Context: an optimization exercise on an open-source flow, tuned for small area and a short achievable clock period. The choices shown serve that exercise and are no tape-out recipe. At most, simulation tests tie the RTL to the original design; equivalence was not proved. Some runs may be left out. An edit can pass the tests and still lose a function that they never use. The RTL of runs 2 to 6 was laid out without a check of its function. Power and IR drop assume default switching activity.

==> flow/design.v <==
module fp_abs #(
    parameter WIDTH = 24
)(
    input  wire [WIDTH - 1:0] a,
    output wire [WIDTH - 1:0] result
);
    assign result = {1'b0, a[WIDTH - 2:0]};
endmodule
module fp_neg #(
    parameter WIDTH = 24
)(
    input  wire [WIDTH - 1:0] a,
    output wire [WIDTH - 1:0] result
);
    assign result = {~a[WIDTH - 1], a[WIDTH - 2:0]};
endmodule
module fp_sign #(
    parameter WIDTH = 24
)(
    input  wire logic [WIDTH - 1:0] a,
    output logic [WIDTH - 1:0] result
);
    logic result_sign;
    assign result_sign = a[23];
    always_comb begin
        if (result_sign == 1'b0) begin
            result = 24'h3f8000; 
        end else begin
            result = 24'hbf8000;
        end
    end
endmodule
module fp_misc #(
    parameter WIDTH = 24
)(
    input logic clk,
    input logic [WIDTH - 1:0] a,
    input logic [3:0] opcode,
    output logic [WIDTH - 1:0] result
);
    wire [WIDTH - 1:0] result_neg;  
    wire [WIDTH - 1:0] result_abs;  
    wire [WIDTH - 1:0] result_sign;  
    wire [WIDTH - 1:0] intermmediate_result;
    reg [WIDTH - 1:0] intermmediate_result_reg;
    fp_neg #(.WIDTH(WIDTH)) fp_neg_inst (
        .a(a),
        .result(result_neg)
    );
    fp_abs #(.WIDTH(WIDTH)) fp_abs_inst (
        .a(a),
        .result(result_abs)
    );
    fp_sign #(.WIDTH(WIDTH)) fp_sign_inst (
        .a(a),
        .result(result_sign)
    );
    assign intermmediate_result = (opcode == 4'b0110) ? result_neg :
                    (opcode == 4'b0101) ? result_abs :
                    result_sign;
    always_ff @(posedge clk) begin
        intermmediate_result_reg <= intermmediate_result;
        result <= intermmediate_result_reg;
    end
endmodule
module fp_floor #(
    parameter WIDTH = 24
)(
    input wire [WIDTH-1:0] a,
    output logic [WIDTH-1:0] result
);
    wire sign = a[23];
    wire [7:0] exponent = a[22:15];
    wire [14:0] fraction = a[14:0];
    wire [14:0] mask;
    wire [14:0] inverted_mask;
    wire [14:0] rounded_fraction;
    wire has_fraction;
    assign mask = {
        exponent>8'd127, exponent>8'd128, exponent>8'd129,
        exponent>8'd130, exponent>8'd131, exponent>8'd132, exponent>8'd133,
        exponent>8'd134, exponent>8'd135, exponent>8'd136, exponent>8'd137,
        exponent>8'd138, exponent>8'd139, exponent>8'd140, exponent>8'd141
    };
    assign inverted_mask = ~mask;
    assign rounded_fraction = fraction & mask;
    assign has_fraction = |(fraction & inverted_mask);
    always_comb begin
        if (exponent < 8'd127) begin
            result = sign ? 24'h800000 : 24'h000000;  
        end else if (!sign) begin
            result = {a[23:15], rounded_fraction};
        end else begin
            if (has_fraction) begin
                if (rounded_fraction == 15'b0) begin
                    result = {1'b1, exponent + 8'd1, 15'b0};
                end else begin
                    result = {1'b1, exponent, rounded_fraction} + 24'd1;
                end
            end else begin
                result = a;
            end
        end
    end
endmodule
module fp_ceil #(
    parameter WIDTH = 24
)(
    input wire [WIDTH-1:0] a,
    output logic [WIDTH-1:0] result
);
    wire sign;
    wire [7:0] exponent;
    wire [14:0] fraction;
    wire is_integer;
    wire [7:0] shift_amount;
    wire [14:0] fraction_mask;
    wire has_fraction;
    wire [14:0] increment;
    logic [14:0] new_fraction;
    logic [7:0] new_exponent;
    logic new_sign;
    assign sign = a[23];
    assign exponent = a[22:15];
    assign fraction = a[14:0];
    assign is_integer = (exponent >= 8'd150) || (fraction == 15'b0);
    assign shift_amount = 8'd150 - exponent;
    assign fraction_mask = (15'h7fff >> shift_amount);
    assign has_fraction = (fraction & fraction_mask) != 15'b0;
    assign increment = 15'h4000 >> (8'd14 - shift_amount);
    always_comb begin
        if (is_integer) begin
            {new_sign, new_exponent, new_fraction} = a;
        end else if (!sign && has_fraction) begin
            {new_sign, new_exponent, new_fraction} = {1'b0, exponent, fraction} + {9'b0, increment};
        end else if (sign && has_fraction) begin
            new_sign = 1'b1;
            new_exponent = exponent;
            new_fraction = fraction & ~fraction_mask;
        end else begin
            {new_sign, new_exponent, new_fraction} = a;
        end
    end
    assign result = {new_sign, new_exponent, new_fraction};
endmodule
module fp_std_0 #(
    parameter WIDTH = 24
)(
    input  logic clk_i,
    input  wire [WIDTH - 1:0] a_i,
    input  wire [WIDTH - 1:0] b_i,
    input  wire [3:0]  op_i,
    output logic [WIDTH - 1:0] result_o,
    output logic [16:0] add_result_mantissa_o,
    output logic [15:0] sub_result_mantissa_o,
    output logic max_sign_o,
    output logic min_sign_o,
    output logic [WIDTH - 1:0] max_result_o,
    output logic [WIDTH - 1:0] min_result_o,
    output logic [7:0] max_exponent_o
);
    logic [WIDTH - 1:0] max_result;
    logic [WIDTH - 1:0] min_result;
    logic sign1;
    logic sign2;
    logic [7:0] exp1;
    logic [7:0] exp2;
    logic mantissa_top_bit_1;
    logic mantissa_top_bit_2;
    logic [15:0] mant1;
    logic [15:0] mant2;
    wire a_is_bigger;
    wire [15:0] max_mantissa;
    wire [7:0] max_exponent;
    wire [15:0] min_mantissa;
    wire [7:0] min_exponent;
    wire [7:0] exp_diff;
    wire [15:0] shift_mantissa;
    wire [16:0] add_result_mantissa;
    wire [15:0] sub_result_mantissa;
    wire max_sign;
    wire min_sign;
    assign sign1 = a_i[23];
    assign sign2 = (op_i[2] == 1) ? ~b_i[23] : b_i[23];
    assign exp1 = a_i[22:15];
    assign exp2 = b_i[22:15];
    assign mantissa_top_bit_1 = (exp1 == 0) ? 1'b0 : 1'b1;
    assign mantissa_top_bit_2 = (exp2 == 0) ? 1'b0 : 1'b1;
    assign mant1 = {mantissa_top_bit_1, a_i[14:0]};  
    assign mant2 = {mantissa_top_bit_2, b_i[14:0]}; 
    assign a_is_bigger = (exp1 > exp2) || ((exp1 == exp2) && (mant1 > mant2));
    assign max_mantissa = a_is_bigger ? mant1 : mant2;
    assign max_exponent = a_is_bigger ? exp1 : exp2;
    assign min_mantissa = a_is_bigger ? mant2 : mant1;
    assign min_exponent = a_is_bigger ? exp2 : exp1;
    assign exp_diff = max_exponent - min_exponent;
    assign shift_mantissa = min_mantissa >> exp_diff[3:0];
    assign add_result_mantissa = max_mantissa + shift_mantissa;
    assign sub_result_mantissa = max_mantissa - shift_mantissa;
    assign max_sign = a_is_bigger ? sign1 : sign2;
    assign min_sign = a_is_bigger ? sign2 : sign1;
    always_comb begin
        max_result = 24'b0;
        min_result = 24'b0;
        if (!sign1 && !sign2) begin
            max_result = a_is_bigger ? a_i : b_i;
            min_result = a_is_bigger ? b_i : a_i;
        end else if (!sign1 && sign2) begin
            max_result = a_i;
            min_result = b_i;
        end else if (sign1 && !sign2) begin
            max_result = b_i;
            min_result = a_i;
        end else if (sign1 && sign2) begin
            max_result = a_is_bigger ? b_i : a_i;
            min_result = a_is_bigger ? a_i : b_i;
        end
    end
    assign result_o = '0;
    always_ff @(posedge clk_i) begin
        max_result_o <= max_result;
        min_result_o <= min_result;
        add_result_mantissa_o <= add_result_mantissa;
        sub_result_mantissa_o <= sub_result_mantissa;
        max_sign_o <= max_sign;
        min_sign_o <= min_sign;
        max_exponent_o <= max_exponent;
    end
endmodule
module fp_std_1 #(
    parameter WIDTH = 24
)(
    input logic clk_i,
    input wire [3:0] op_i,
    input logic [WIDTH - 1:0] result_i,
    input logic [16:0] add_result_mantissa_i,
    input logic [15:0] sub_result_mantissa_i,
    input logic max_sign_i,
    input logic min_sign_i,
    input logic [WIDTH - 1:0] max_result_i,
    input logic [WIDTH - 1:0] min_result_i,
    input logic [7:0] max_exponent_i,
    output logic [WIDTH - 1:0] result_o
);
    logic [WIDTH - 1:0] add_sub_result;
    logic [7:0] new_exp_diff;
    wire [4:0] new_exp_diff_w;
    wire [7:0] add_result_exponent;
    wire [15:0] new_sub_result_mantissa;
    wire [7:0] sub_result_exponent;
    assign new_exp_diff_w = new_exp_diff[3:0] + 1;
    assign add_result_exponent = add_result_mantissa_i[16] ? max_exponent_i + 1 : max_exponent_i;
    assign new_sub_result_mantissa = sub_result_mantissa_i << new_exp_diff_w;
    assign sub_result_exponent = max_exponent_i - new_exp_diff;
    always_comb begin
        casez (sub_result_mantissa_i)
            16'b1???????????????: new_exp_diff = 0;
            16'b01??????????????: new_exp_diff = 1;
            16'b001?????????????: new_exp_diff = 2;
            16'b0001????????????: new_exp_diff = 3;
            16'b00001???????????: new_exp_diff = 4;
            16'b000001??????????: new_exp_diff = 5;
            16'b0000001?????????: new_exp_diff = 6;
            16'b00000001????????: new_exp_diff = 7;
            16'b000000001???????: new_exp_diff = 8;
            16'b0000000001??????: new_exp_diff = 9;
            16'b00000000001?????: new_exp_diff = 10;
            16'b000000000001????: new_exp_diff = 11;
            16'b0000000000001???: new_exp_diff = 12;
            16'b00000000000001??: new_exp_diff = 13;
            16'b000000000000001?: new_exp_diff = 14;
            16'b0000000000000001: new_exp_diff = 15;
            default: new_exp_diff = max_exponent_i;
        endcase
    end
    logic [WIDTH - 1:0] result_reg;
    always_ff @(posedge clk_i) begin
        case (op_i[1:0])
            2'b00: result_reg <= max_sign_i == min_sign_i ? {max_sign_i, add_result_exponent, add_result_mantissa_i[16] ? add_result_mantissa_i[15:1] : add_result_mantissa_i[14:0]} : {max_sign_i, sub_result_exponent, new_sub_result_mantissa[15:1]};
            2'b01: result_reg <= max_result_i;
            2'b10: result_reg <= min_result_i;
            default: result_reg <= 24'b0;
        endcase
    end
    assign result_o = result_reg;
endmodule
module fp_addpipe #(
    parameter WIDTH = 24
)(
    input logic clk,
    input logic [WIDTH - 1:0] a,
    input logic [WIDTH - 1:0] b,
    input logic [3:0] opcode,
    output logic [WIDTH - 1:0] result
);
    wire [WIDTH - 1:0] std_result_stage1;
    wire [WIDTH - 1:0] std_result_stage2;
    wire [WIDTH - 1:0] floor_result;
    wire [WIDTH - 1:0] ceil_result;
    reg [WIDTH - 1:0] a_reg, b_reg;
    reg [3:0] opcode_reg;
    reg [3:0] opcode_reg2;
    reg [WIDTH - 1:0] std_result_stage1_reg;
    reg [WIDTH - 1:0] floor_result_reg, ceil_result_reg;
    logic [WIDTH - 1:0] result_o;
    logic [16:0] add_result_mantissa_o;
    logic [15:0] sub_result_mantissa_o;
    logic max_sign_o;
    logic min_sign_o;
    logic [WIDTH - 1:0] max_result_o;
    logic [WIDTH - 1:0] min_result_o;
    logic [7:0] max_exponent_o;
    fp_std_0 #(.WIDTH(WIDTH)) fp_std_0_inst (
        .clk_i(clk),
        .a_i(a),
        .b_i(b),
        .op_i(opcode),
        .result_o(std_result_stage1),
        .add_result_mantissa_o(add_result_mantissa_o),
        .sub_result_mantissa_o(sub_result_mantissa_o),
        .max_sign_o(max_sign_o),
        .min_sign_o(min_sign_o),
        .max_result_o(max_result_o),
        .min_result_o(min_result_o),
        .max_exponent_o(max_exponent_o)
    );
    fp_std_1 #(.WIDTH(WIDTH)) fp_std_1_inst (
        .clk_i(clk),
        .op_i(opcode_reg),
        .result_i(std_result_stage1),
        .add_result_mantissa_i(add_result_mantissa_o),
        .sub_result_mantissa_i(sub_result_mantissa_o),
        .max_sign_i(max_sign_o),
        .min_sign_i(min_sign_o),
        .max_result_i(max_result_o),
        .min_result_i(min_result_o),
        .max_exponent_i(max_exponent_o),
        .result_o(std_result_stage2)
    );
    fp_floor #(.WIDTH(WIDTH)) fp_floor_inst (
        .a(a_reg),
        .result(floor_result)
    );
    fp_ceil #(.WIDTH(WIDTH)) fp_ceil_inst (
        .a(a_reg),
        .result(ceil_result)
    );
    always_ff @(posedge clk) begin
        a_reg <= a;
        b_reg <= b;
        opcode_reg <= opcode;
        opcode_reg2 <= opcode_reg;
        std_result_stage1_reg <= std_result_stage1;
        floor_result_reg <= floor_result;
        ceil_result_reg <= ceil_result;
        case (opcode_reg2)
            4'b0000, 4'b0100, 4'b0001, 4'b0010: result <= std_result_stage2;  
            4'b1000: result <= floor_result_reg;
            4'b1001: result <= ceil_result_reg;
            default: result <= '0;  
        endcase
    end
endmodule
module fp_mul_0 #(
    parameter WIDTH = 24
)(
    input logic clk,
    input  wire [WIDTH - 1:0] a,
    input  wire [WIDTH - 1:0] b,
    output logic [16:0] product_o,
    output logic zero_flag_o,
    output logic sign_xor_o,
    output logic [8:0] sum_exp_o
);
    logic sign1;
    logic sign2;
    logic [7:0] exp1;
    logic [7:0] exp2;
    logic mantissa_top_bit_1;
    logic mantissa_top_bit_2;
    logic [15:0] mant1;
    logic [15:0] mant2;
    logic [31:0] product;
    assign sign1 = a[23];
    assign sign2 = b[23];
    assign exp1 = a[22:15];
    assign exp2 = b[22:15];
    assign mantissa_top_bit_1 = (exp1 == 0) ? 1'b0 : 1'b1;
    assign mantissa_top_bit_2 = (exp2 == 0) ? 1'b0 : 1'b1;
    assign mant1 = {mantissa_top_bit_1, a[14:0]};  
    assign mant2 = {mantissa_top_bit_2, b[14:0]}; 
    assign product = mant1 * mant2;  
    always_ff @(posedge clk) begin
        if (mant1[15] == 0 || mant2[15] == 0) begin
            zero_flag_o <= 1;
        end
        else if (exp1 + exp2 < 128) begin
            zero_flag_o <= 1;
        end else begin
            zero_flag_o <= 0;
        end
        product_o <= product[31:15];  
        sign_xor_o <= sign1 ^ sign2;
        sum_exp_o <= exp1 + exp2;
    end
endmodule
module fp_mul_1 #(
    parameter WIDTH = 24
)(
    input  logic            clk,
    input  wire [16:0]      product_i,
    input  wire             zero_flag_i,
    input  logic            sign_xor_i,
    input  wire [8:0]       sum_exp_i,
    output logic [WIDTH - 1:0] result_o
);
    logic sign_o;
    logic [8:0] exp_o;
    logic [14:0] mant_o;
    always_ff @(posedge clk) begin
        if (!zero_flag_i) begin
            if (product_i[16] == 1) begin
                exp_o <= sum_exp_i - 126;
                mant_o <= product_i[15:1];  
            end
            else begin
                exp_o <= sum_exp_i - 127;
                mant_o <= product_i[14:0];  
            end
            sign_o <= sign_xor_i;
        end else begin
            sign_o <= 0;
            exp_o <= 0;
            mant_o <= 0;
        end
    end
    assign result_o = exp_o > 254 ? 24'h7f8000 : {sign_o, exp_o[7:0], mant_o};
endmodule
module fp_mul #(
    parameter WIDTH = 24
)(
    input logic clk, 
    input wire [WIDTH - 1:0] a,
    input wire [WIDTH - 1:0] b,
    output wire [23:0] result
);
    logic [16:0] product_o;
    logic zero_flag_o;
    logic sign_xor_o;
    logic [8:0] sum_exp_o;
    fp_mul_0 fp_mul_0_inst (
        .clk(clk),
        .a(a),
        .b(b),
        .product_o(product_o),
        .zero_flag_o(zero_flag_o),
        .sign_xor_o(sign_xor_o),
        .sum_exp_o(sum_exp_o)
    );
    fp_mul_1 fp_mul_1_inst (
        .clk(clk),
        .product_i(product_o),
        .zero_flag_i(zero_flag_o),
        .sign_xor_i(sign_xor_o),
        .sum_exp_i(sum_exp_o),
        .result_o(result)
    );
endmodule
module fpu #(
    parameter WIDTH = 24
)(
    input   logic clk,
    input   wire logic [WIDTH - 1:0] a,
    input   wire logic [WIDTH - 1:0] b,
    input   wire logic [3:0]         opcode,
    output  logic [WIDTH - 1:0] result
);
    logic [WIDTH - 1:0] result_std;
    logic [WIDTH - 1:0] result_mul;
    logic [WIDTH - 1:0] result_misc;
    fp_addpipe fp_addpipe_inst (
        .clk(clk),
        .a(a),
        .b(b),
        .opcode(opcode),
        .result(result_std)
    );
    fp_mul fp_mul_inst (
        .clk(clk),
        .a(a),
        .b(b),
        .result(result_mul)
    );
    fp_misc fp_misc_inst (
        .clk(clk),
        .a(a),
        .opcode(opcode),
        .result(result_misc)
    );
    logic [3:0] opcode_d1, opcode_d2, opcode_d3;
    logic [WIDTH - 1:0] result_mul_d;
    logic [WIDTH - 1:0] result_misc_d;
    always_ff @(posedge clk) begin
        opcode_d1 <= opcode;
        opcode_d2 <= opcode_d1;
        opcode_d3 <= opcode_d2;
        result_mul_d <= result_mul;
        result_misc_d <= result_misc;
    end
    always_comb begin
        case(opcode_d3)
            4'b0000, 4'b0100, 4'b0001, 4'b0010, 4'b1000, 4'b1001: result = result_std;
            4'b0011: result = result_mul_d;
            default: result = result_misc_d;
        endcase
    end
endmodule
==> flow/run.sh <==
#!/bin/bash
# synth_recipe.tcl (not shown) runs the flow's synth.tcl, then flattens the netlist and writes it again
# the make line also repeats each setting of config.mk as NAME=value (left out here)
make -C /OpenROAD-flow-scripts/flow DESIGN_CONFIG=/design/flow/config.mk WORK_HOME=/design/flow/orfs CLKGATE_MAP_FILE= SYNTH_SCRIPT=/design/flow/synth_recipe.tcl finish
==> flow/config.mk <==
export PLATFORM = sky130hd
export DESIGN_NAME = fpu
export DESIGN_NICKNAME = fpu
export VERILOG_FILES = /design/flow/design.v
export SDC_FILE = /design/flow/constraint.sdc
export NUM_CORES = 4
export LEC_CHECK = 0
export CAP_MARGIN = 20
export CORE_MARGIN = 2
export CORE_UTILIZATION = 40
export SLEW_MARGIN = 20
==> flow/constraint.sdc <==
create_clock -name core_clock -period 8.5 [get_ports {clk}]
set_input_delay 1.7000 -clock core_clock [delete_from_list [all_inputs] [get_ports {clk}]]
set_output_delay 1.7000 -clock core_clock [all_outputs]
set_load 0.01 [all_outputs]
### M3 wires, run 1

(1.5 px per um)
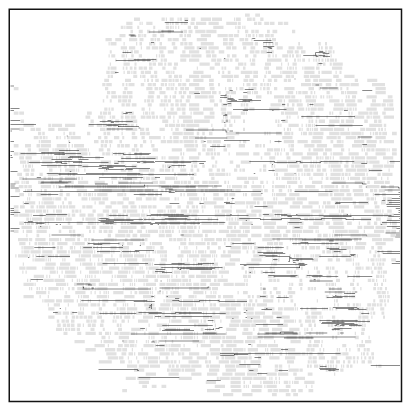
longest straight run: 98.4 um
nets with wire on the layer: 260

### Routed metal, one color a layer, run 1

(2 px per um)
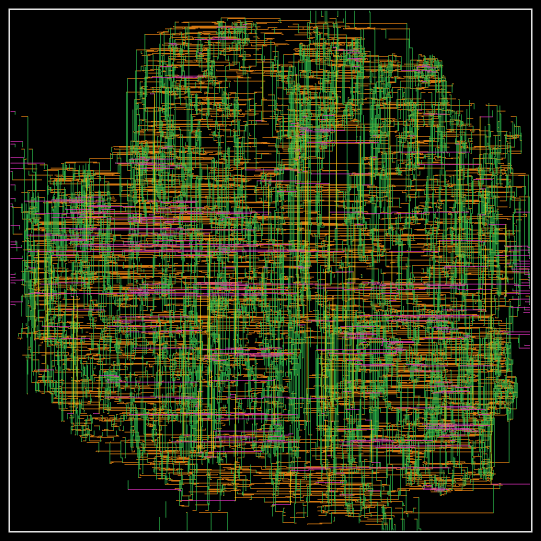
[magenta] M3 | wire length: 5110 um
[orange] M1 | wire length: 36.8 mm
[yellow] M4 | wire length: 2490 um
[green] M2 | wire length: 39.5 mm
Total Wirelength: 83900 um
vias: 21800

### The clock tree on the layout, run 1

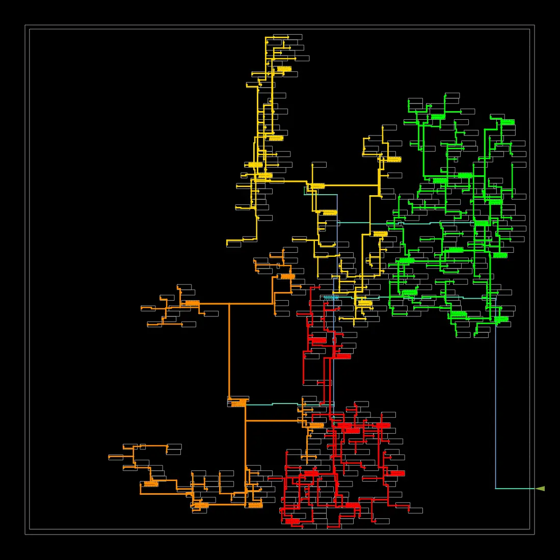
H-tree depth: 2
CTS Root Cell: clkbuf_16
CTS Buf Count: 38
Sinks on Clock Net: 371

### Clock wires, drivers and flops, run 1

(2 px per um)
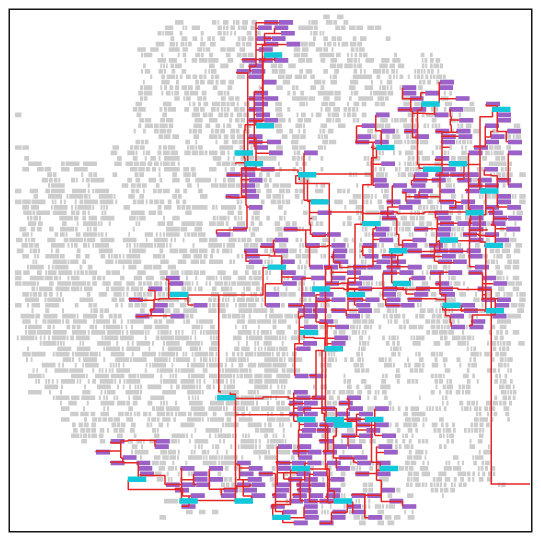
[cyan] clock-net drivers | count: 38
[purple] flip-flops | count: 371
[red] clock wires | length: 4300 um
routed clock nets: 39
Clk pwr share: 0.162
clk_skew: 0.0209 ns
Clk. pwr: 1660 uW
later-pin clock latency in the skew report: 0.56 ns

==> run 1: how the worst min path moves through the flow <==
stage	to
5_1_grt	fp_misc_inst.result[16]
2_1_floorplan	fp_addpipe_inst.opcode_reg2[2]
6_report	fp_misc_inst.result[16]
4_1_cts	fp_misc_inst.result[16]
3_3_place_gp	fp_addpipe_inst.opcode_reg2[2]
3_5_place_dp	fp_misc_inst.result[1]
==> run 1: timing repair <==
| action | in CTS | in global routing |
|---|---|---|
| hold buffers | 0 | 0 |
| buffers inserted | 0 | 0 |
| setup endpoints to repair | 0 | 13 |
| resized for setup | 0 | 8 |
==> run 1: cell usage after synthesis (6+ instances only) <==
cell type | instances | area [um^2]
and2_1 | 127 | 795
o21ai_1 | 10 | 50.1
or3_1 | 17 | 106
a21oi_1 | 121 | 606
nor4_1 | 12 | 75.1
a211oi_1 | 17 | 128
o31ai_1 | 14 | 105
nor2_1 | 197 | 739
or4_1 | 6 | 45.0
ha_1 | 210 | 2630
a21o_1 | 20 | 150
o211ai_1 | 11 | 82.6
mux2_2 | 40 | 450
nand2_1 | 320 | 1200
buf_1 | 6 | 22.5
fa_1 | 198 | 3960
a31oi_1 | 13 | 81.3
o21ai_0 | 128 | 641
nand3_1 | 29 | 145
xor2_1 | 34 | 298
mux4_2 | 6 | 135
mux2_1 | 12 | 135
mux2i_1 | 85 | 851
xnor2_1 | 66 | 578
and3_1 | 12 | 75.1
o21bai_1 | 17 | 128
dfxtp_1 | 371 | 7430
o22a_1 | 7 | 61.3
a222oi_1 | 25 | 250
nand2b_1 | 24 | 150
inv_1 | 363 | 1360
buf_2 | 18 | 90.1
clkbuf_1 | 128 | 480
o22ai_1 | 30 | 188
nand4_1 | 18 | 113
nor2b_1 | 31 | 194
nand3b_1 | 6 | 45.0
or2_2 | 13 | 81.3
o21a_1 | 11 | 82.6
a22oi_1 | 31 | 233
nor3_1 | 35 | 175
==> run 1: metal layers <==
layer	global-route usage	vias up
met2	0.411	728
met5	0	-
li1	-	10200
met3	0.0330	124
met1	0.337	10700
met4	0.0825	0
==> run 1: worst max-delay path, delay by kind of cell <==
family / cells / cell delay (ns)
AO/OA/AOI/OAI: 13 / 2.75
adder cells (fa/ha/maj): 4 / 1.02
buffers and inverters: 8 / 1.33
multiplexers: 1 / 0.53
AND/OR/NAND/NOR: 7 / 1.22
==> run 1: through the flow <==
stage,instance area (um^2),utilization,cells,power [uW],setup slack (ns)
2_1_floorplan,26300,-,2964,6320,0.110
3_3_place_gp,29400,0.449,3973,8540,-0.268
3_5_place_dp,29400,0.449,3973,8640,-0.474
4_1_cts,30600,0.468,4041,10300,0.0579
5_1_grt,30700,0.469,4041,11100,0.00874
6_report,30700,0.469,4041,10300,0.388
==> run 1: kinds of logic (layout without fill, tap and decap cells) <==
group / Yosys count / count (layout) / share of synthesized area
adders and majority gates: 409 / 409 / 0.251
AOI/OAI and AO/OA: 539 / 539 / 0.136
DFF: 371 / 371 / 0.282
and+or+nand+nor: 877 / 877 / 0.161
xor gates and xnor gates: 100 / 100 / 0.0333
buffers and inverters: 525 / 738 / 0.0766
muxes: 143 / 143 / 0.0597
==> run 1: power by group through the flow <==
stage / combinational [uW] / clock (uW) / sequential (uW)
after global routing: 6900 / 1770 / 2480
final: 6150 / 1660 / 2450
after global placement: 6060 / 0 / 2480
after floorplan: 3990 / 0 / 2340
after CTS: 6190 / 1690 / 2450
after detailed placement: 6150 / 0 / 2480
==> run 1: layout make-up <==
type	count	area, um^2	share of cell area
multi-input cells	2068	17000	0.553
flip-flops and latches	371	7430	0.242
repair buffers	302	2560	0.0833
inverters	368	1380	0.0450
well taps	864	1080	0.0352
clock buffers	47	1000	0.0327
clock inverters	21	250	0.00816
==> out/qor.csv, run 1 <==
stage,metric,value,unit
run_status,status,timing/DRC/antenna clean,
floorplanning,I/O pins,77,
global_routing,first-pass GRT wire length,130000,um
synth,Post-Syn Nets,3425,
min_path,hold_sp,fp_misc_inst.intermmediate_result_reg[16],
layout,Layout area overhead,16.6,%
worst_setup_path,Crit-path slowest cell,mux4_2,
worst_setup_path,R2R Path Start,fp_addpipe_inst.a_reg[15],
drt,WL met3,5110,um
pwr,Internal Power,6110,uW
layout,fin nets,3610,
worst_setup_path,flop2flop setup slack,1.50,ns
synth,Synth Instances,2964,
timing,setup TNS,0,ns
timing,RSZ-0062 raised after global routing,false,
timing,Tightest Pin Transition,1.12,ns
placed_design,Port Buffers,76,
synth,Synth Register Bits,371,
placed_design,placer congestion estimate,0.936,
layout,Fillers,6368,
floorplanning,num rows,94,
synth,Mapped Area,26300,um^2
pwr,Flop pwr share,0.239,
pwr,Cell Pwr Density,334,nW/um^2
min_path,hold depth,0,
drt,drt first-iter violations,1642,
drt,met2 routed wirelength,39500,um
cts,clk buf depth,3,
flow_run,Max Cap Viol,0,
timing,fin crit share,0.954,
pwr,Logic pwr share,0.600,
drt,Metal-1 WL,36800,um
worst_setup_path,Critical Path Start Type,primary input,
layout,layout cells sized above 1,0.127,
worst_setup_path,reg2reg path depth,19,
worst_setup_path,"Arr. time, crit path",8.56,ns
global_routing,gr usage total,0.249,
worst_setup_path,required time worst endpoint,8.95,ns
timing,Period minus WS final,8.11,ns
timing,Final Hold Slack,0.312,ns
worst_setup_path,Critical path origin,b[21],
timing,Slew Limit Headroom,0.249,
layout,most frequent cells in the layout,"dfxtp_1, inv_1, nand2_1, buf_4, ha_1",
drt,Max Used Layer,met4,
synth,Post-synth EDFFs,0,
worst_setup_path,RR Endpoint,fp_addpipe_inst.ceil_result_reg[14],
synth,"FFs w/ async S/R, synth",0,
global_routing,initial antenna violation count,0,
worst_setup_path,CP Max Fanout,7,
timing,Max Fclk,123,MHz
synth,synth unique cells,99,
global_routing,largest net degree at the start of global routing,72,
global_routing,vias in the first global route,22000,
drt,drt wl/cell,20.8,um
synth,Syn. warnings,10,
floorplanning,DIE WIDTH,260,um
floorplanning,Core ar.,65400,um^2
synth,Syn Area/Cell,8.88,um^2
timing,final slew viol count,0,
timing,"Hold Vio Cnt, Final",0,
synth,ys flop type,dfxtp_1,
layout,# diodes,0,
cts,Clock transition at path regs,0.06,ns
worst_setup_path,Setup CP Type,in2reg,
min_path,Hold Crit Class,reg2reg,
timing,Setup Viol. Count Final,0,
worst_setup_path,Setup crit end kind,register,
drt,DR vias/cell,5.39,
pwr,switch share,0.404,
floorplanning,Initial Utilization,0.402,
drt,1st-pass router iterations,6,
pwr,leakage power total,0.0142,uW
placed_design,DP HPWL,66000,um
pwr,Psw,4140,uW
worst_setup_path,CP max stage delay,0.53,ns
## Run 2: files that changed since run 1, shown whole
==> flow/design.v <==
module fp_floor #(
    parameter WIDTH = 24
)(
    input wire [WIDTH-1:0] a,
    output logic [WIDTH-1:0] result
);
    wire sign = a[23];
    wire [7:0] exponent = a[22:15];
    wire [14:0] fraction = a[14:0];
    wire [14:0] mask;
    wire [14:0] inverted_mask;
    wire [14:0] rounded_fraction;
    wire has_fraction;
    assign mask = {
        exponent>8'd127, exponent>8'd128, exponent>8'd129,
        exponent>8'd130, exponent>8'd131, exponent>8'd132, exponent>8'd133,
        exponent>8'd134, exponent>8'd135, exponent>8'd136, exponent>8'd137,
        exponent>8'd138, exponent>8'd139, exponent>8'd140, exponent>8'd141
    };
    assign inverted_mask = ~mask;
    assign rounded_fraction = fraction & mask;
    assign has_fraction = |(fraction & inverted_mask);
    always_comb begin
        if (exponent < 8'd127) begin
            result = sign ? 24'h800000 : 24'h000000;  
        end else if (!sign) begin
            result = {a[23:15], rounded_fraction};
        end else begin
            if (has_fraction) begin
                if (rounded_fraction == 15'b0) begin
                    result = {1'b1, exponent + 8'd1, 15'b0};
                end else begin
                    result = {1'b1, exponent, rounded_fraction} + 24'd1;
                end
            end else begin
                result = a;
            end
        end
    end
endmodule
module fp_ceil #(
    parameter WIDTH = 24
)(
    input wire [WIDTH-1:0] a,
    output logic [WIDTH-1:0] result
);
    wire sign;
    wire [7:0] exponent;
    wire [14:0] fraction;
    wire is_integer;
    wire [7:0] shift_amount;
    wire [14:0] fraction_mask;
    wire has_fraction;
    wire [14:0] increment;
    logic [14:0] new_fraction;
    logic [7:0] new_exponent;
    logic new_sign;
    assign sign = a[23];
    assign exponent = a[22:15];
    assign fraction = a[14:0];
    assign is_integer = (exponent >= 8'd150) || (fraction == 15'b0);
    assign shift_amount = 8'd150 - exponent;
    assign fraction_mask = (15'h7fff >> shift_amount);
    assign has_fraction = (fraction & fraction_mask) != 15'b0;
    assign increment = 15'h4000 >> (8'd14 - shift_amount);
    always_comb begin
        if (is_integer) begin
            {new_sign, new_exponent, new_fraction} = a;
        end else if (!sign && has_fraction) begin
            {new_sign, new_exponent, new_fraction} = {1'b0, exponent, fraction} + {9'b0, increment};
        end else if (sign && has_fraction) begin
            new_sign = 1'b1;
            new_exponent = exponent;
            new_fraction = fraction & ~fraction_mask;
        end else begin
            {new_sign, new_exponent, new_fraction} = a;
        end
    end
    assign result = {new_sign, new_exponent, new_fraction};
endmodule
module fp_mul_tree (
    input  wire [14:0] fa,
    input  wire [14:0] fb,
    output wire [31:0] r0,
    output wire [31:0] r1
);
    wire pp [0:14][0:14];
    genvar i, j;
    generate for (i = 0; i < 15; i = i + 1) begin : g_i
        for (j = 0; j < 15; j = j + 1) begin : g_j
            assign pp[i][j] = fa[i] & fb[j];
        end
    end endgenerate
    wire s1;
    wire c2;
    wire s3;
    wire c4;
    wire s5;
    wire c6;
    wire s7;
    wire c8;
    wire s9;
    wire c10;
    wire s11;
    wire c12;
    wire s13;
    wire c14;
    wire s15;
    wire c16;
    wire s17;
    wire c18;
    wire s19;
    wire c20;
    wire s21;
    wire c22;
    wire s23;
    wire c24;
    wire s25;
    wire c26;
    wire s27;
    wire c28;
    wire s29;
    wire c30;
    wire s31;
    wire c32;
    wire s33;
    wire c34;
    wire s35;
    wire c36;
    wire s37;
    wire c38;
    wire s39;
    wire c40;
    wire s41;
    wire c42;
    wire s43;
    wire c44;
    wire s45;
    wire c46;
    wire s47;
    wire c48;
    wire s49;
    wire c50;
    wire s51;
    wire c52;
    wire s53;
    wire c54;
    wire s55;
    wire c56;
    wire s57;
    wire c58;
    wire s59;
    wire c60;
    wire s61;
    wire c62;
    wire s63;
    wire c64;
    wire s65;
    wire c66;
    wire s67;
    wire c68;
    wire s69;
    wire c70;
    wire s71;
    wire c72;
    wire s73;
    wire c74;
    wire s75;
    wire c76;
    wire s77;
    wire c78;
    wire s79;
    wire c80;
    wire s81;
    wire c82;
    wire s83;
    wire c84;
    wire s85;
    wire c86;
    wire s87;
    wire c88;
    wire s89;
    wire c90;
    wire s91;
    wire c92;
    wire s93;
    wire c94;
    wire s95;
    wire c96;
    wire s97;
    wire c98;
    wire s99;
    wire c100;
    wire s101;
    wire c102;
    wire s103;
    wire c104;
    wire s105;
    wire c106;
    wire s107;
    wire c108;
    wire s109;
    wire c110;
    wire s111;
    wire c112;
    wire s113;
    wire c114;
    wire s115;
    wire c116;
    wire s117;
    wire c118;
    wire s119;
    wire c120;
    wire s121;
    wire c122;
    wire s123;
    wire c124;
    wire s125;
    wire c126;
    wire s127;
    wire c128;
    wire s129;
    wire c130;
    wire s131;
    wire c132;
    wire s133;
    wire c134;
    wire s135;
    wire c136;
    wire s137;
    wire c138;
    wire s139;
    wire c140;
    wire s141;
    wire c142;
    wire s143;
    wire c144;
    wire s145;
    wire c146;
    wire s147;
    wire c148;
    wire s149;
    wire c150;
    wire s151;
    wire c152;
    wire s153;
    wire c154;
    wire s155;
    wire c156;
    wire s157;
    wire c158;
    wire s159;
    wire c160;
    wire s161;
    wire c162;
    wire s163;
    wire c164;
    wire s165;
    wire c166;
    wire s167;
    wire c168;
    wire s169;
    wire c170;
    wire s171;
    wire c172;
    wire s173;
    wire c174;
    wire s175;
    wire c176;
    wire s177;
    wire c178;
    wire s179;
    wire c180;
    wire s181;
    wire c182;
    wire s183;
    wire c184;
    wire s185;
    wire c186;
    wire s187;
    wire c188;
    wire s189;
    wire c190;
    wire s191;
    wire c192;
    wire s193;
    wire c194;
    wire s195;
    wire c196;
    wire s197;
    wire c198;
    wire s199;
    wire c200;
    wire s201;
    wire c202;
    wire s203;
    wire c204;
    wire s205;
    wire c206;
    wire s207;
    wire c208;
    wire s209;
    wire c210;
    wire s211;
    wire c212;
    wire s213;
    wire c214;
    wire s215;
    wire c216;
    wire s217;
    wire c218;
    wire s219;
    wire c220;
    wire s221;
    wire c222;
    wire s223;
    wire c224;
    wire s225;
    wire c226;
    wire s227;
    wire c228;
    wire s229;
    wire c230;
    wire s231;
    wire c232;
    wire s233;
    wire c234;
    wire s235;
    wire c236;
    wire s237;
    wire c238;
    wire s239;
    wire c240;
    wire s241;
    wire c242;
    wire s243;
    wire c244;
    wire s245;
    wire c246;
    wire s247;
    wire c248;
    wire s249;
    wire c250;
    wire s251;
    wire c252;
    wire s253;
    wire c254;
    wire s255;
    wire c256;
    wire s257;
    wire c258;
    wire s259;
    wire c260;
    wire s261;
    wire c262;
    wire s263;
    wire c264;
    wire s265;
    wire c266;
    wire s267;
    wire c268;
    wire s269;
    wire c270;
    wire s271;
    wire c272;
    wire s273;
    wire c274;
    wire s275;
    wire c276;
    wire s277;
    wire c278;
    wire s279;
    wire c280;
    wire s281;
    wire c282;
    wire s283;
    wire c284;
    wire s285;
    wire c286;
    wire s287;
    wire c288;
    wire s289;
    wire c290;
    wire s291;
    wire c292;
    wire s293;
    wire c294;
    wire s295;
    wire c296;
    wire s297;
    wire c298;
    wire s299;
    wire c300;
    wire s301;
    wire c302;
    wire s303;
    wire c304;
    wire s305;
    wire c306;
    wire s307;
    wire c308;
    wire s309;
    wire c310;
    wire s311;
    wire c312;
    wire s313;
    wire c314;
    wire s315;
    wire c316;
    wire s317;
    wire c318;
    wire s319;
    wire c320;
    wire s321;
    wire c322;
    wire s323;
    wire c324;
    wire s325;
    wire c326;
    wire s327;
    wire c328;
    wire s329;
    wire c330;
    wire s331;
    wire c332;
    wire s333;
    wire c334;
    wire s335;
    wire c336;
    wire s337;
    wire c338;
    wire s339;
    wire c340;
    wire s341;
    wire c342;
    wire s343;
    wire c344;
    wire s345;
    wire c346;
    wire s347;
    wire c348;
    wire s349;
    wire c350;
    wire s351;
    wire c352;
    wire s353;
    wire c354;
    wire s355;
    wire c356;
    wire s357;
    wire c358;
    wire s359;
    wire c360;
    wire s361;
    wire c362;
    wire s363;
    wire c364;
    wire s365;
    wire c366;
    wire s367;
    wire c368;
    wire s369;
    wire c370;
    wire s371;
    wire c372;
    wire s373;
    wire c374;
    wire s375;
    wire c376;
    wire s377;
    wire c378;
    wire s379;
    wire c380;
    wire s381;
    wire c382;
    wire s383;
    wire c384;
    wire s385;
    wire c386;
    wire s387;
    wire c388;
    wire s389;
    wire c390;
    wire s391;
    wire c392;
    wire s393;
    wire c394;
    wire s395;
    wire c396;
    wire s397;
    wire c398;
    wire s399;
    wire c400;
    wire s401;
    wire c402;
    wire s403;
    wire c404;
    wire s405;
    wire c406;
    wire s407;
    wire c408;
    wire s409;
    wire c410;
    wire s411;
    wire c412;
    wire s413;
    wire c414;
    wire s415;
    wire c416;
    wire s417;
    wire c418;
    wire s419;
    wire c420;
    fp_ha u_s1 (.a(pp[0][13]), .b(pp[1][12]), .s(s1), .co(c2));
    fp_fa u_s3 (.a(pp[0][14]), .b(pp[1][13]), .c(pp[2][12]), .s(s3), .co(c4));
    fp_ha u_s5 (.a(pp[3][11]), .b(pp[4][10]), .s(s5), .co(c6));
    fp_fa u_s7 (.a(pp[1][14]), .b(pp[2][13]), .c(pp[3][12]), .s(s7), .co(c8));
    fp_fa u_s9 (.a(pp[4][11]), .b(pp[5][10]), .c(pp[6][9]), .s(s9), .co(c10));
    fp_ha u_s11 (.a(pp[7][8]), .b(pp[8][7]), .s(s11), .co(c12));
    fp_fa u_s13 (.a(pp[2][14]), .b(pp[3][13]), .c(pp[4][12]), .s(s13), .co(c14));
    fp_fa u_s15 (.a(pp[5][11]), .b(pp[6][10]), .c(pp[7][9]), .s(s15), .co(c16));
    fp_ha u_s17 (.a(pp[8][8]), .b(pp[9][7]), .s(s17), .co(c18));
    fp_fa u_s19 (.a(pp[3][14]), .b(pp[4][13]), .c(pp[5][12]), .s(s19), .co(c20));
    fp_fa u_s21 (.a(pp[6][11]), .b(pp[7][10]), .c(pp[8][9]), .s(s21), .co(c22));
    fp_fa u_s23 (.a(pp[4][14]), .b(pp[5][13]), .c(pp[6][12]), .s(s23), .co(c24));
    fp_ha u_s25 (.a(pp[0][9]), .b(pp[1][8]), .s(s25), .co(c26));
    fp_fa u_s27 (.a(pp[0][10]), .b(pp[1][9]), .c(pp[2][8]), .s(s27), .co(c28));
    fp_ha u_s29 (.a(pp[3][7]), .b(pp[4][6]), .s(s29), .co(c30));
    fp_fa u_s31 (.a(pp[0][11]), .b(pp[1][10]), .c(pp[2][9]), .s(s31), .co(c32));
    fp_fa u_s33 (.a(pp[3][8]), .b(pp[4][7]), .c(pp[5][6]), .s(s33), .co(c34));
    fp_ha u_s35 (.a(pp[6][5]), .b(pp[7][4]), .s(s35), .co(c36));
    fp_fa u_s37 (.a(pp[0][12]), .b(pp[1][11]), .c(pp[2][10]), .s(s37), .co(c38));
    fp_fa u_s39 (.a(pp[3][9]), .b(pp[4][8]), .c(pp[5][7]), .s(s39), .co(c40));
    fp_fa u_s41 (.a(pp[6][6]), .b(pp[7][5]), .c(pp[8][4]), .s(s41), .co(c42));
    fp_ha u_s43 (.a(pp[9][3]), .b(pp[10][2]), .s(s43), .co(c44));
    fp_fa u_s45 (.a(pp[2][11]), .b(pp[3][10]), .c(pp[4][9]), .s(s45), .co(c46));
    fp_fa u_s47 (.a(pp[5][8]), .b(pp[6][7]), .c(pp[7][6]), .s(s47), .co(c48));
    fp_fa u_s49 (.a(pp[8][5]), .b(pp[9][4]), .c(pp[10][3]), .s(s49), .co(c50));
    fp_fa u_s51 (.a(pp[11][2]), .b(pp[12][1]), .c(pp[13][0]), .s(s51), .co(c52));
    fp_fa u_s53 (.a(pp[5][9]), .b(pp[6][8]), .c(pp[7][7]), .s(s53), .co(c54));
    fp_fa u_s55 (.a(pp[8][6]), .b(pp[9][5]), .c(pp[10][4]), .s(s55), .co(c56));
    fp_fa u_s57 (.a(pp[11][3]), .b(pp[12][2]), .c(pp[13][1]), .s(s57), .co(c58));
    fp_fa u_s59 (.a(pp[14][0]), .b(c2), .c(s3), .s(s59), .co(c60));
    fp_fa u_s61 (.a(pp[9][6]), .b(pp[10][5]), .c(pp[11][4]), .s(s61), .co(c62));
    fp_fa u_s63 (.a(pp[12][3]), .b(pp[13][2]), .c(pp[14][1]), .s(s63), .co(c64));
    fp_fa u_s65 (.a(fa[0]), .b(fb[0]), .c(c4), .s(s65), .co(c66));
    fp_fa u_s67 (.a(c6), .b(s7), .c(s9), .s(s67), .co(c68));
    fp_fa u_s69 (.a(pp[10][6]), .b(pp[11][5]), .c(pp[12][4]), .s(s69), .co(c70));
    fp_fa u_s71 (.a(pp[13][3]), .b(pp[14][2]), .c(fa[1]), .s(s71), .co(c72));
    fp_fa u_s73 (.a(fb[1]), .b(c8), .c(c10), .s(s73), .co(c74));
    fp_fa u_s75 (.a(c12), .b(s13), .c(s15), .s(s75), .co(c76));
    fp_fa u_s77 (.a(pp[9][8]), .b(pp[10][7]), .c(pp[11][6]), .s(s77), .co(c78));
    fp_fa u_s79 (.a(pp[12][5]), .b(pp[13][4]), .c(pp[14][3]), .s(s79), .co(c80));
    fp_fa u_s81 (.a(fa[2]), .b(fb[2]), .c(c14), .s(s81), .co(c82));
    fp_fa u_s83 (.a(c16), .b(c18), .c(s19), .s(s83), .co(c84));
    fp_fa u_s85 (.a(pp[7][11]), .b(pp[8][10]), .c(pp[9][9]), .s(s85), .co(c86));
    fp_fa u_s87 (.a(pp[10][8]), .b(pp[11][7]), .c(pp[12][6]), .s(s87), .co(c88));
    fp_fa u_s89 (.a(pp[13][5]), .b(pp[14][4]), .c(fa[3]), .s(s89), .co(c90));
    fp_fa u_s91 (.a(fb[3]), .b(c20), .c(c22), .s(s91), .co(c92));
    fp_fa u_s93 (.a(pp[5][14]), .b(pp[6][13]), .c(pp[7][12]), .s(s93), .co(c94));
    fp_fa u_s95 (.a(pp[8][11]), .b(pp[9][10]), .c(pp[10][9]), .s(s95), .co(c96));
    fp_fa u_s97 (.a(pp[11][8]), .b(pp[12][7]), .c(pp[13][6]), .s(s97), .co(c98));
    fp_fa u_s99 (.a(pp[14][5]), .b(fa[4]), .c(fb[4]), .s(s99), .co(c100));
    fp_fa u_s101 (.a(pp[6][14]), .b(pp[7][13]), .c(pp[8][12]), .s(s101), .co(c102));
    fp_fa u_s103 (.a(pp[9][11]), .b(pp[10][10]), .c(pp[11][9]), .s(s103), .co(c104));
    fp_fa u_s105 (.a(pp[12][8]), .b(pp[13][7]), .c(pp[14][6]), .s(s105), .co(c106));
    fp_fa u_s107 (.a(pp[7][14]), .b(pp[8][13]), .c(pp[9][12]), .s(s107), .co(c108));
    fp_fa u_s109 (.a(pp[10][11]), .b(pp[11][10]), .c(pp[12][9]), .s(s109), .co(c110));
    fp_fa u_s111 (.a(pp[8][14]), .b(pp[9][13]), .c(pp[10][12]), .s(s111), .co(c112));
    fp_ha u_s113 (.a(pp[0][6]), .b(pp[1][5]), .s(s113), .co(c114));
    fp_fa u_s115 (.a(pp[0][7]), .b(pp[1][6]), .c(pp[2][5]), .s(s115), .co(c116));
    fp_ha u_s117 (.a(pp[3][4]), .b(pp[4][3]), .s(s117), .co(c118));
    fp_fa u_s119 (.a(pp[0][8]), .b(pp[1][7]), .c(pp[2][6]), .s(s119), .co(c120));
    fp_fa u_s121 (.a(pp[3][5]), .b(pp[4][4]), .c(pp[5][3]), .s(s121), .co(c122));
    fp_ha u_s123 (.a(pp[6][2]), .b(pp[7][1]), .s(s123), .co(c124));
    fp_fa u_s125 (.a(pp[2][7]), .b(pp[3][6]), .c(pp[4][5]), .s(s125), .co(c126));
    fp_fa u_s127 (.a(pp[5][4]), .b(pp[6][3]), .c(pp[7][2]), .s(s127), .co(c128));
    fp_fa u_s129 (.a(pp[8][1]), .b(pp[9][0]), .c(s25), .s(s129), .co(c130));
    fp_fa u_s131 (.a(pp[5][5]), .b(pp[6][4]), .c(pp[7][3]), .s(s131), .co(c132));
    fp_fa u_s133 (.a(pp[8][2]), .b(pp[9][1]), .c(pp[10][0]), .s(s133), .co(c134));
    fp_fa u_s135 (.a(c26), .b(s27), .c(s29), .s(s135), .co(c136));
    fp_fa u_s137 (.a(pp[8][3]), .b(pp[9][2]), .c(pp[10][1]), .s(s137), .co(c138));
    fp_fa u_s139 (.a(pp[11][0]), .b(c28), .c(c30), .s(s139), .co(c140));
    fp_fa u_s141 (.a(s31), .b(s33), .c(s35), .s(s141), .co(c142));
    fp_fa u_s143 (.a(pp[11][1]), .b(pp[12][0]), .c(c32), .s(s143), .co(c144));
    fp_fa u_s145 (.a(c34), .b(c36), .c(s37), .s(s145), .co(c146));
    fp_fa u_s147 (.a(s39), .b(s41), .c(s43), .s(s147), .co(c148));
    fp_fa u_s149 (.a(s1), .b(c38), .c(c40), .s(s149), .co(c150));
    fp_fa u_s151 (.a(c42), .b(c44), .c(s45), .s(s151), .co(c152));
    fp_fa u_s153 (.a(s47), .b(s49), .c(s51), .s(s153), .co(c154));
    fp_fa u_s155 (.a(s5), .b(c46), .c(c48), .s(s155), .co(c156));
    fp_fa u_s157 (.a(c50), .b(c52), .c(s53), .s(s157), .co(c158));
    fp_fa u_s159 (.a(s55), .b(s57), .c(s59), .s(s159), .co(c160));
    fp_fa u_s161 (.a(s11), .b(c54), .c(c56), .s(s161), .co(c162));
    fp_fa u_s163 (.a(c58), .b(c60), .c(s61), .s(s163), .co(c164));
    fp_fa u_s165 (.a(s63), .b(s65), .c(s67), .s(s165), .co(c166));
    fp_fa u_s167 (.a(s17), .b(c62), .c(c64), .s(s167), .co(c168));
    fp_fa u_s169 (.a(c66), .b(c68), .c(s69), .s(s169), .co(c170));
    fp_fa u_s171 (.a(s71), .b(s73), .c(s75), .s(s171), .co(c172));
    fp_fa u_s173 (.a(s21), .b(c70), .c(c72), .s(s173), .co(c174));
    fp_fa u_s175 (.a(c74), .b(c76), .c(s77), .s(s175), .co(c176));
    fp_fa u_s177 (.a(s79), .b(s81), .c(s83), .s(s177), .co(c178));
    fp_fa u_s179 (.a(s23), .b(c78), .c(c80), .s(s179), .co(c180));
    fp_fa u_s181 (.a(c82), .b(c84), .c(s85), .s(s181), .co(c182));
    fp_fa u_s183 (.a(s87), .b(s89), .c(s91), .s(s183), .co(c184));
    fp_fa u_s185 (.a(c24), .b(c86), .c(c88), .s(s185), .co(c186));
    fp_fa u_s187 (.a(c90), .b(c92), .c(s93), .s(s187), .co(c188));
    fp_fa u_s189 (.a(s95), .b(s97), .c(s99), .s(s189), .co(c190));
    fp_fa u_s191 (.a(fa[5]), .b(fb[5]), .c(c94), .s(s191), .co(c192));
    fp_fa u_s193 (.a(c96), .b(c98), .c(c100), .s(s193), .co(c194));
    fp_fa u_s195 (.a(s101), .b(s103), .c(s105), .s(s195), .co(c196));
    fp_fa u_s197 (.a(pp[13][8]), .b(pp[14][7]), .c(fa[6]), .s(s197), .co(c198));
    fp_fa u_s199 (.a(fb[6]), .b(c102), .c(c104), .s(s199), .co(c200));
    fp_fa u_s201 (.a(c106), .b(s107), .c(s109), .s(s201), .co(c202));
    fp_fa u_s203 (.a(pp[11][11]), .b(pp[12][10]), .c(pp[13][9]), .s(s203), .co(c204));
    fp_fa u_s205 (.a(pp[14][8]), .b(fa[7]), .c(fb[7]), .s(s205), .co(c206));
    fp_fa u_s207 (.a(c108), .b(c110), .c(s111), .s(s207), .co(c208));
    fp_fa u_s209 (.a(pp[9][14]), .b(pp[10][13]), .c(pp[11][12]), .s(s209), .co(c210));
    fp_fa u_s211 (.a(pp[12][11]), .b(pp[13][10]), .c(pp[14][9]), .s(s211), .co(c212));
    fp_fa u_s213 (.a(fa[8]), .b(fb[8]), .c(c112), .s(s213), .co(c214));
    fp_fa u_s215 (.a(pp[10][14]), .b(pp[11][13]), .c(pp[12][12]), .s(s215), .co(c216));
    fp_fa u_s217 (.a(pp[13][11]), .b(pp[14][10]), .c(fa[9]), .s(s217), .co(c218));
    fp_fa u_s219 (.a(pp[11][14]), .b(pp[12][13]), .c(pp[13][12]), .s(s219), .co(c220));
    fp_ha u_s221 (.a(pp[0][4]), .b(pp[1][3]), .s(s221), .co(c222));
    fp_fa u_s223 (.a(pp[0][5]), .b(pp[1][4]), .c(pp[2][3]), .s(s223), .co(c224));
    fp_ha u_s225 (.a(pp[3][2]), .b(pp[4][1]), .s(s225), .co(c226));
    fp_fa u_s227 (.a(pp[2][4]), .b(pp[3][3]), .c(pp[4][2]), .s(s227), .co(c228));
    fp_fa u_s229 (.a(pp[5][1]), .b(pp[6][0]), .c(s113), .s(s229), .co(c230));
    fp_fa u_s231 (.a(pp[5][2]), .b(pp[6][1]), .c(pp[7][0]), .s(s231), .co(c232));
    fp_fa u_s233 (.a(c114), .b(s115), .c(s117), .s(s233), .co(c234));
    fp_fa u_s235 (.a(pp[8][0]), .b(c116), .c(c118), .s(s235), .co(c236));
    fp_fa u_s237 (.a(s119), .b(s121), .c(s123), .s(s237), .co(c238));
    fp_fa u_s239 (.a(c120), .b(c122), .c(c124), .s(s239), .co(c240));
    fp_fa u_s241 (.a(s125), .b(s127), .c(s129), .s(s241), .co(c242));
    fp_fa u_s243 (.a(c126), .b(c128), .c(c130), .s(s243), .co(c244));
    fp_fa u_s245 (.a(s131), .b(s133), .c(s135), .s(s245), .co(c246));
    fp_fa u_s247 (.a(c132), .b(c134), .c(c136), .s(s247), .co(c248));
    fp_fa u_s249 (.a(s137), .b(s139), .c(s141), .s(s249), .co(c250));
    fp_fa u_s251 (.a(c138), .b(c140), .c(c142), .s(s251), .co(c252));
    fp_fa u_s253 (.a(s143), .b(s145), .c(s147), .s(s253), .co(c254));
    fp_fa u_s255 (.a(c144), .b(c146), .c(c148), .s(s255), .co(c256));
    fp_fa u_s257 (.a(s149), .b(s151), .c(s153), .s(s257), .co(c258));
    fp_fa u_s259 (.a(c150), .b(c152), .c(c154), .s(s259), .co(c260));
    fp_fa u_s261 (.a(s155), .b(s157), .c(s159), .s(s261), .co(c262));
    fp_fa u_s263 (.a(c156), .b(c158), .c(c160), .s(s263), .co(c264));
    fp_fa u_s265 (.a(s161), .b(s163), .c(s165), .s(s265), .co(c266));
    fp_fa u_s267 (.a(c162), .b(c164), .c(c166), .s(s267), .co(c268));
    fp_fa u_s269 (.a(s167), .b(s169), .c(s171), .s(s269), .co(c270));
    fp_fa u_s271 (.a(c168), .b(c170), .c(c172), .s(s271), .co(c272));
    fp_fa u_s273 (.a(s173), .b(s175), .c(s177), .s(s273), .co(c274));
    fp_fa u_s275 (.a(c174), .b(c176), .c(c178), .s(s275), .co(c276));
    fp_fa u_s277 (.a(s179), .b(s181), .c(s183), .s(s277), .co(c278));
    fp_fa u_s279 (.a(c180), .b(c182), .c(c184), .s(s279), .co(c280));
    fp_fa u_s281 (.a(s185), .b(s187), .c(s189), .s(s281), .co(c282));
    fp_fa u_s283 (.a(c186), .b(c188), .c(c190), .s(s283), .co(c284));
    fp_fa u_s285 (.a(s191), .b(s193), .c(s195), .s(s285), .co(c286));
    fp_fa u_s287 (.a(c192), .b(c194), .c(c196), .s(s287), .co(c288));
    fp_fa u_s289 (.a(s197), .b(s199), .c(s201), .s(s289), .co(c290));
    fp_fa u_s291 (.a(c198), .b(c200), .c(c202), .s(s291), .co(c292));
    fp_fa u_s293 (.a(s203), .b(s205), .c(s207), .s(s293), .co(c294));
    fp_fa u_s295 (.a(c204), .b(c206), .c(c208), .s(s295), .co(c296));
    fp_fa u_s297 (.a(s209), .b(s211), .c(s213), .s(s297), .co(c298));
    fp_fa u_s299 (.a(fb[9]), .b(c210), .c(c212), .s(s299), .co(c300));
    fp_fa u_s301 (.a(c214), .b(s215), .c(s217), .s(s301), .co(c302));
    fp_fa u_s303 (.a(pp[14][11]), .b(fa[10]), .c(fb[10]), .s(s303), .co(c304));
    fp_fa u_s305 (.a(c216), .b(c218), .c(s219), .s(s305), .co(c306));
    fp_fa u_s307 (.a(pp[12][14]), .b(pp[13][13]), .c(pp[14][12]), .s(s307), .co(c308));
    fp_fa u_s309 (.a(fa[11]), .b(fb[11]), .c(c220), .s(s309), .co(c310));
    fp_fa u_s311 (.a(pp[13][14]), .b(pp[14][13]), .c(fa[12]), .s(s311), .co(c312));
    fp_ha u_s313 (.a(pp[0][3]), .b(pp[1][2]), .s(s313), .co(c314));
    fp_fa u_s315 (.a(pp[2][2]), .b(pp[3][1]), .c(pp[4][0]), .s(s315), .co(c316));
    fp_fa u_s317 (.a(pp[5][0]), .b(c222), .c(s223), .s(s317), .co(c318));
    fp_fa u_s319 (.a(c224), .b(c226), .c(s227), .s(s319), .co(c320));
    fp_fa u_s321 (.a(c228), .b(c230), .c(s231), .s(s321), .co(c322));
    fp_fa u_s323 (.a(c232), .b(c234), .c(s235), .s(s323), .co(c324));
    fp_fa u_s325 (.a(c236), .b(c238), .c(s239), .s(s325), .co(c326));
    fp_fa u_s327 (.a(c240), .b(c242), .c(s243), .s(s327), .co(c328));
    fp_fa u_s329 (.a(c244), .b(c246), .c(s247), .s(s329), .co(c330));
    fp_fa u_s331 (.a(c248), .b(c250), .c(s251), .s(s331), .co(c332));
    fp_fa u_s333 (.a(c252), .b(c254), .c(s255), .s(s333), .co(c334));
    fp_fa u_s335 (.a(c256), .b(c258), .c(s259), .s(s335), .co(c336));
    fp_fa u_s337 (.a(c260), .b(c262), .c(s263), .s(s337), .co(c338));
    fp_fa u_s339 (.a(c264), .b(c266), .c(s267), .s(s339), .co(c340));
    fp_fa u_s341 (.a(c268), .b(c270), .c(s271), .s(s341), .co(c342));
    fp_fa u_s343 (.a(c272), .b(c274), .c(s275), .s(s343), .co(c344));
    fp_fa u_s345 (.a(c276), .b(c278), .c(s279), .s(s345), .co(c346));
    fp_fa u_s347 (.a(c280), .b(c282), .c(s283), .s(s347), .co(c348));
    fp_fa u_s349 (.a(c284), .b(c286), .c(s287), .s(s349), .co(c350));
    fp_fa u_s351 (.a(c288), .b(c290), .c(s291), .s(s351), .co(c352));
    fp_fa u_s353 (.a(c292), .b(c294), .c(s295), .s(s353), .co(c354));
    fp_fa u_s355 (.a(c296), .b(c298), .c(s299), .s(s355), .co(c356));
    fp_fa u_s357 (.a(c300), .b(c302), .c(s303), .s(s357), .co(c358));
    fp_fa u_s359 (.a(c304), .b(c306), .c(s307), .s(s359), .co(c360));
    fp_fa u_s361 (.a(fb[12]), .b(c308), .c(c310), .s(s361), .co(c362));
    fp_fa u_s363 (.a(pp[14][14]), .b(fa[13]), .c(fb[13]), .s(s363), .co(c364));
    fp_ha u_s365 (.a(pp[0][2]), .b(pp[1][1]), .s(s365), .co(c366));
    fp_fa u_s367 (.a(pp[2][1]), .b(pp[3][0]), .c(s313), .s(s367), .co(c368));
    fp_fa u_s369 (.a(s221), .b(c314), .c(s315), .s(s369), .co(c370));
    fp_fa u_s371 (.a(s225), .b(c316), .c(s317), .s(s371), .co(c372));
    fp_fa u_s373 (.a(s229), .b(c318), .c(s319), .s(s373), .co(c374));
    fp_fa u_s375 (.a(s233), .b(c320), .c(s321), .s(s375), .co(c376));
    fp_fa u_s377 (.a(s237), .b(c322), .c(s323), .s(s377), .co(c378));
    fp_fa u_s379 (.a(s241), .b(c324), .c(s325), .s(s379), .co(c380));
    fp_fa u_s381 (.a(s245), .b(c326), .c(s327), .s(s381), .co(c382));
    fp_fa u_s383 (.a(s249), .b(c328), .c(s329), .s(s383), .co(c384));
    fp_fa u_s385 (.a(s253), .b(c330), .c(s331), .s(s385), .co(c386));
    fp_fa u_s387 (.a(s257), .b(c332), .c(s333), .s(s387), .co(c388));
    fp_fa u_s389 (.a(s261), .b(c334), .c(s335), .s(s389), .co(c390));
    fp_fa u_s391 (.a(s265), .b(c336), .c(s337), .s(s391), .co(c392));
    fp_fa u_s393 (.a(s269), .b(c338), .c(s339), .s(s393), .co(c394));
    fp_fa u_s395 (.a(s273), .b(c340), .c(s341), .s(s395), .co(c396));
    fp_fa u_s397 (.a(s277), .b(c342), .c(s343), .s(s397), .co(c398));
    fp_fa u_s399 (.a(s281), .b(c344), .c(s345), .s(s399), .co(c400));
    fp_fa u_s401 (.a(s285), .b(c346), .c(s347), .s(s401), .co(c402));
    fp_fa u_s403 (.a(s289), .b(c348), .c(s349), .s(s403), .co(c404));
    fp_fa u_s405 (.a(s293), .b(c350), .c(s351), .s(s405), .co(c406));
    fp_fa u_s407 (.a(s297), .b(c352), .c(s353), .s(s407), .co(c408));
    fp_fa u_s409 (.a(s301), .b(c354), .c(s355), .s(s409), .co(c410));
    fp_fa u_s411 (.a(s305), .b(c356), .c(s357), .s(s411), .co(c412));
    fp_fa u_s413 (.a(s309), .b(c358), .c(s359), .s(s413), .co(c414));
    fp_fa u_s415 (.a(s311), .b(c360), .c(s361), .s(s415), .co(c416));
    fp_fa u_s417 (.a(c312), .b(c362), .c(s363), .s(s417), .co(c418));
    fp_fa u_s419 (.a(fa[14]), .b(fb[14]), .c(c364), .s(s419), .co(c420));
    assign r0[0] = pp[0][0];
    assign r1[0] = 1'b0;
    assign r0[1] = pp[0][1];
    assign r1[1] = pp[1][0];
    assign r0[2] = pp[2][0];
    assign r1[2] = s365;
    assign r0[3] = c366;
    assign r1[3] = s367;
    assign r0[4] = c368;
    assign r1[4] = s369;
    assign r0[5] = c370;
    assign r1[5] = s371;
    assign r0[6] = c372;
    assign r1[6] = s373;
    assign r0[7] = c374;
    assign r1[7] = s375;
    assign r0[8] = c376;
    assign r1[8] = s377;
    assign r0[9] = c378;
    assign r1[9] = s379;
    assign r0[10] = c380;
    assign r1[10] = s381;
    assign r0[11] = c382;
    assign r1[11] = s383;
    assign r0[12] = c384;
    assign r1[12] = s385;
    assign r0[13] = c386;
    assign r1[13] = s387;
    assign r0[14] = c388;
    assign r1[14] = s389;
    assign r0[15] = c390;
    assign r1[15] = s391;
    assign r0[16] = c392;
    assign r1[16] = s393;
    assign r0[17] = c394;
    assign r1[17] = s395;
    assign r0[18] = c396;
    assign r1[18] = s397;
    assign r0[19] = c398;
    assign r1[19] = s399;
    assign r0[20] = c400;
    assign r1[20] = s401;
    assign r0[21] = c402;
    assign r1[21] = s403;
    assign r0[22] = c404;
    assign r1[22] = s405;
    assign r0[23] = c406;
    assign r1[23] = s407;
    assign r0[24] = c408;
    assign r1[24] = s409;
    assign r0[25] = c410;
    assign r1[25] = s411;
    assign r0[26] = c412;
    assign r1[26] = s413;
    assign r0[27] = c414;
    assign r1[27] = s415;
    assign r0[28] = c416;
    assign r1[28] = s417;
    assign r0[29] = c418;
    assign r1[29] = s419;
    assign r0[30] = c420;
    assign r1[30] = 1'b1;
    assign r0[31] = 1'b0;
    assign r1[31] = 1'b0;
endmodule
module fp_fa (input wire a, input wire b, input wire c, output wire s, output wire co);
    assign s  = a ^ b ^ c;
    assign co = (a & b) | (a & c) | (b & c);
endmodule
module fp_ha (input wire a, input wire b, output wire s, output wire co);
    assign s  = a ^ b;
    assign co = a & b;
endmodule
module fpu #(
    parameter WIDTH = 24
)(
    input   logic clk,
    input   wire logic [WIDTH - 1:0] a,
    input   wire logic [WIDTH - 1:0] b,
    input   wire logic [3:0]         opcode,
    output  logic [WIDTH - 1:0] result
);
    logic [23:0] a1, b1;
    logic [3:0]  op1;
    always_ff @(posedge clk) begin
        a1  <= a;
        b1  <= b;
        op1 <= opcode;
    end
    wire is_as   = (op1 == 4'b0000) || (op1 == 4'b0100);
    wire is_max  = (op1 == 4'b0001);
    wire is_min  = (op1 == 4'b0010);
    wire is_fl   = (op1 == 4'b1000);
    wire is_ce   = (op1 == 4'b1001);
    wire is_mul  = (op1 == 4'b0011);
    wire is_abs  = (op1 == 4'b0101);
    wire is_neg  = (op1 == 4'b0110);
    wire [7:0]  ea = a1[22:15];
    wire [7:0]  eb = b1[22:15];
    wire [15:0] ma = {ea != 8'd0, a1[14:0]};
    wire [15:0] mb = {eb != 8'd0, b1[14:0]};
    wire        sa    = a1[23];
    wire        sb    = b1[23] ^ op1[2];
    wire        abig  = a1[22:0] > b1[22:0];
    wire [15:0] maxm  = abig ? ma : mb;
    wire [15:0] minm  = abig ? mb : ma;
    wire [7:0]  maxe  = abig ? ea : eb;
    wire [3:0]  dab   = ea[3:0] - eb[3:0];
    wire [3:0]  shamt = abig ? dab : 4'd0 - dab;
    wire [15:0] shm   = minm >> shamt;
    wire        effsub = sa ^ sb;
    wire        ssign = abig ? sa : sb;
    wire [16:0] m17   = effsub ? {1'b0, maxm - shm} : {1'b0, maxm} + {1'b0, shm};
    wire a_gt = (a1[23] == b1[23]) ? (abig ^ a1[23]) : b1[23];
    wire [23:0] mm = (a_gt ^ is_min) ? a1 : b1;
    wire [23:0] fl_r, ce_r;
    fp_floor u_floor (.a(a1), .result(fl_r));
    fp_ceil  u_ceil  (.a(a1), .result(ce_r));
    wire [23:0] pass_r =
        (is_max | is_min) ? mm :
        is_fl  ? fl_r :
        is_ce  ? ce_r :
        is_abs ? {1'b0, a1[22:0]} :
        is_neg ? {~a1[23], a1[22:0]} :
        (a1[23] ? 24'hbf8000 : 24'h3f8000);
    wire [31:0] r0, r1;
    fp_mul_tree u_tree (.fa(a1[14:0]), .fb(b1[14:0]), .r0(r0), .r1(r1));
    wire [15:0] lo   = {1'b0, r0[14:0]} + {1'b0, r1[14:0]};
    wire        pcin = lo[15];
    wire [8:0]  sum9 = {1'b0, ea} + {1'b0, eb};
    wire [8:0]  e9   = sum9 - 9'd127;
    wire        mzero = (ea == 8'd0) || (eb == 8'd0) || (sum9 < 9'd128);
    wire        movf  = sum9 >= 9'd382;
    wire        meq   = sum9 == 9'd381;
    wire        msign = a1[23] ^ b1[23];
    logic        k_mul, k_as, k_sub;
    logic [43:0] d2;
    always_ff @(posedge clk) begin
        k_mul <= is_mul;
        k_as  <= is_as;
        k_sub <= effsub;
        if (is_mul)
            d2 <= {meq, movf, mzero, msign, e9[7:0], pcin, r1[29:15], r0[30:15]};
        else if (is_as)
            d2 <= {18'd0, ssign, maxe, m17};
        else
            d2 <= {20'd0, pass_r};
    end
    wire [16:0] m  = d2[16:0];
    wire [7:0]  me = d2[24:17];
    wire        ms = d2[25];
    logic [3:0] lz;
    always_comb begin
        lz = 4'd15;
        for (int i = 0; i < 16; i++)
            if (m[i]) lz = 4'(15 - i);
    end
    wire [15:0] nsh = m[15:0] << lz;
    wire [23:0] add_r = m[16] ? {ms, me + 8'd1, m[15:1]} : {ms, me, m[14:0]};
    wire [23:0] sub_r = (m[15:0] == 16'd0) ? {ms, 23'd0} : {ms, me - {4'd0, lz}, nsh[14:0]};
    wire [16:0] p    = {1'b0, d2[15:0]} + {2'b01, d2[30:16]} + {16'd0, d2[31]};
    wire [7:0]  pe   = d2[39:32] + {7'd0, p[16]};
    wire [14:0] pm   = p[16] ? p[15:1] : p[14:0];
    wire        povf = d2[42] | (d2[43] & p[16]);
    wire [23:0] mul_r = d2[41] ? 24'd0 : povf ? 24'h7f8000 : {d2[40], pe, pm};
    always_ff @(posedge clk) begin
        if (k_mul)
            result <= mul_r;
        else if (k_as)
            result <= k_sub ? sub_r : add_r;
        else
            result <= d2[23:0];
    end
endmodule
==> flow/config.mk <==
export PLATFORM = sky130hd
export DESIGN_NAME = fpu
export DESIGN_NICKNAME = fpu
export VERILOG_FILES = /design/flow/design.v
export SDC_FILE = /design/flow/constraint.sdc
export NUM_CORES = 4
export LEC_CHECK = 0
export CAP_MARGIN = 20
export CORE_MARGIN = 2
export CORE_UTILIZATION = 40
export SETUP_SLACK_MARGIN = 5
export SLEW_MARGIN = 20
### Routed metal, one color a layer, run 2

(2 px per um)
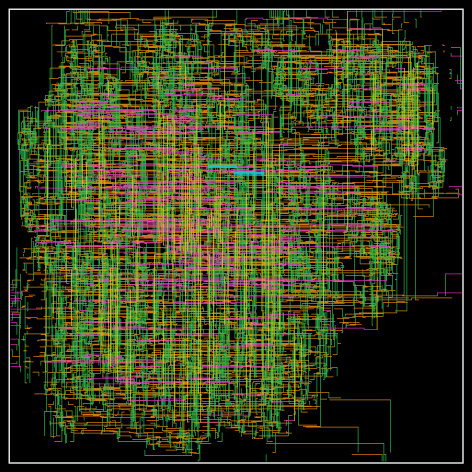
[magenta] M3 | wire length: 7890 um
[yellow] M4 | wire length: 5080 um
[cyan] M5 | wire length: 26.7 um
[green] M2 | wire length: 35.1 mm
[orange] M1 | wire length: 33.5 mm

### Sizing map, run 2

(2 px per um)
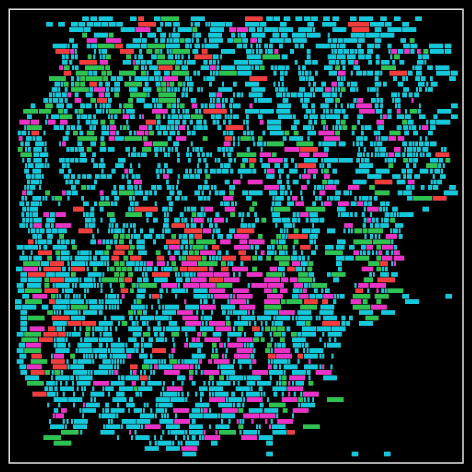
[red] x6 and larger | cells: 91
[green] x3 and x4 | cells: 278
[cyan] x1 and smaller | cells: 2008
[magenta] x2 | cells: 249

### The clock tree on the layout, run 2

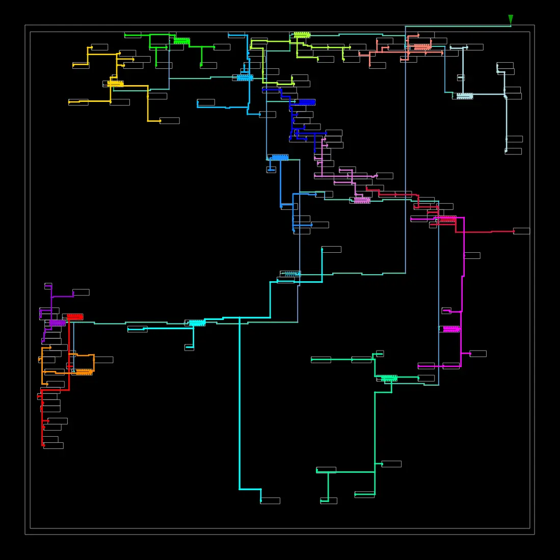
CTS Buf Count: 17
Seq cells: 123
Sinks on Clock Net: 123

==> out/qor.csv, run 2 <==
stage,metric,value,unit,change
layout,Fillers,4593,,was 6368
synth,Syn. warnings,4,,was 10
synth,Synth Instances,2463,,was 2964
placed_design,placer congestion estimate,1.01,,was 0.936
cts,CTS tree,yes,,unchanged
synth,Synth area leader,fa_1,,was dfxtp_1
drt,Post-DRT Antenna Nets,0,,unchanged
timing,Setup Viol. Count Final,0,,unchanged
placed_design,DP HPWL,57700,um,was 66000 um
synth,top-count cell post-synth,inv_1,,was dfxtp_1
worst_setup_path,WP buf/inv,8,,unchanged
timing,Period minus WS final,5.80,ns,was 8.11 ns
pwr,Logic pwr share,0.722,,was 0.600
floorplanning,DIE WIDTH,226,um,was 260 um
worst_setup_path,required time worst endpoint,8.91,ns,was 8.95 ns
worst_setup_path,Crit-path slowest cell,a221oi_4,,was mux4_2
floorplanning,Initial Utilization,0.404,,was 0.402
synth,Syn Area/Cell,8.01,um^2,was 8.88 um^2
drt,drt first-iter violations,2372,,was 1642
worst_setup_path,CP Capture Point,d2[14],,
layout,layout cells sized above 1,0.235,,was 0.127
worst_setup_path,Setup CP Type,reg2reg,,was in2reg
drt,Total Wirelength,81600,um,was 83900 um
synth,Post-Syn Nets,2870,,was 3425
layout,Layout area overhead,26.6,%,was 16.6%
global_routing,initial antenna violation count,2,,was 0
timing,clk_skew,0.0265,ns,was 0.0209 ns
worst_setup_path,CP Max Fanout,4,,was 7
drt,drt wl/cell,24.8,um,was 20.8 um
drt,Remaining DRCs,0,,unchanged
cts,H-tree depth,4,,was 2
worst_setup_path,"Arr. time, crit path",6.21,ns,was 8.56 ns
synth,ys flop type,dfxtp_1,,unchanged
worst_setup_path,Critical Path Start Type,register,,was primary input
cts,Post-CTS Hold Buffers,0,,unchanged
synth,Post-synth EDFFs,0,,unchanged
worst_setup_path,Crit path depth,29,,was 33
pwr,leakage power total,0.0107,uW,was 0.0142 uW
pwr,VDD IR-drop max,196,uV,was 442 uV
timing,Max Fclk,172,MHz,was 123 MHz
synth,Mapped Area,19700,um^2,was 26300 um^2
timing,setup TNS,0,ns,unchanged
layout,most frequent cells in the layout,"inv_1, nor2_1, nand2_1, fa_1, buf_4",,"was dfxtp_1, inv_1, nand2_1, buf_4, ha_1"
layout,final cell count without fillers,3290,,was 4041
timing,Tightest Pin Transition,1.17,ns,was 1.12 ns
worst_setup_path,crit-path most repeated cell,buf_4,,unchanged
layout,fin nets,3020,,was 3610
worst_setup_path,reg2reg path depth,29,,was 19
synth,Post-synth top cells,"inv_1, nor2_1, fa_1, nand2_1, ha_1",,"was dfxtp_1, inv_1, nand2_1, ha_1, fa_1"
placed_design,Port Buffers,76,,unchanged
run_status,status,timing/DRC/antenna clean,,unchanged
floorplanning,Die Ht,226,um,was 260 um
timing,Slew Limit Headroom,0.215,,was 0.249
pwr,Cell Pwr Density,224,nW/um^2,was 334 nW/um^2
placed_design,pre-CTS WS,1.67,ns,was -0.474 ns
drt,vias,20100,,was 21800
min_path,Hold Crit Class,reg2reg,,unchanged
cts,Clock transition at path regs,0.07,ns,was 0.06 ns
pwr,Internal Power,2840,uW,was 6110 uW
global_routing,gr ovfl total,0,,unchanged
global_routing,vias in the first global route,19700,,was 22000
layout,Biggest register,d2,,
drt,1st-pass router iterations,6,,unchanged
pwr,Psw,2770,uW,was 4140 uW
cts,clk buf depth,2,,was 3
timing,fin crit share,0.683,,was 0.954
synth,synth unique cells,104,,was 99
drt,DR vias/cell,6.10,,was 5.39
timing,final setup margin,2.70,ns,was 0.388 ns
floorplanning,I/O pins,77,,unchanged
pwr,Clk pwr share,0.138,,was 0.162
global_routing,largest net degree at the start of global routing,46,,was 72
floorplanning,Die Area,51100,um^2,was 67900 um^2
worst_setup_path,CP max stage delay,0.43,ns,was 0.53 ns
flow_run,Max Cap Viol,0,,unchanged
worst_setup_path,Setup crit end kind,register,,unchanged
floorplanning,num rows,81,,was 94
cts,later-pin clock latency in the skew report,0.50,ns,was 0.56 ns
worst_setup_path,CP top delay family,compound AO/OA/AOI/OAI gates,,unchanged
worst_setup_path,Critical path origin,b1[16],,was b[21]
layout,max reg flops,44,,
pwr,Flop pwr share,0.140,,was 0.239
timing,RSZ-0062 raised after global routing,true,,was false
worst_setup_path,RR Endpoint,d2[14],,was fp_addpipe_inst.ceil_result_reg[14]
synth,"Seq/Total Area, Yosys",0.125,,was 0.282
synth,Synth Register Bits,123,,was 371
floorplanning,Core ar.,48800,um^2,was 65400 um^2
worst_setup_path,R2R Path Start,b1[16],,was fp_addpipe_inst.a_reg[15]
synth,Area contributors post-synth,"fa_1, dfxtp_1, ha_1",,"was dfxtp_1, fa_1, ha_1"
cts,CTS Root Cell,clkbuf_16,,unchanged
worst_setup_path,flop2flop setup slack,2.70,ns,was 1.50 ns
layout,"commonest non-fill, non-tap cell in the layout",inv_1,,was dfxtp_1
pwr,switch share,0.494,,was 0.404
synth,Synth top area share,0.206,,was 0.282
synth,"FFs w/ async S/R, synth",0,,unchanged
global_routing,first-pass GRT wire length,122000,um,was 130000 um
global_routing,gr usage total,0.319,,was 0.249
timing,final slew viol count,0,,unchanged
timing,"Hold Vio Cnt, Final",0,,unchanged
placed_design,Cells after DPL,3092,,was 3973
layout,# diodes,0,,unchanged
==> run 2: cells by family (layout without fill, tap and decap cells) <==
group           count (synthesis)  count (layout)  synth area share
simple gates                  761             762             0.184
compound gates                601             601             0.210
buf+inv                       464             625            0.0912
fa+ha+maj                     354             354             0.302
flops                         123             123             0.125
mux                            81              82            0.0529
xor+xnor                       79              79            0.0355
==> run 2: per-layer routing <==
layer | vias to the layer above | part of all wire | global-route usage
met2 | 1087 | 0.43 | 0.477
met5 | - | 0.00032 | 0
met1 | 9903 | 0.41 | 0.426
met3 | 280 | 0.097 | 0.0792
li1 | 8807 | - | -
met4 | 4 | 0.062 | 0.169
==> run 2: final cells by class <==
class	count	area [um^2]	share of cell area
Clock buffer	18	450	0.0180
Clock inverter	14	145	0.00581
Timing Repair Buffer	278	2820	0.113
Tap cell	664	831	0.0333
Inverter	315	1310	0.0526
Multi-Input combinational cell	1878	16800	0.674
Sequential cell	123	2570	0.103
==> run 2: through the flow <==
step	utilization	hold WS, ns	cell area (um^2)	power, uW
finish	0.511	0.466	25000	5610
floorplan	-	0.437	20400	2860
detailed placement	0.439	0.463	21400	4010
CTS	0.490	0.474	24000	5170
global placement	0.439	0.455	21400	3990
global route	0.511	0.499	25000	5930
==> run 2: worst min path at each step <==
stage	startpoint	cells after the start	slack (ns)	endpoint
2_1_floorplan	d2[40]	2	0.44	result[23]
5_1_grt	d2[40]	2	0.50	result[23]
3_5_place_dp	d2[40]	2	0.46	result[23]
3_3_place_gp	d2[40]	2	0.46	result[23]
4_1_cts	d2[40]	2	0.47	result[23]
6_report	d2[40]	2	0.47	result[23]
==> run 2: what timing repair did <==
action / 4_1_cts / 5_1_grt
setup endpoints to repair: 53 / 37
gates cloned: 6 / 1
resized for setup: 232 / 155
setup buffers: 108 / 51
pin swaps: 73 / 93
hold endpoints to repair: 0 / 0
==> run 2: worst reg2reg max path, delay by kind of cell (launching register included) <==
kind | cells | cell delay, ns
and+or+nand+nor | 5 | 0.61
adders and majority gates | 2 | 0.64
buffers and inverters | 8 | 0.98
DFF | 1 | 0.37
AOI/OAI and AO/OA | 13 | 2.80
muxes | 1 | 0.33
==> run 2: power by group through the flow <==
stage | sequential (uW) | clock (uW) | combinational (uW)
6_report | 786 | 775 | 4050
5_1_grt | 794 | 815 | 4320
4_1_cts | 782 | 789 | 3600
3_5_place_dp | 815 | 0 | 3190
3_3_place_gp | 812 | 0 | 3180
2_1_floorplan | 751 | 0 | 2110
==> run 3: changes to the inputs <==
--- a/flow/config.mk
+++ b/flow/config.mk
@@ -6,4 +6,5 @@
 export NUM_CORES = 4
 export LEC_CHECK = 0
+export ABC_CLOCK_PERIOD_IN_PS = 3000
 export CAP_MARGIN = 20
 export CORE_MARGIN = 2
### M3 wires, run 3

(1.5 px per um)
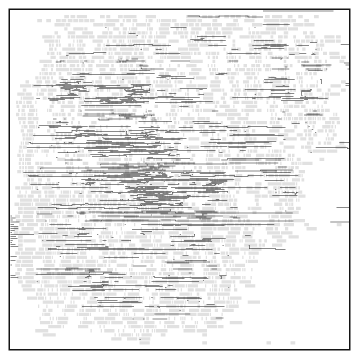
main direction: horizontal
share of all routed wire: 9.7%
wire length on this layer: 7890 um
nets with wire on the layer: 380

### Register map, names as in the netlist, run 3

(3 px per um) Other sequential cells in the stronger gray, the rest of the logic in the fainter gray.
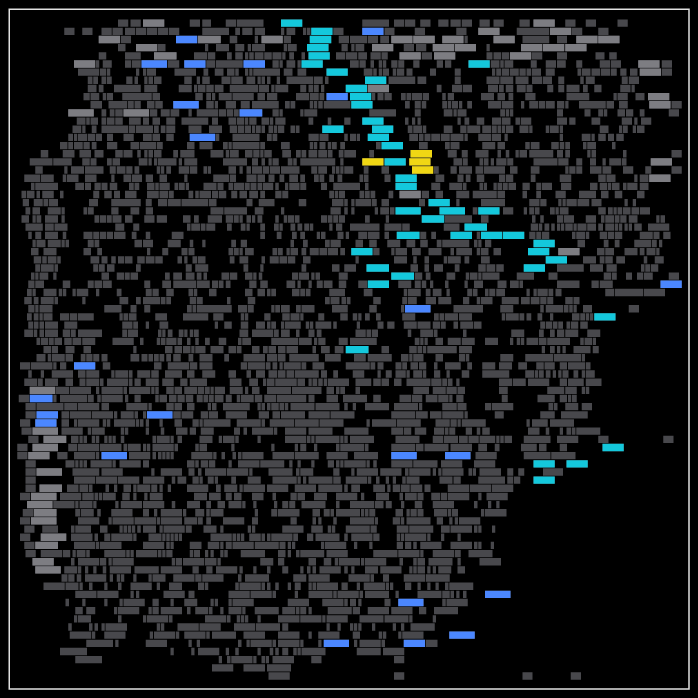
[blue] `b1` | placed flops: 24
[cyan] `d2` | placed flops: 44
[yellow] `op1` | placed flops: 4 | where: north
not colored: 51
register area: 2570 um^2
Seq area share: 0.103
Seq. pwr: 786 uW
fin util: 0.511

==> out/qor.csv, run 3 <==
stage,metric,value,unit,change
worst_setup_path,Crit-path slowest cell,a221oi_4,,unchanged
pwr,switch share,0.494,,unchanged
layout,Layout area overhead,26.6,%,unchanged
synth,Synth Register Bits,123,,unchanged
worst_setup_path,CP top delay family,compound AO/OA/AOI/OAI gates,,unchanged
worst_setup_path,Setup crit end kind,register,,unchanged
layout,# diodes,0,,unchanged
floorplanning,Die Area,51100,um^2,unchanged
floorplanning,I/O pins,77,,unchanged
global_routing,largest net degree at the start of global routing,46,,unchanged
drt,Remaining DRCs,0,,unchanged
worst_setup_path,CP Max Fanout,4,,unchanged
pwr,total power,5610,uW,unchanged
drt,drt first-iter violations,2372,,unchanged
pwr,Logic pwr share,0.722,,about the same
cts,H-tree depth,4,,unchanged
floorplanning,Initial Utilization,0.404,,unchanged
worst_setup_path,flop2flop setup slack,2.70,ns,about the same
placed_design,pre-CTS WS,1.67,ns,unchanged
placed_design,DP HPWL,57700,um,unchanged
drt,1st-pass router iterations,6,,unchanged
pwr,leakage power total,0.0107,uW,unchanged
timing,setup TNS,0,ns,unchanged
worst_setup_path,crit-path most repeated cell,buf_4,,unchanged
drt,DR vias/cell,6.10,,unchanged
timing,Tightest Pin Transition,1.17,ns,unchanged
min_path,Hold EP,result[23],,unchanged
worst_setup_path,reg2reg path depth,29,,unchanged
layout,Fillers,4593,,unchanged
worst_setup_path,RR Endpoint,d2[14],,unchanged
placed_design,placer congestion estimate,1.01,,unchanged
run_status,status,timing/DRC/antenna clean,,unchanged
layout,most frequent cells in the layout,"inv_1, nor2_1, nand2_1, fa_1, buf_4",,unchanged
floorplanning,num rows,81,,unchanged
cts,later-pin clock latency in the skew report,0.50,ns,about the same
global_routing,initial antenna violation count,2,,unchanged
worst_setup_path,R2R Path Start,b1[16],,unchanged
synth,top-count cell post-synth,inv_1,,unchanged
global_routing,gr ovfl total,0,,unchanged
min_path,hold_sp,d2[40],,unchanged
synth,synth unique cells,104,,unchanged
synth,"FFs w/ async S/R, synth",0,,unchanged
layout,Biggest register,d2,,unchanged
synth,Post-synth top cells,"inv_1, nor2_1, fa_1, nand2_1, ha_1",,unchanged
cts,CTS Buf Count,17,,unchanged
cts,CTS tree,yes,,unchanged
global_routing,first-pass GRT wire length,122000,um,unchanged
timing,clk_skew,0.0265,ns,unchanged
min_path,hold depth,2,,unchanged
timing,final setup margin,2.70,ns,unchanged
cts,Clock transition at path regs,0.07,ns,about the same
synth,Syn Area/Cell,8.01,um^2,unchanged
worst_setup_path,required time worst endpoint,8.91,ns,about the same
synth,ys flop type,dfxtp_1,,unchanged
global_routing,gr usage total,0.319,,unchanged
synth,Post-Syn Nets,2870,,unchanged
layout,final cell count without fillers,3290,,unchanged
pwr,Flop pwr share,0.140,,about the same
drt,Total Wirelength,81600,um,unchanged
synth,Area contributors post-synth,"fa_1, dfxtp_1, ha_1",,unchanged
worst_setup_path,Setup CP Type,reg2reg,,unchanged
flow_run,Max Cap Viol,0,,unchanged
floorplanning,Core ar.,48800,um^2,unchanged
pwr,VDD IR-drop max,196,uV,unchanged
layout,max reg flops,44,,unchanged
min_path,Hold Crit Class,reg2reg,,unchanged
pwr,Psw,2770,uW,unchanged
synth,Mapped Area,19700,um^2,unchanged
synth,Synth top area share,0.206,,unchanged
pwr,Internal Power,2840,uW,unchanged
timing,"Hold Vio Cnt, Final",0,,unchanged
layout,"commonest non-fill, non-tap cell in the layout",inv_1,,unchanged
worst_setup_path,Critical Path Start Type,register,,unchanged
placed_design,Cells after DPL,3092,,unchanged
pwr,Clk pwr share,0.138,,about the same
placed_design,Port Buffers,76,,unchanged
timing,RSZ-0062 raised after global routing,true,,unchanged
cts,Sinks on Clock Net,123,,unchanged
global_routing,vias in the first global route,19700,,unchanged
run 3: cell type report:
type,count,area [um^2],area share
Clock buffer,18,450,0.0180
Inverter,315,1310,0.0526
Multi-Input combinational cell,1878,16800,0.674
Sequential cell,123,2570,0.103
Clock inverter,14,145,0.00581
Tap cell,664,831,0.0333
Timing Repair Buffer,278,2820,0.113
run 3: worst max path at each step:
stage | slack (ns) | startpoint | end | depth (start not counted)
after floorplan | 3.33 | b1[16] | d2[14] | 25
after global placement | 1.89 | a1[15] | d2[14] | 23
after detailed placement | 1.67 | a1[15] | d2[14] | 23
after CTS | 2.76 | b1[17] | d2[14] | 25
after global routing | 2.55 | b1[16] | d2[14] | 29
final | 2.70 | b1[16] | d2[14] | 29
run 3: cell families after synthesis:
| kind of cell | share of synthesized area |
|---|---|
| simple gates | 0.184 |
| flops | 0.125 |
| buf+inv | 0.0912 |
| mux | 0.0529 |
| xor+xnor | 0.0355 |
| compound gates | 0.210 |
| fa+ha+maj | 0.302 |
run 3: layer usage:
metal  GRT usage  vias up  share of wire
li1            -     8807              -
met1       0.426     9903           0.41
met2       0.477     1087           0.43
met4       0.169        4          0.062
met5           0        -        0.00032
met3      0.0792      280          0.097
run 3: stage by stage:
step           hold WS, ns  utilization
2_1_floorplan        0.437            -
3_3_place_gp         0.455        0.439
3_5_place_dp         0.463        0.439
4_1_cts              0.474        0.490
5_1_grt              0.499        0.511
6_report             0.466        0.511
run 3: repair_timing:
item | 4_1_cts | 5_1_grt
hold buffers | 0 | 0
pin swaps | 73 | 93
buffers inserted | 108 | 51
gates resized for setup | 232 | 155
hold endpoints to repair | 0 | 0
endpoints found under the setup margin | 53 | 37
cloned | 6 | 1
run 3: worst register-to-register path, delay by kind of cell, from the launching register on:
| kind | cells | cell delay (ns) |
|---|---|---|
| multiplexers | 1 | 0.33 |
| buffers and inverters | 8 | 0.98 |
| AND/OR/NAND/NOR | 5 | 0.61 |
| flip-flops | 1 | 0.37 |
| adder cells (fa/ha/maj) | 2 | 0.64 |
| AO/OA/AOI/OAI | 13 | 2.80 |
run 3: power groups by stage:
stage | sequential, uW | clock, uW | combinational [uW]
floorplan | 751 | 0 | 2110
global placement | 812 | 0 | 3180
detailed placement | 815 | 0 | 3190
CTS | 782 | 789 | 3600
global route | 794 | 815 | 4320
finish | 786 | 775 | 4050
==> run 4: changes to the inputs <==
--- a/flow/design.v
+++ b/flow/design.v
@@ -1,81 +1,91 @@
-module fp_floor #(
-    parameter WIDTH = 24
-)(
-    input wire [WIDTH-1:0] a,
-    output logic [WIDTH-1:0] result
+module fp_round (
+    input  wire [23:0] a,
+    output wire [23:0] fl,
+    output wire [23:0] ce
 );
-    wire sign = a[23];
-    wire [7:0] exponent = a[22:15];
-    wire [14:0] fraction = a[14:0];
-    wire [14:0] mask;
-    wire [14:0] inverted_mask;
-    wire [14:0] rounded_fraction;
-    wire has_fraction;
-    assign mask = {
-        exponent>8'd127, exponent>8'd128, exponent>8'd129,
-        exponent>8'd130, exponent>8'd131, exponent>8'd132, exponent>8'd133,
-        exponent>8'd134, exponent>8'd135, exponent>8'd136, exponent>8'd137,
-        exponent>8'd138, exponent>8'd139, exponent>8'd140, exponent>8'd141
-    };
-    assign inverted_mask = ~mask;
-    assign rounded_fraction = fraction & mask;
-    assign has_fraction = |(fraction & inverted_mask);
-    always_comb begin
-        if (exponent < 8'd127) begin
-            result = sign ? 24'h800000 : 24'h000000;  
-        end else if (!sign) begin
-            result = {a[23:15], rounded_fraction};
-        end else begin
-            if (has_fraction) begin
-                if (rounded_fraction == 15'b0) begin
-                    result = {1'b1, exponent + 8'd1, 15'b0};
-                end else begin
-                    result = {1'b1, exponent, rounded_fraction} + 24'd1;
-                end
-            end else begin
-                result = a;
-            end
-        end
-    end
+    wire        s = a[23];
+    wire [7:0]  e = a[22:15];
+    wire [14:0] f = a[14:0];
+    wire [22:0] th;
+    genvar k;
+    generate for (k = 0; k < 23; k = k + 1) begin : g_th
+        assign th[k] = e >= 8'(128 + k);
+    end endgenerate
+    wire [14:0] fmask;
+    generate for (k = 0; k < 15; k = k + 1) begin : g_fm
+        assign fmask[k] = th[14 - k];
+    end endgenerate
+    wire [14:0] rf   = f & fmask;
+    wire        fhf  = |(f & ~fmask);
+    wire        frz  = ~|rf;
+    wire        lt1  = ~th[0] & (e != 8'd127);
+    wire        fup  = s & fhf;
+    assign fl = {s,
+                 lt1 ? 8'd0 : (fup & frz) ? e + 8'd1 : e,
+                 rf[14:1], rf[0] | (fup & ~frz)};
+    wire [14:0] cm;    
+    wire [14:0] hm;    
+    generate for (k = 0; k < 15; k = k + 1) begin : g_cm
+        assign cm[k] = th[8 + k];
+        assign hm[k] = th[22 - k];
+    end endgenerate
+    wire        inr  = ~th[22];                
+    wire        chf  = inr & |(f & cm);
+    wire [14:0] x    = f | ~hm;
+    wire [15:0] pa;                             
+    assign pa[0] = 1'b1;
+    generate for (k = 0; k < 15; k = k + 1) begin : g_pa
+        assign pa[k + 1] = pa[k] & x[k];
+    end endgenerate
+    wire [14:0] q    = hm & pa[14:0];
+    wire [14:0] fi   = f ^ q;
+    wire [7:0]  ei   = e + {7'd0, pa[15]};
+    assign ce = ~chf ? a :
+                s    ? {1'b1, e, f & ~cm} :
+                       {1'b0, ei, fi};
 endmodule
-module fp_ceil #(
-    parameter WIDTH = 24
-)(
-    input wire [WIDTH-1:0] a,
-    output logic [WIDTH-1:0] result
+module fp_align (
+    input  wire [23:0] a,
+    input  wire [23:0] b,
+    input  wire        bneg,    
+    input  wire        abig,    
+    output wire [16:0] m,       
+    output wire [7:0]  maxe,
+    output wire        sign,
+    output wire        effsub
+);
+    wire [7:0]  ea = a[22:15];
+    wire [7:0]  eb = b[22:15];
+    wire [15:0] ma = {ea != 8'd0, a[14:0]};
+    wire [15:0] mb = {eb != 8'd0, b[14:0]};
+    wire        sa = a[23];
+    wire        sb = b[23] ^ bneg;
+    wire [15:0] maxm  = abig ? ma : mb;
+    wire [15:0] minm  = abig ? mb : ma;
+    assign      maxe  = abig ? ea : eb;
+    wire [3:0]  dab   = ea[3:0] - eb[3:0];
+    wire [3:0]  shamt = abig ? dab : 4'd0 - dab;
+    wire [15:0] shm   = minm >> shamt;
+    assign effsub = sa ^ sb;
+    assign sign   = abig ? sa : sb;
+    assign m = {1'b0, maxm} + {1'b0, effsub ? ~shm : shm} + {16'd0, effsub};
+endmodule
+module fp_norm (
+    input  wire [16:0] m,
+    input  wire [7:0]  e,
+    input  wire        s,
+    input  wire        sub,
+    output wire [23:0] r
 );
-    wire sign;
-    wire [7:0] exponent;
-    wire [14:0] fraction;
-    wire is_integer;
-    wire [7:0] shift_amount;
-    wire [14:0] fraction_mask;
-    wire has_fraction;
-    wire [14:0] increment;
-    logic [14:0] new_fraction;
-    logic [7:0] new_exponent;
-    logic new_sign;
-    assign sign = a[23];
-    assign exponent = a[22:15];
-    assign fraction = a[14:0];
-    assign is_integer = (exponent >= 8'd150) || (fraction == 15'b0);
-    assign shift_amount = 8'd150 - exponent;
-    assign fraction_mask = (15'h7fff >> shift_amount);
-    assign has_fraction = (fraction & fraction_mask) != 15'b0;
-    assign increment = 15'h4000 >> (8'd14 - shift_amount);
+    logic [3:0] lz;
     always_comb begin
-        if (is_integer) begin
-            {new_sign, new_exponent, new_fraction} = a;
-        end else if (!sign && has_fraction) begin
-            {new_sign, new_exponent, new_fraction} = {1'b0, exponent, fraction} + {9'b0, increment};
-        end else if (sign && has_fraction) begin
-            new_sign = 1'b1;
-            new_exponent = exponent;
-            new_fraction = fraction & ~fraction_mask;
-        end else begin
-            {new_sign, new_exponent, new_fraction} = a;
-        end
+        lz = 4'd15;
+        for (int i = 0; i < 16; i++)
+            if (m[i]) lz = 4'(15 - i);
     end
-    assign result = {new_sign, new_exponent, new_fraction};
+    wire [15:0] nsh   = m[15:0] << lz;
+    wire [23:0] add_r = m[16] ? {s, e + 8'd1, m[15:1]} : {s, e, m[14:0]};
+    wire [23:0] sub_r = (m[15:0] == 16'd0) ? {s, 23'd0} : {s, e - {4'd0, lz}, nsh[14:0]};
+    assign r = sub ? sub_r : add_r;
 endmodule
 module fp_mul_tree (
@@ -795,4 +805,20 @@
     assign co = a & b;
 endmodule
+module fp_mul_fin (
+    input  wire [15:0] r0,      
+    input  wire [14:0] r1,      
+    input  wire        cin,     
+    input  wire [7:0]  e,       
+    input  wire        s,
+    input  wire        zero,
+    input  wire        ovf,     
+    input  wire        eq,      
+    output wire [23:0] r
+);
+    wire [16:0] p  = {1'b0, r0} + {2'b01, r1} + {16'd0, cin};
+    wire [7:0]  pe = e + {7'd0, p[16]};
+    wire [14:0] pm = p[16] ? p[15:1] : p[14:0];
+    assign r = zero ? 24'd0 : (ovf | (eq & p[16])) ? 24'h7f8000 : {s, pe, pm};
+endmodule
 module fpu #(
     parameter WIDTH = 24
@@ -806,8 +832,10 @@
     logic [23:0] a1, b1;
     logic [3:0]  op1;
+    logic        abig1;
     always_ff @(posedge clk) begin
-        a1  <= a;
-        b1  <= b;
-        op1 <= opcode;
+        a1    <= a;
+        b1    <= b;
+        op1   <= opcode;
+        abig1 <= a[22:0] > b[22:0];
     end
     wire is_as   = (op1 == 4'b0000) || (op1 == 4'b0100);
@@ -819,25 +847,15 @@
     wire is_abs  = (op1 == 4'b0101);
     wire is_neg  = (op1 == 4'b0110);
-    wire [7:0]  ea = a1[22:15];
-    wire [7:0]  eb = b1[22:15];
-    wire [15:0] ma = {ea != 8'd0, a1[14:0]};
-    wire [15:0] mb = {eb != 8'd0, b1[14:0]};
-    wire        sa    = a1[23];
-    wire        sb    = b1[23] ^ op1[2];
-    wire        abig  = a1[22:0] > b1[22:0];
-    wire [15:0] maxm  = abig ? ma : mb;
-    wire [15:0] minm  = abig ? mb : ma;
-    wire [7:0]  maxe  = abig ? ea : eb;
-    wire [3:0]  dab   = ea[3:0] - eb[3:0];
-    wire [3:0]  shamt = abig ? dab : 4'd0 - dab;
-    wire [15:0] shm   = minm >> shamt;
-    wire        effsub = sa ^ sb;
-    wire        ssign = abig ? sa : sb;
-    wire [16:0] m17   = effsub ? {1'b0, maxm - shm} : {1'b0, maxm} + {1'b0, shm};
-    wire a_gt = (a1[23] == b1[23]) ? (abig ^ a1[23]) : b1[23];
+    wire [7:0] ea = a1[22:15];
+    wire [7:0] eb = b1[22:15];
+    wire [16:0] m17;
+    wire [7:0]  maxe;
+    wire        ssign, effsub;
+    fp_align u_align (.a(a1), .b(b1), .bneg(op1[2]), .abig(abig1),
+                      .m(m17), .maxe(maxe), .sign(ssign), .effsub(effsub));
+    wire a_gt = (a1[23] == b1[23]) ? (abig1 ^ a1[23]) : b1[23];
     wire [23:0] mm = (a_gt ^ is_min) ? a1 : b1;
     wire [23:0] fl_r, ce_r;
-    fp_floor u_floor (.a(a1), .result(fl_r));
-    fp_ceil  u_ceil  (.a(a1), .result(ce_r));
+    fp_round u_round (.a(a1), .fl(fl_r), .ce(ce_r));
     wire [23:0] pass_r =
         (is_max | is_min) ? mm :
@@ -849,8 +867,7 @@
     wire [31:0] r0, r1;
     fp_mul_tree u_tree (.fa(a1[14:0]), .fb(b1[14:0]), .r0(r0), .r1(r1));
-    wire [15:0] lo   = {1'b0, r0[14:0]} + {1'b0, r1[14:0]};
-    wire        pcin = lo[15];
-    wire [8:0]  sum9 = {1'b0, ea} + {1'b0, eb};
-    wire [8:0]  e9   = sum9 - 9'd127;
+    wire [15:0] lo    = {1'b0, r0[14:0]} + {1'b0, r1[14:0]};
+    wire [8:0]  sum9  = {1'b0, ea} + {1'b0, eb};
+    wire [8:0]  e9    = sum9 - 9'd127;
     wire        mzero = (ea == 8'd0) || (eb == 8'd0) || (sum9 < 9'd128);
     wire        movf  = sum9 >= 9'd382;
@@ -864,5 +881,5 @@
         k_sub <= effsub;
         if (is_mul)
-            d2 <= {meq, movf, mzero, msign, e9[7:0], pcin, r1[29:15], r0[30:15]};
+            d2 <= {meq, movf, mzero, msign, e9[7:0], lo[15], r1[29:15], r0[30:15]};
         else if (is_as)
             d2 <= {18'd0, ssign, maxe, m17};
@@ -870,26 +887,13 @@
             d2 <= {20'd0, pass_r};
     end
-    wire [16:0] m  = d2[16:0];
-    wire [7:0]  me = d2[24:17];
-    wire        ms = d2[25];
-    logic [3:0] lz;
-    always_comb begin
-        lz = 4'd15;
-        for (int i = 0; i < 16; i++)
-            if (m[i]) lz = 4'(15 - i);
-    end
-    wire [15:0] nsh = m[15:0] << lz;
-    wire [23:0] add_r = m[16] ? {ms, me + 8'd1, m[15:1]} : {ms, me, m[14:0]};
-    wire [23:0] sub_r = (m[15:0] == 16'd0) ? {ms, 23'd0} : {ms, me - {4'd0, lz}, nsh[14:0]};
-    wire [16:0] p    = {1'b0, d2[15:0]} + {2'b01, d2[30:16]} + {16'd0, d2[31]};
-    wire [7:0]  pe   = d2[39:32] + {7'd0, p[16]};
-    wire [14:0] pm   = p[16] ? p[15:1] : p[14:0];
-    wire        povf = d2[42] | (d2[43] & p[16]);
-    wire [23:0] mul_r = d2[41] ? 24'd0 : povf ? 24'h7f8000 : {d2[40], pe, pm};
+    wire [23:0] as_r, mul_r;
+    fp_norm u_norm (.m(d2[16:0]), .e(d2[24:17]), .s(d2[25]), .sub(k_sub), .r(as_r));
+    fp_mul_fin u_mfin (.r0(d2[15:0]), .r1(d2[30:16]), .cin(d2[31]), .e(d2[39:32]),
+                       .s(d2[40]), .zero(d2[41]), .ovf(d2[42]), .eq(d2[43]), .r(mul_r));
     always_ff @(posedge clk) begin
         if (k_mul)
             result <= mul_r;
         else if (k_as)
-            result <= k_sub ? sub_r : add_r;
+            result <= as_r;
         else
             result <= d2[23:0];
--- a/flow/config.mk
+++ b/flow/config.mk
@@ -6,5 +6,4 @@
 export NUM_CORES = 4
 export LEC_CHECK = 0
-export ABC_CLOCK_PERIOD_IN_PS = 3000
 export CAP_MARGIN = 20
 export CORE_MARGIN = 2
### The clock tree on the layout, run 4

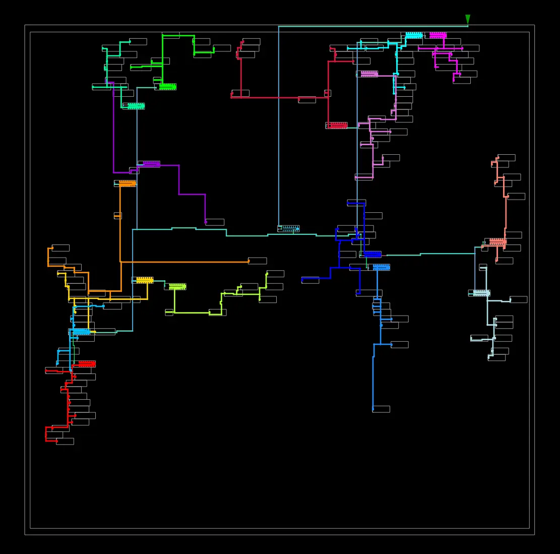
H-tree depth: 4
Sinks on Clock Net: 124
Seq cells: 124

### Register map, names as in the netlist, run 4

(3 px per um) Other sequential cells in the stronger gray, the rest of the logic in the fainter gray.
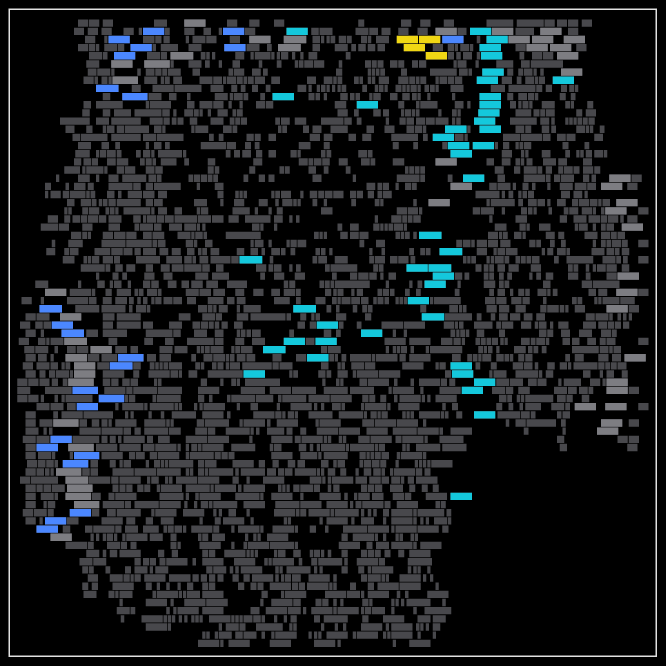
[blue] `b1` | placed flops: 24
[yellow] `op1` | placed flops: 4
[cyan] `d2` | placed flops: 44
not colored: 52
Seq area share: 0.116
fin util: 0.502
Seq. pwr: 829 uW
register area: 2560 um^2

### M3 wires, run 4

(1.5 px per um)
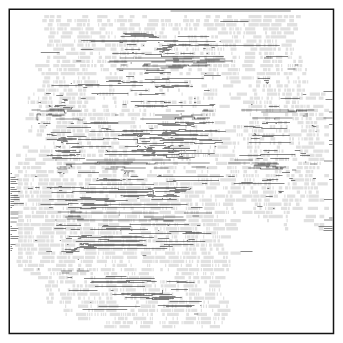
wire length on this layer: 6190 um
main direction: horizontal
share of all routed wire: 8.9%
longest straight run: 81.9 um
nets with wire on the layer: 309
vias: 17200
Total Wirelength: 69200 um
met3 usage: 0.0572

==> out/qor.csv, run 4 <==
stage,metric,value,unit,change
synth,Post-synth top cells,"inv_1, fa_1, nor2_1, nand2_1, and2_1",,"was inv_1, nor2_1, fa_1, nand2_1, ha_1"
min_path,hold_sp,d2[40],,unchanged
worst_setup_path,reg2reg path depth,26,,was 29
synth,"Seq/Total Area, Yosys",0.139,,was 0.125
worst_setup_path,CP Max Fanout,5,,was 4
cts,CTS Root Cell,clkbuf_16,,unchanged
floorplanning,Core ar.,44100,um^2,was 48800 um^2
timing,final slew viol count,0,,unchanged
drt,DR vias/cell,5.91,,was 6.10
synth,"FFs w/ async S/R, synth",0,,unchanged
timing,Period minus WS final,4.83,ns,was 5.80 ns
timing,clk_skew,0.0159,ns,was 0.0265 ns
floorplanning,I/O pins,77,,unchanged
timing,Tightest Pin Transition,0.996,ns,was 1.17 ns
global_routing,initial antenna violation count,1,,was 2
drt,drt wl/cell,23.8,um,was 24.8 um
cts,CTS tree,yes,,unchanged
pwr,Cell Pwr Density,231,nW/um^2,was 224 nW/um^2
cts,CTS Buf Count,17,,unchanged
drt,Remaining DRCs,0,,unchanged
placed_design,DP HPWL,47200,um,was 57700 um
layout,Layout area overhead,24.2,%,was 26.6%
synth,Post-Synth XOR/XNOR Area,0.0367,,was 0.0355
flow_run,Max Cap Viol,0,,unchanged
worst_setup_path,RR Endpoint,d2[7],,was d2[14]
synth,Synth top area share,0.226,,was 0.206
drt,1st-pass router iterations,6,,unchanged
min_path,Hold Crit Class,reg2reg,,unchanged
timing,setup TNS,0,ns,unchanged
layout,max reg flops,44,,unchanged
synth,Syn Area/Cell,8.18,um^2,was 8.01 um^2
floorplanning,DIE WIDTH,215,um,was 226 um
synth,Synth Area in Compound Gates,0.179,,was 0.210
global_routing,largest net degree at the start of global routing,39,,was 46
layout,"commonest non-fill, non-tap cell in the layout",inv_1,,unchanged
global_routing,gr usage total,0.297,,was 0.319
timing,fin crit share,0.569,,was 0.683
min_path,Hold EP,result[23],,unchanged
pwr,total power,5120,uW,was 5610 uW
synth,post-synthesis mux area share,0.0579,,was 0.0529
synth,Synth Instances,2182,,was 2463
timing,Slew Limit Headroom,0.336,,was 0.215
synth,Syn. warnings,3,,was 4
pwr,VDD IR-drop max,144,uV,was 196 uV
floorplanning,num rows,77,,was 81
synth,Mapped Area,17800,um^2,was 19700 um^2
global_routing,vias in the first global route,17100,,was 19700
global_routing,gr ovfl total,0,,unchanged
pwr,leakage power total,0.00967,uW,was 0.0107 uW
worst_setup_path,Setup crit end kind,register,,unchanged
worst_setup_path,Critical Path Start Type,register,,unchanged
synth,top-count cell post-synth,inv_1,,unchanged
floorplanning,Die Ht,215,um,was 226 um
worst_setup_path,Setup CP Type,reg2reg,,unchanged
synth,Synth area leader,fa_1,,unchanged
cts,later-pin clock latency in the skew report,0.46,ns,was 0.50 ns
layout,Fillers,4174,,was 4593
synth,ys flop type,dfxtp_1,,unchanged
synth,Adder-Cell Fraction of Synth Area,0.305,,was 0.302
synth,Post-Syn Nets,2549,,was 2870
synth,largest family of logic cells by synthesized area,adder cells,,unchanged
floorplanning,Die Area,46300,um^2,was 51100 um^2
timing,Setup Viol. Count Final,0,,unchanged
min_path,hold depth,2,,unchanged
worst_setup_path,R2R Path Start,a1[15],,was b1[16]
floorplanning,Initial Utilization,0.404,,about the same
layout,Biggest register,d2,,unchanged
placed_design,Port Buffers,76,,unchanged
timing,Max Fclk,207,MHz,was 172 MHz
placed_design,placer congestion estimate,0.998,,was 1.01
layout,fin nets,2668,,was 3020
layout,most frequent cells in the layout,"inv_1, nand2_1, nor2_1, fa_1, and2_1",,"was inv_1, nor2_1, nand2_1, fa_1, buf_4"
cts,Clock transition at path regs,0.06,ns,was 0.07 ns
global_routing,first-pass GRT wire length,104000,um,was 122000 um
worst_setup_path,required time worst endpoint,8.83,ns,was 8.91 ns
drt,Post-DRT Antenna Nets,0,,unchanged
drt,drt first-iter violations,1852,,was 2372
layout,multi-input logic area,14600,um^2,was 16800 um^2
worst_setup_path,Critical path origin,a1[15],,was b1[16]
timing,"Hold Vio Cnt, Final",0,,unchanged
worst_setup_path,flop2flop setup slack,3.67,ns,was 2.70 ns
synth,Synth Register Bits,124,,was 123
synth,Area contributors post-synth,"fa_1, dfxtp_1, ha_1",,unchanged
layout,layout cells sized above 1,0.207,,was 0.235
synth,Post-synth EDFFs,0,,unchanged
layout,# diodes,0,,unchanged
synth,synth unique cells,90,,was 104
cts,Post-CTS Hold Buffers,0,,unchanged
cts,clk buf depth,2,,unchanged
timing,RSZ-0062 raised after global routing,true,,unchanged
worst_setup_path,"Arr. time, crit path",5.16,ns,was 6.21 ns
run_status,status,timing/DRC/antenna clean,,unchanged
synth,Post-Synth Simple-Gate Area,0.191,,was 0.184
## run 4: cell types whose count changed in the layout (fill, tap and decap cells not counted), sizes merged, moves of 11 or more
cell    delta
nand3     -16
inv       -24
o21ai     -20
and2      +94
nor2      -94
o211ai    -11
ha        -38
buf       -45
a31oi     -13
nand2     -18
a211oi    -17
## run 4: cells by family (layout without fill, tap and decap cells)
logic type / after synthesis / count (layout)
AO/OA/AOI/OAI: 475 / 475
XOR/XNOR: 73 / 73
adder cells (fa/ha/maj): 314 / 314
buffers and inverters: 425 / 557
flip-flops: 124 / 124
multiplexers: 87 / 87
AND/OR/NAND/NOR: 684 / 684
## run 4: worst max path at each step
stage,endpoint,slack [ns],cells after the start
CTS,d2[14],3.81,24
finish,d2[7],3.67,26
floorplan,d2[14],3.85,24
detailed placement,d2[14],3.01,23
global placement,d2[14],3.11,23
global route,d2[14],3.46,26
## run 4: report_power, final
group	internal [uW]	switching, uW
logic	1590	1940
clock network	446	313
registers	672	157
## run 4: area by class of cell
cell class / count / area share
clock buffer: 19 / 0.0200
timing repair buffer: 236 / 0.111
tap: 592 / 0.0334
multi-input combinational: 1633 / 0.661
clock inverter: 13 / 0.00706
inverter: 289 / 0.0522
sequential: 124 / 0.116
## run 4: metrics by stage
stage / instance area, um^2 / hold slack, ns / std cells / setup slack (ns)
after global routing: 22200 / 0.523 / 2906 / 3.46
after CTS: 21600 / 0.517 / 2880 / 3.81
after detailed placement: 19300 / 0.503 / 2758 / 3.01
final: 22200 / 0.500 / 2906 / 3.67
after floorplan: 18100 / 0.437 / 2182 / 3.85
after global placement: 19300 / 0.499 / 2758 / 3.11
## run 4: layer usage
| layer | vias to the layer above | share of wire | track usage |
|---|---|---|---|
| met5 | - | 0 | 0 |
| met4 | 0 | 0.058 | 0.151 |
| met3 | 200 | 0.089 | 0.0572 |
| met2 | 927 | 0.44 | 0.459 |
| met1 | 8425 | 0.41 | 0.395 |
| li1 | 7610 | - | - |
## run 4: what timing repair did
action | in CTS | in global routing
resized for setup | 234 | 99
endpoints found under the setup margin | 52 | 51
buffers inserted | 85 | 25
gates cloned | 5 | 1
pin swaps | 91 | 79
## run 4: worst max-delay path, cell delays in order, from the launching register on
cell,delay [ns]
dfxtp_4,0.35
clkinv_4,0.05
ha_4,0.11
inv_2,0.04
fa_2,0.55
inv_2,0.06
ha_4,0.25
nor2b_4,0.14
a21oi_4,0.21
mux4_2,0.33
mux2i_2,0.19
nand2_1,0.08
o21ai_1,0.08
nand2_1,0.10
o21ai_2,0.07
xnor2_1,0.09
ha_1,0.37
buf_4,0.13
buf_4,0.10
nand2_2,0.06
a311o_1,0.35
nor3_4,0.23
o31ai_4,0.15
buf_6,0.16
xnor2_1,0.14
a22oi_1,0.22
nand2_1,0.09
==> run 5: changes to the inputs <==
--- a/flow/config.mk
+++ b/flow/config.mk
@@ -11,2 +11,4 @@
 export SETUP_SLACK_MARGIN = 5
 export SLEW_MARGIN = 20
+export SYNTH_HIERARCHICAL = 1
+export SYNTH_MINIMUM_KEEP_SIZE = 0
### Sizing map, run 5

(2 px per um)
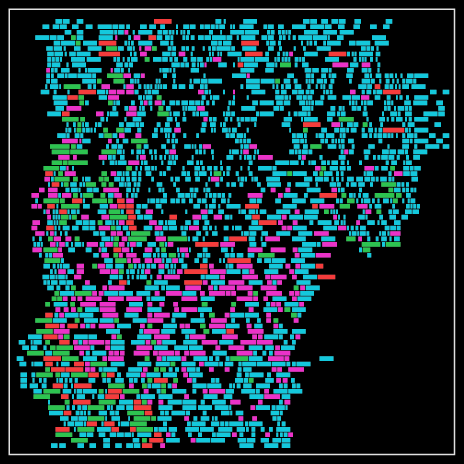
[red] x6 and larger | cells: 76
[magenta] x2 | cells: 329
[cyan] x1 and smaller | cells: 1613
[green] x3 and x4 | cells: 172
fin area: 22000 um^2
Layout area overhead: 16.0%
bufs w/o clock: 206

### M3 wires, run 5

(1.5 px per um)
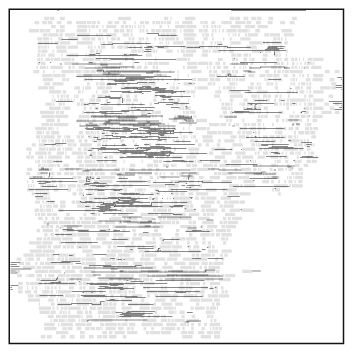
share of all routed wire: 8.7%
main direction: horizontal
wire length on this layer: 5770 um
longest straight run: 75.7 um
nets with wire on the layer: 313

### Register map, names as in the netlist, run 5

(3 px per um) Other sequential cells in the stronger gray, the rest of the logic in the fainter gray.
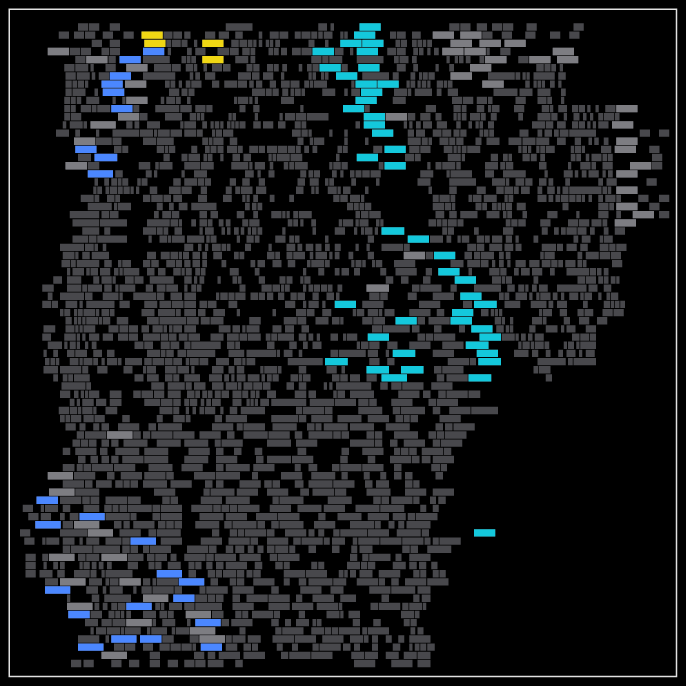
[yellow] `op1` | placed flops: 4 | where: north-west
[cyan] `d2` | placed flops: 44
[blue] `b1` | placed flops: 24

==> out/qor.csv, run 5 <==
stage,metric,value,unit,change
drt,Total Wirelength,66200,um,was 69200 um
worst_setup_path,CP Max Fanout,3,,was 5
timing,clk_skew,0.0151,ns,was 0.0159 ns
placed_design,Post-DP Area,19700,um^2,was 19300 um^2
drt,DR vias/cell,6.03,,was 5.91
synth,Mapped Area,19000,um^2,was 17800 um^2
worst_setup_path,Setup crit end kind,register,,unchanged
pwr,leakage power total,0.00906,uW,was 0.00967 uW
cts,CTS Root Cell,clkbuf_16,,unchanged
placed_design,DP HPWL,44100,um,was 47200 um
placed_design,Cells after DPL,2661,,was 2758
cts,later-pin clock latency in the skew report,0.47,ns,was 0.46 ns
worst_setup_path,Setup CP Type,reg2reg,,unchanged
layout,layout cells sized above 1,0.263,,was 0.207
global_routing,gr usage total,0.266,,was 0.297
worst_setup_path,"Arr. time, crit path",5.42,ns,was 5.16 ns
layout,fin nets,2541,,was 2668
cts,clk buf depth,2,,unchanged
floorplanning,num rows,79,,was 77
global_routing,gr ovfl total,0,,unchanged
cts,CTS tree,yes,,unchanged
pwr,switch share,0.468,,was 0.470
timing,fin crit share,0.597,,was 0.569
layout,final cell count without fillers,2797,,was 2906
floorplanning,Die Area,49200,um^2,was 46300 um^2
layout,"commonest non-fill, non-tap cell in the layout",fa_1,,was inv_1
pwr,Cell Pwr Density,249,nW/um^2,was 231 nW/um^2
floorplanning,Initial Utilization,0.406,,was 0.404
placed_design,placer congestion estimate,0.974,,was 0.998
drt,vias,16900,,was 17200
cts,Sinks on Clock Net,124,,unchanged
run_status,status,timing/DRC/antenna clean,,unchanged
timing,setup TNS,0,ns,unchanged
pwr,total power,5490,uW,was 5120 uW
timing,Slew Limit Headroom,0.244,,was 0.336
cts,Post-CTS Hold Buffers,0,,unchanged
timing,Max Fclk,197,MHz,was 207 MHz
placed_design,Port Buffers,76,,unchanged
cts,CTS Buf Count,17,,unchanged
synth,Syn. warnings,9,,was 3
floorplanning,Die Ht,222,um,was 215 um
pwr,Clk pwr share,0.143,,was 0.148
global_routing,first-pass GRT wire length,100000,um,was 104000 um
pwr,Internal Power,2920,uW,was 2710 uW
drt,1st-pass router iterations,8,,was 6
worst_setup_path,Crit-path slowest cell,fa_2,,unchanged
placed_design,pre-CTS WS,2.57,ns,was 3.01 ns
flow_run,Max Cap Viol,0,,unchanged
timing,final setup margin,3.43,ns,was 3.67 ns
layout,max reg flops,44,,unchanged
layout,Biggest register,d2,,unchanged
layout,Fillers,4395,,was 4174
cts,H-tree depth,4,,unchanged
drt,drt first-iter violations,1710,,was 1852
floorplanning,Core ar.,46800,um^2,was 44100 um^2
worst_setup_path,Critical Path Start Type,register,,unchanged
synth,Post-Syn Nets,2506,,was 2549
drt,Post-DRT Antenna Nets,0,,unchanged
min_path,Hold Crit Class,reg2reg,,unchanged
pwr,Psw,2570,uW,was 2410 uW
timing,Period minus WS final,5.07,ns,was 4.83 ns
global_routing,vias in the first global route,16900,,was 17100
global_routing,largest net degree at the start of global routing,49,,was 39
worst_setup_path,required time worst endpoint,8.85,ns,was 8.83 ns
pwr,VDD IR-drop max,124,uV,was 144 uV
layout,# diodes,0,,unchanged
layout,most frequent cells in the layout,"fa_1, nand2_1, and2_2, nor2_1, a21oi_1",,"was inv_1, nand2_1, nor2_1, fa_1, and2_1"
timing,"Hold Vio Cnt, Final",0,,unchanged
synth,Synth Instances,2142,,was 2182
worst_setup_path,worst path cell trace,"inv_4, ha_4, inv_2, fa_2, inv_2, ha_4, mux2_4, mux2i_2, mux2i_1, mux2_4, or2_4, fa_2, a21o_1, a21oi_2, o21bai_1, a21oi_2, o21bai_2, a2111oi_4, nor2_2, o21ai_1, a2bb2oi_1, a22oi_1, nand2_1, a221o_1",,
drt,Remaining DRCs,0,,unchanged
worst_setup_path,CP max stage delay,0.54,ns,was 0.55 ns
floorplanning,DIE WIDTH,222,um,was 215 um
timing,final slew viol count,0,,unchanged
pwr,Flop pwr share,0.157,,was 0.162
layout,multi-input logic area,15600,um^2,was 14600 um^2
floorplanning,I/O pins,77,,unchanged
pwr,Logic pwr share,0.700,,was 0.690
timing,Setup Viol. Count Final,0,,unchanged
cts,Clock transition at path regs,0.06,ns,about the same
timing,RSZ-0062 raised after global routing,true,,unchanged
drt,drt wl/cell,23.7,um,was 23.8 um
global_routing,initial antenna violation count,1,,unchanged
timing,Tightest Pin Transition,1.13,ns,was 0.996 ns
layout,register area,2600,um^2,was 2560 um^2
synth,Syn Area/Cell,8.87,um^2,was 8.18 um^2
[run 5: cell type report]
class	instances	share of cell area
multi-input cells	1740	0.709
flip-flops and latches	124	0.118
repair buffers	206	0.0950
well taps	607	0.0345
clock buffers	18	0.0204
inverters	88	0.0156
clock inverters	14	0.00784
[run 5: power groups by stage]
| stage | sequential (uW) | clock [uW] | combinational (uW) |
|---|---|---|---|
| 6_report | 863 | 786 | 3840 |
| 5_1_grt | 875 | 826 | 4120 |
| 4_1_cts | 862 | 799 | 3540 |
| 3_5_place_dp | 891 | 0 | 3160 |
| 3_3_place_gp | 889 | 0 | 3130 |
| 2_1_floorplan | 790 | 0 | 2640 |
[run 5: final timing paths]
path,from,endpoint,slack [ns],cells after the start
max reg2reg,a1[15],d2[14],3.43,24
min reg2reg,d2[40],result[23],0.58,3
min,d2[40],result[23],0.58,3
max,a1[15],d2[14],3.43,24
[run 5: layer usage]
metal,routed length (um),global-route usage,up-vias
met1,27000,0.341,8240
met5,0,0,-
met4,3990,0.156,0
li1,-,-,7548
met2,29500,0.412,899
met3,5770,0.0612,175
[run 5: metrics by stage]
stage / hold slack (ns) / utilization
after floorplan: 0.503 / -
after detailed placement: 0.566 / 0.421
after global placement: 0.571 / 0.421
final: 0.577 / 0.471
after CTS: 0.579 / 0.460
after global routing: 0.610 / 0.471
[run 5: worst max-delay path, delay by kind of cell (launching register included)]
family	cells	cell delay (ns)
flip-flops	1	0.35
AND/OR/NAND/NOR	3	0.41
multiplexers	4	1.07
AO/OA/AOI/OAI	10	1.73
adder cells (fa/ha/maj)	4	1.22
buffers and inverters	3	0.15
[run 5: timing repair]
item                       CTS  global route
setup endpoints to repair   35            31
resized for setup          123            86
buffers inserted            77            24
pin swaps                   56            40
cloned                       3             0
--- run 6: outline of the changes from run 5 ---
flow/design.v: 901 -> 873 lines; modules unchanged: 2
  fp_mul_tree: edited, 708 -> 708 lines
  fpu: edited, 79 -> 157 lines
  removed: fp_round, fp_align, fp_norm, fp_mul_fin
--- a/flow/config.mk
+++ b/flow/config.mk
@@ -11,4 +11,2 @@
 export SETUP_SLACK_MARGIN = 5
 export SLEW_MARGIN = 20
-export SYNTH_HIERARCHICAL = 1
-export SYNTH_MINIMUM_KEEP_SIZE = 0
### M3 wires, run 6

(1.5 px per um)
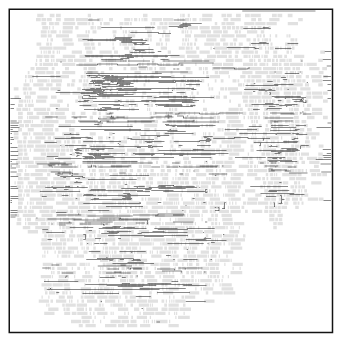
share of all routed wire: 8.9%
main direction: horizontal
nets with wire on the layer: 328
longest straight run: 77.5 um

### Routed metal, one color a layer, run 6

(2 px per um)
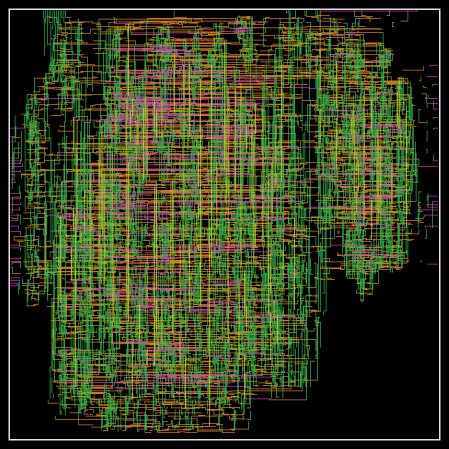
[green] M2 | wire length: 32.2 mm
[magenta] M3 | wire length: 6280 um
[orange] M1 | wire length: 27.9 mm
[yellow] M4 | wire length: 3930 um
vias: 17300
drt wl/cell: 24.3 um
gr usage total: 0.303
Total Wirelength: 70400 um

### Register map, names as in the netlist, run 6

(3 px per um) Other sequential cells in the stronger gray, the rest of the logic in the fainter gray.
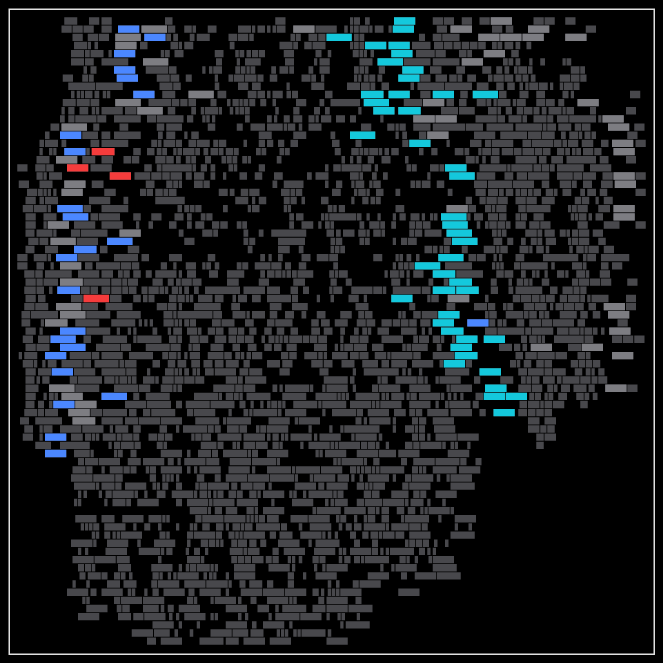
[cyan] `d2` | placed flops: 44
[blue] `b1` | placed flops: 24
[red] `sh1` | placed flops: 4 | where: north-west
Seq. pwr: 898 uW
Seq area share: 0.118
register area: 2700 um^2

==> out/qor.csv, run 6 <==
stage,metric,value,unit,change
layout,Biggest register,d2,,unchanged
synth,Synth area leader,fa_1,,
cts,Sinks on Clock Net,128,,was 124
timing,RSZ-0062 raised after global routing,true,,unchanged
placed_design,Post-DP Area,19200,um^2,was 19700 um^2
worst_setup_path,RR Endpoint,d2[15],,was d2[14]
drt,Post-DRT Antenna Nets,0,,unchanged
worst_setup_path,Setup crit end kind,register,,unchanged
worst_setup_path,Crit-path slowest cell,or4_4,,was fa_2
drt,Remaining DRCs,0,,unchanged
layout,most frequent cells in the layout,"inv_1, fa_1, nand2_1, nor2_1, buf_4",,"was fa_1, nand2_1, and2_2, nor2_1, a21oi_1"
run_status,status,timing/DRC/antenna clean,,unchanged
synth,Synth Instances,2133,,was 2142
floorplanning,Core ar.,43900,um^2,was 46800 um^2
worst_setup_path,Critical path origin,a1[20],,was a1[15]
worst_setup_path,CP Max Fanout,4,,was 3
cts,Clock transition at path regs,0.07,ns,was 0.06 ns
synth,Synth top area share,0.233,,
cts,later-pin clock latency in the skew report,0.44,ns,was 0.47 ns
synth,ys flop type,dfxtp_1,,
global_routing,first-pass GRT wire length,107000,um,was 100000 um
floorplanning,num rows,77,,was 79
worst_setup_path,R2R Path Start,a1[20],,was a1[15]
layout,"commonest non-fill, non-tap cell in the layout",inv_1,,was fa_1
worst_setup_path,"Arr. time, crit path",4.82,ns,was 5.42 ns
timing,setup TNS,0,ns,unchanged
cts,CTS Buf Count,17,,unchanged
worst_setup_path,flop2flop setup slack,3.97,ns,was 3.43 ns
placed_design,DP HPWL,46700,um,was 44100 um
global_routing,largest net degree at the start of global routing,54,,was 49
synth,Post-synth EDFFs,0,,
worst_setup_path,reg2reg path depth,23,,was 24
synth,top-count cell post-synth,inv_1,,
layout,max reg flops,44,,unchanged
pwr,VDD IR-drop max,192,uV,was 124 uV
worst_setup_path,CP top delay family,compound AO/OA/AOI/OAI gates,,unchanged
synth,"FFs w/ async S/R, synth",0,,
synth,Synth Register Bits,128,,
timing,Final Hold Slack,0.507,ns,was 0.577 ns
worst_setup_path,Critical Path Start Type,register,,unchanged
timing,fin crit share,0.533,,was 0.597
timing,clk_skew,0.0159,ns,was 0.0151 ns
synth,Post-Syn Nets,2502,,was 2506
layout,layout cells sized above 1,0.257,,was 0.263
layout,fin area,22900,um^2,was 22000 um^2
floorplanning,I/O pins,77,,unchanged
timing,Setup Viol. Count Final,0,,unchanged
timing,Max Fclk,221,MHz,was 197 MHz
floorplanning,Die Ht,214,um,was 222 um
layout,Fillers,4064,,was 4395
timing,final slew viol count,0,,unchanged
min_path,Hold EP,result[23],,unchanged
layout,fin nets,2656,,was 2541
synth,Mapped Area,17700,um^2,was 19000 um^2
drt,drt first-iter violations,1712,,was 1710
min_path,Hold Crit Class,reg2reg,,unchanged
pwr,leakage power total,0.00984,uW,was 0.00906 uW
synth,Area contributors post-synth,"fa_1, dfxtp_1, ha_1",,
synth,Syn Area/Cell,8.31,um^2,was 8.87 um^2
placed_design,Cells after DPL,2694,,was 2661
cts,CTS Root Cell,clkbuf_16,,unchanged
-- run 6: worst max path at each step --
| stage | end | cells past startpoint |
|---|---|---|
| 2_1_floorplan | d2[15] | 21 |
| 3_3_place_gp | d2[2] | 13 |
| 3_5_place_dp | d2[2] | 13 |
| 4_1_cts | d2[15] | 23 |
| 5_1_grt | d2[15] | 20 |
| 6_report | d2[15] | 23 |
-- run 6: worst register-to-register path, cell delays in order, from the launching register on --
cell and delay, ns:
dfxtp_4 0.35, or4_4 0.57, o41ai_4 0.22, buf_4 0.19
nor2_2 0.04, mux2i_1 0.20, nand2_1 0.10, o21ai_2 0.10
mux2i_1 0.11, xnor2_1 0.25, ha_2 0.23, a21o_1 0.11
a21o_1 0.12, a21oi_2 0.06, o211ai_1 0.25, a21o_1 0.18
a21oi_2 0.07, a311oi_2 0.34, a21oi_2 0.10, nor2b_1 0.12
nor2_1 0.06, fa_1 0.47, o22a_1 0.12, nand2_1 0.05
-- run 6: timing repair --
action	in CTS	in global routing
hold endpoints to repair	0	0
pin swaps	99	87
resized for setup	322	129
endpoints found under the setup margin	54	54
buffers inserted	125	32
cloned	7	2
-- run 6: layout make-up --
cell class | count | area, um^2 | area share
Multi-Input combinational cell | 1583 | 14700 | 0.642
Clock buffer | 17 | 425 | 0.0186
Clock inverter | 15 | 148 | 0.00645
Tap cell | 592 | 741 | 0.0324
Inverter | 275 | 1180 | 0.0516
Sequential cell | 128 | 2700 | 0.118
Antenna cell | 2 | 5.00 | 0.000219
Timing Repair Buffer | 282 | 3000 | 0.131
-- run 6: cells by family after synthesis --
group / Yosys count / synth area share
flops: 128 / 0.145
mux: 98 / 0.0708
buf+inv: 422 / 0.0897
xor+xnor: 67 / 0.0339
fa+ha+maj: 317 / 0.311
compound gates: 469 / 0.175
simple gates: 632 / 0.175
-- run 6: per-stage QoR --
step | setup WS [ns] | power, uW | util
6_report | 3.97 | 5120 | 0.521
4_1_cts | 4.00 | 4880 | 0.503
2_1_floorplan | 4.18 | 2790 | -
3_5_place_dp | 3.38 | 3760 | 0.438
3_3_place_gp | 3.42 | 3730 | 0.437
5_1_grt | 3.77 | 5460 | 0.521
-- run 6: metal layers --
metal | vias up | share of wire | wire, um | GRT usage
met5 | - | 0 | 0 | 0
met4 | 0 | 0.056 | 3930 | 0.140
met3 | 247 | 0.089 | 6280 | 0.0613
met2 | 970 | 0.46 | 32200 | 0.492
met1 | 8494 | 0.40 | 27900 | 0.390
li1 | 7558 | - | - | -
-- run 6: where the power goes --
part           switching, uW  total [uW]  internal (uW)
sequential               190         898            708
clock                    318         728            411
combinational           1890        3490           1600

[what the ideal ports hide]
The flow's constraints put no driver on any port. The routed layouts listed below were extracted and timed again, unchanged, in two steps.
Step 1 sets driving cells, clkbuf_16 on the clock port and buf_2 on the other inputs (assumed; they add their load-dependent delay and slew).
Step 2 moves the port delays by t, midway between the first and last clock arrival at a register: inputs arrive t later, outputs are due t later. That takes back most of the time a late clock gives input paths.
Slacks: no drivers / after step 1 / after step 2; pairs: no drivers / after step 1.
run | shift t [ns] | slack for setup (ns) | worst hold slack (ns) | worst setup path after step 2
run 1 | 0.610 | 0.388 / 0.413 / -0.197 | 0.312 / 0.312 / 0.312 | input to register
run 2 | 0.544 | 2.698 / 2.698 / 2.698 | 0.466 / 0.466 / 0.466 | register to register
run 3 | 0.544 | 2.698 / 2.698 / 2.698 | 0.466 / 0.466 / 0.466 | register to register
run 4 | 0.506 | 3.667 / 3.667 / 3.667 | 0.500 / 0.500 / 0.500 | register to register
run 5 | 0.521 | 3.428 / 3.428 / 3.428 | 0.577 / 0.577 / 0.577 | register to register
run 6 | 0.481 | 3.973 / 3.973 / 3.973 | 0.507 / 0.507 / 0.507 | register to register
With both steps, setup timing fails in run 1, where it was met with ideal ports. For run 1, which loses most, drivers alone change the setup slack by +0.025 ns; drivers and shift together by -0.585 ns.
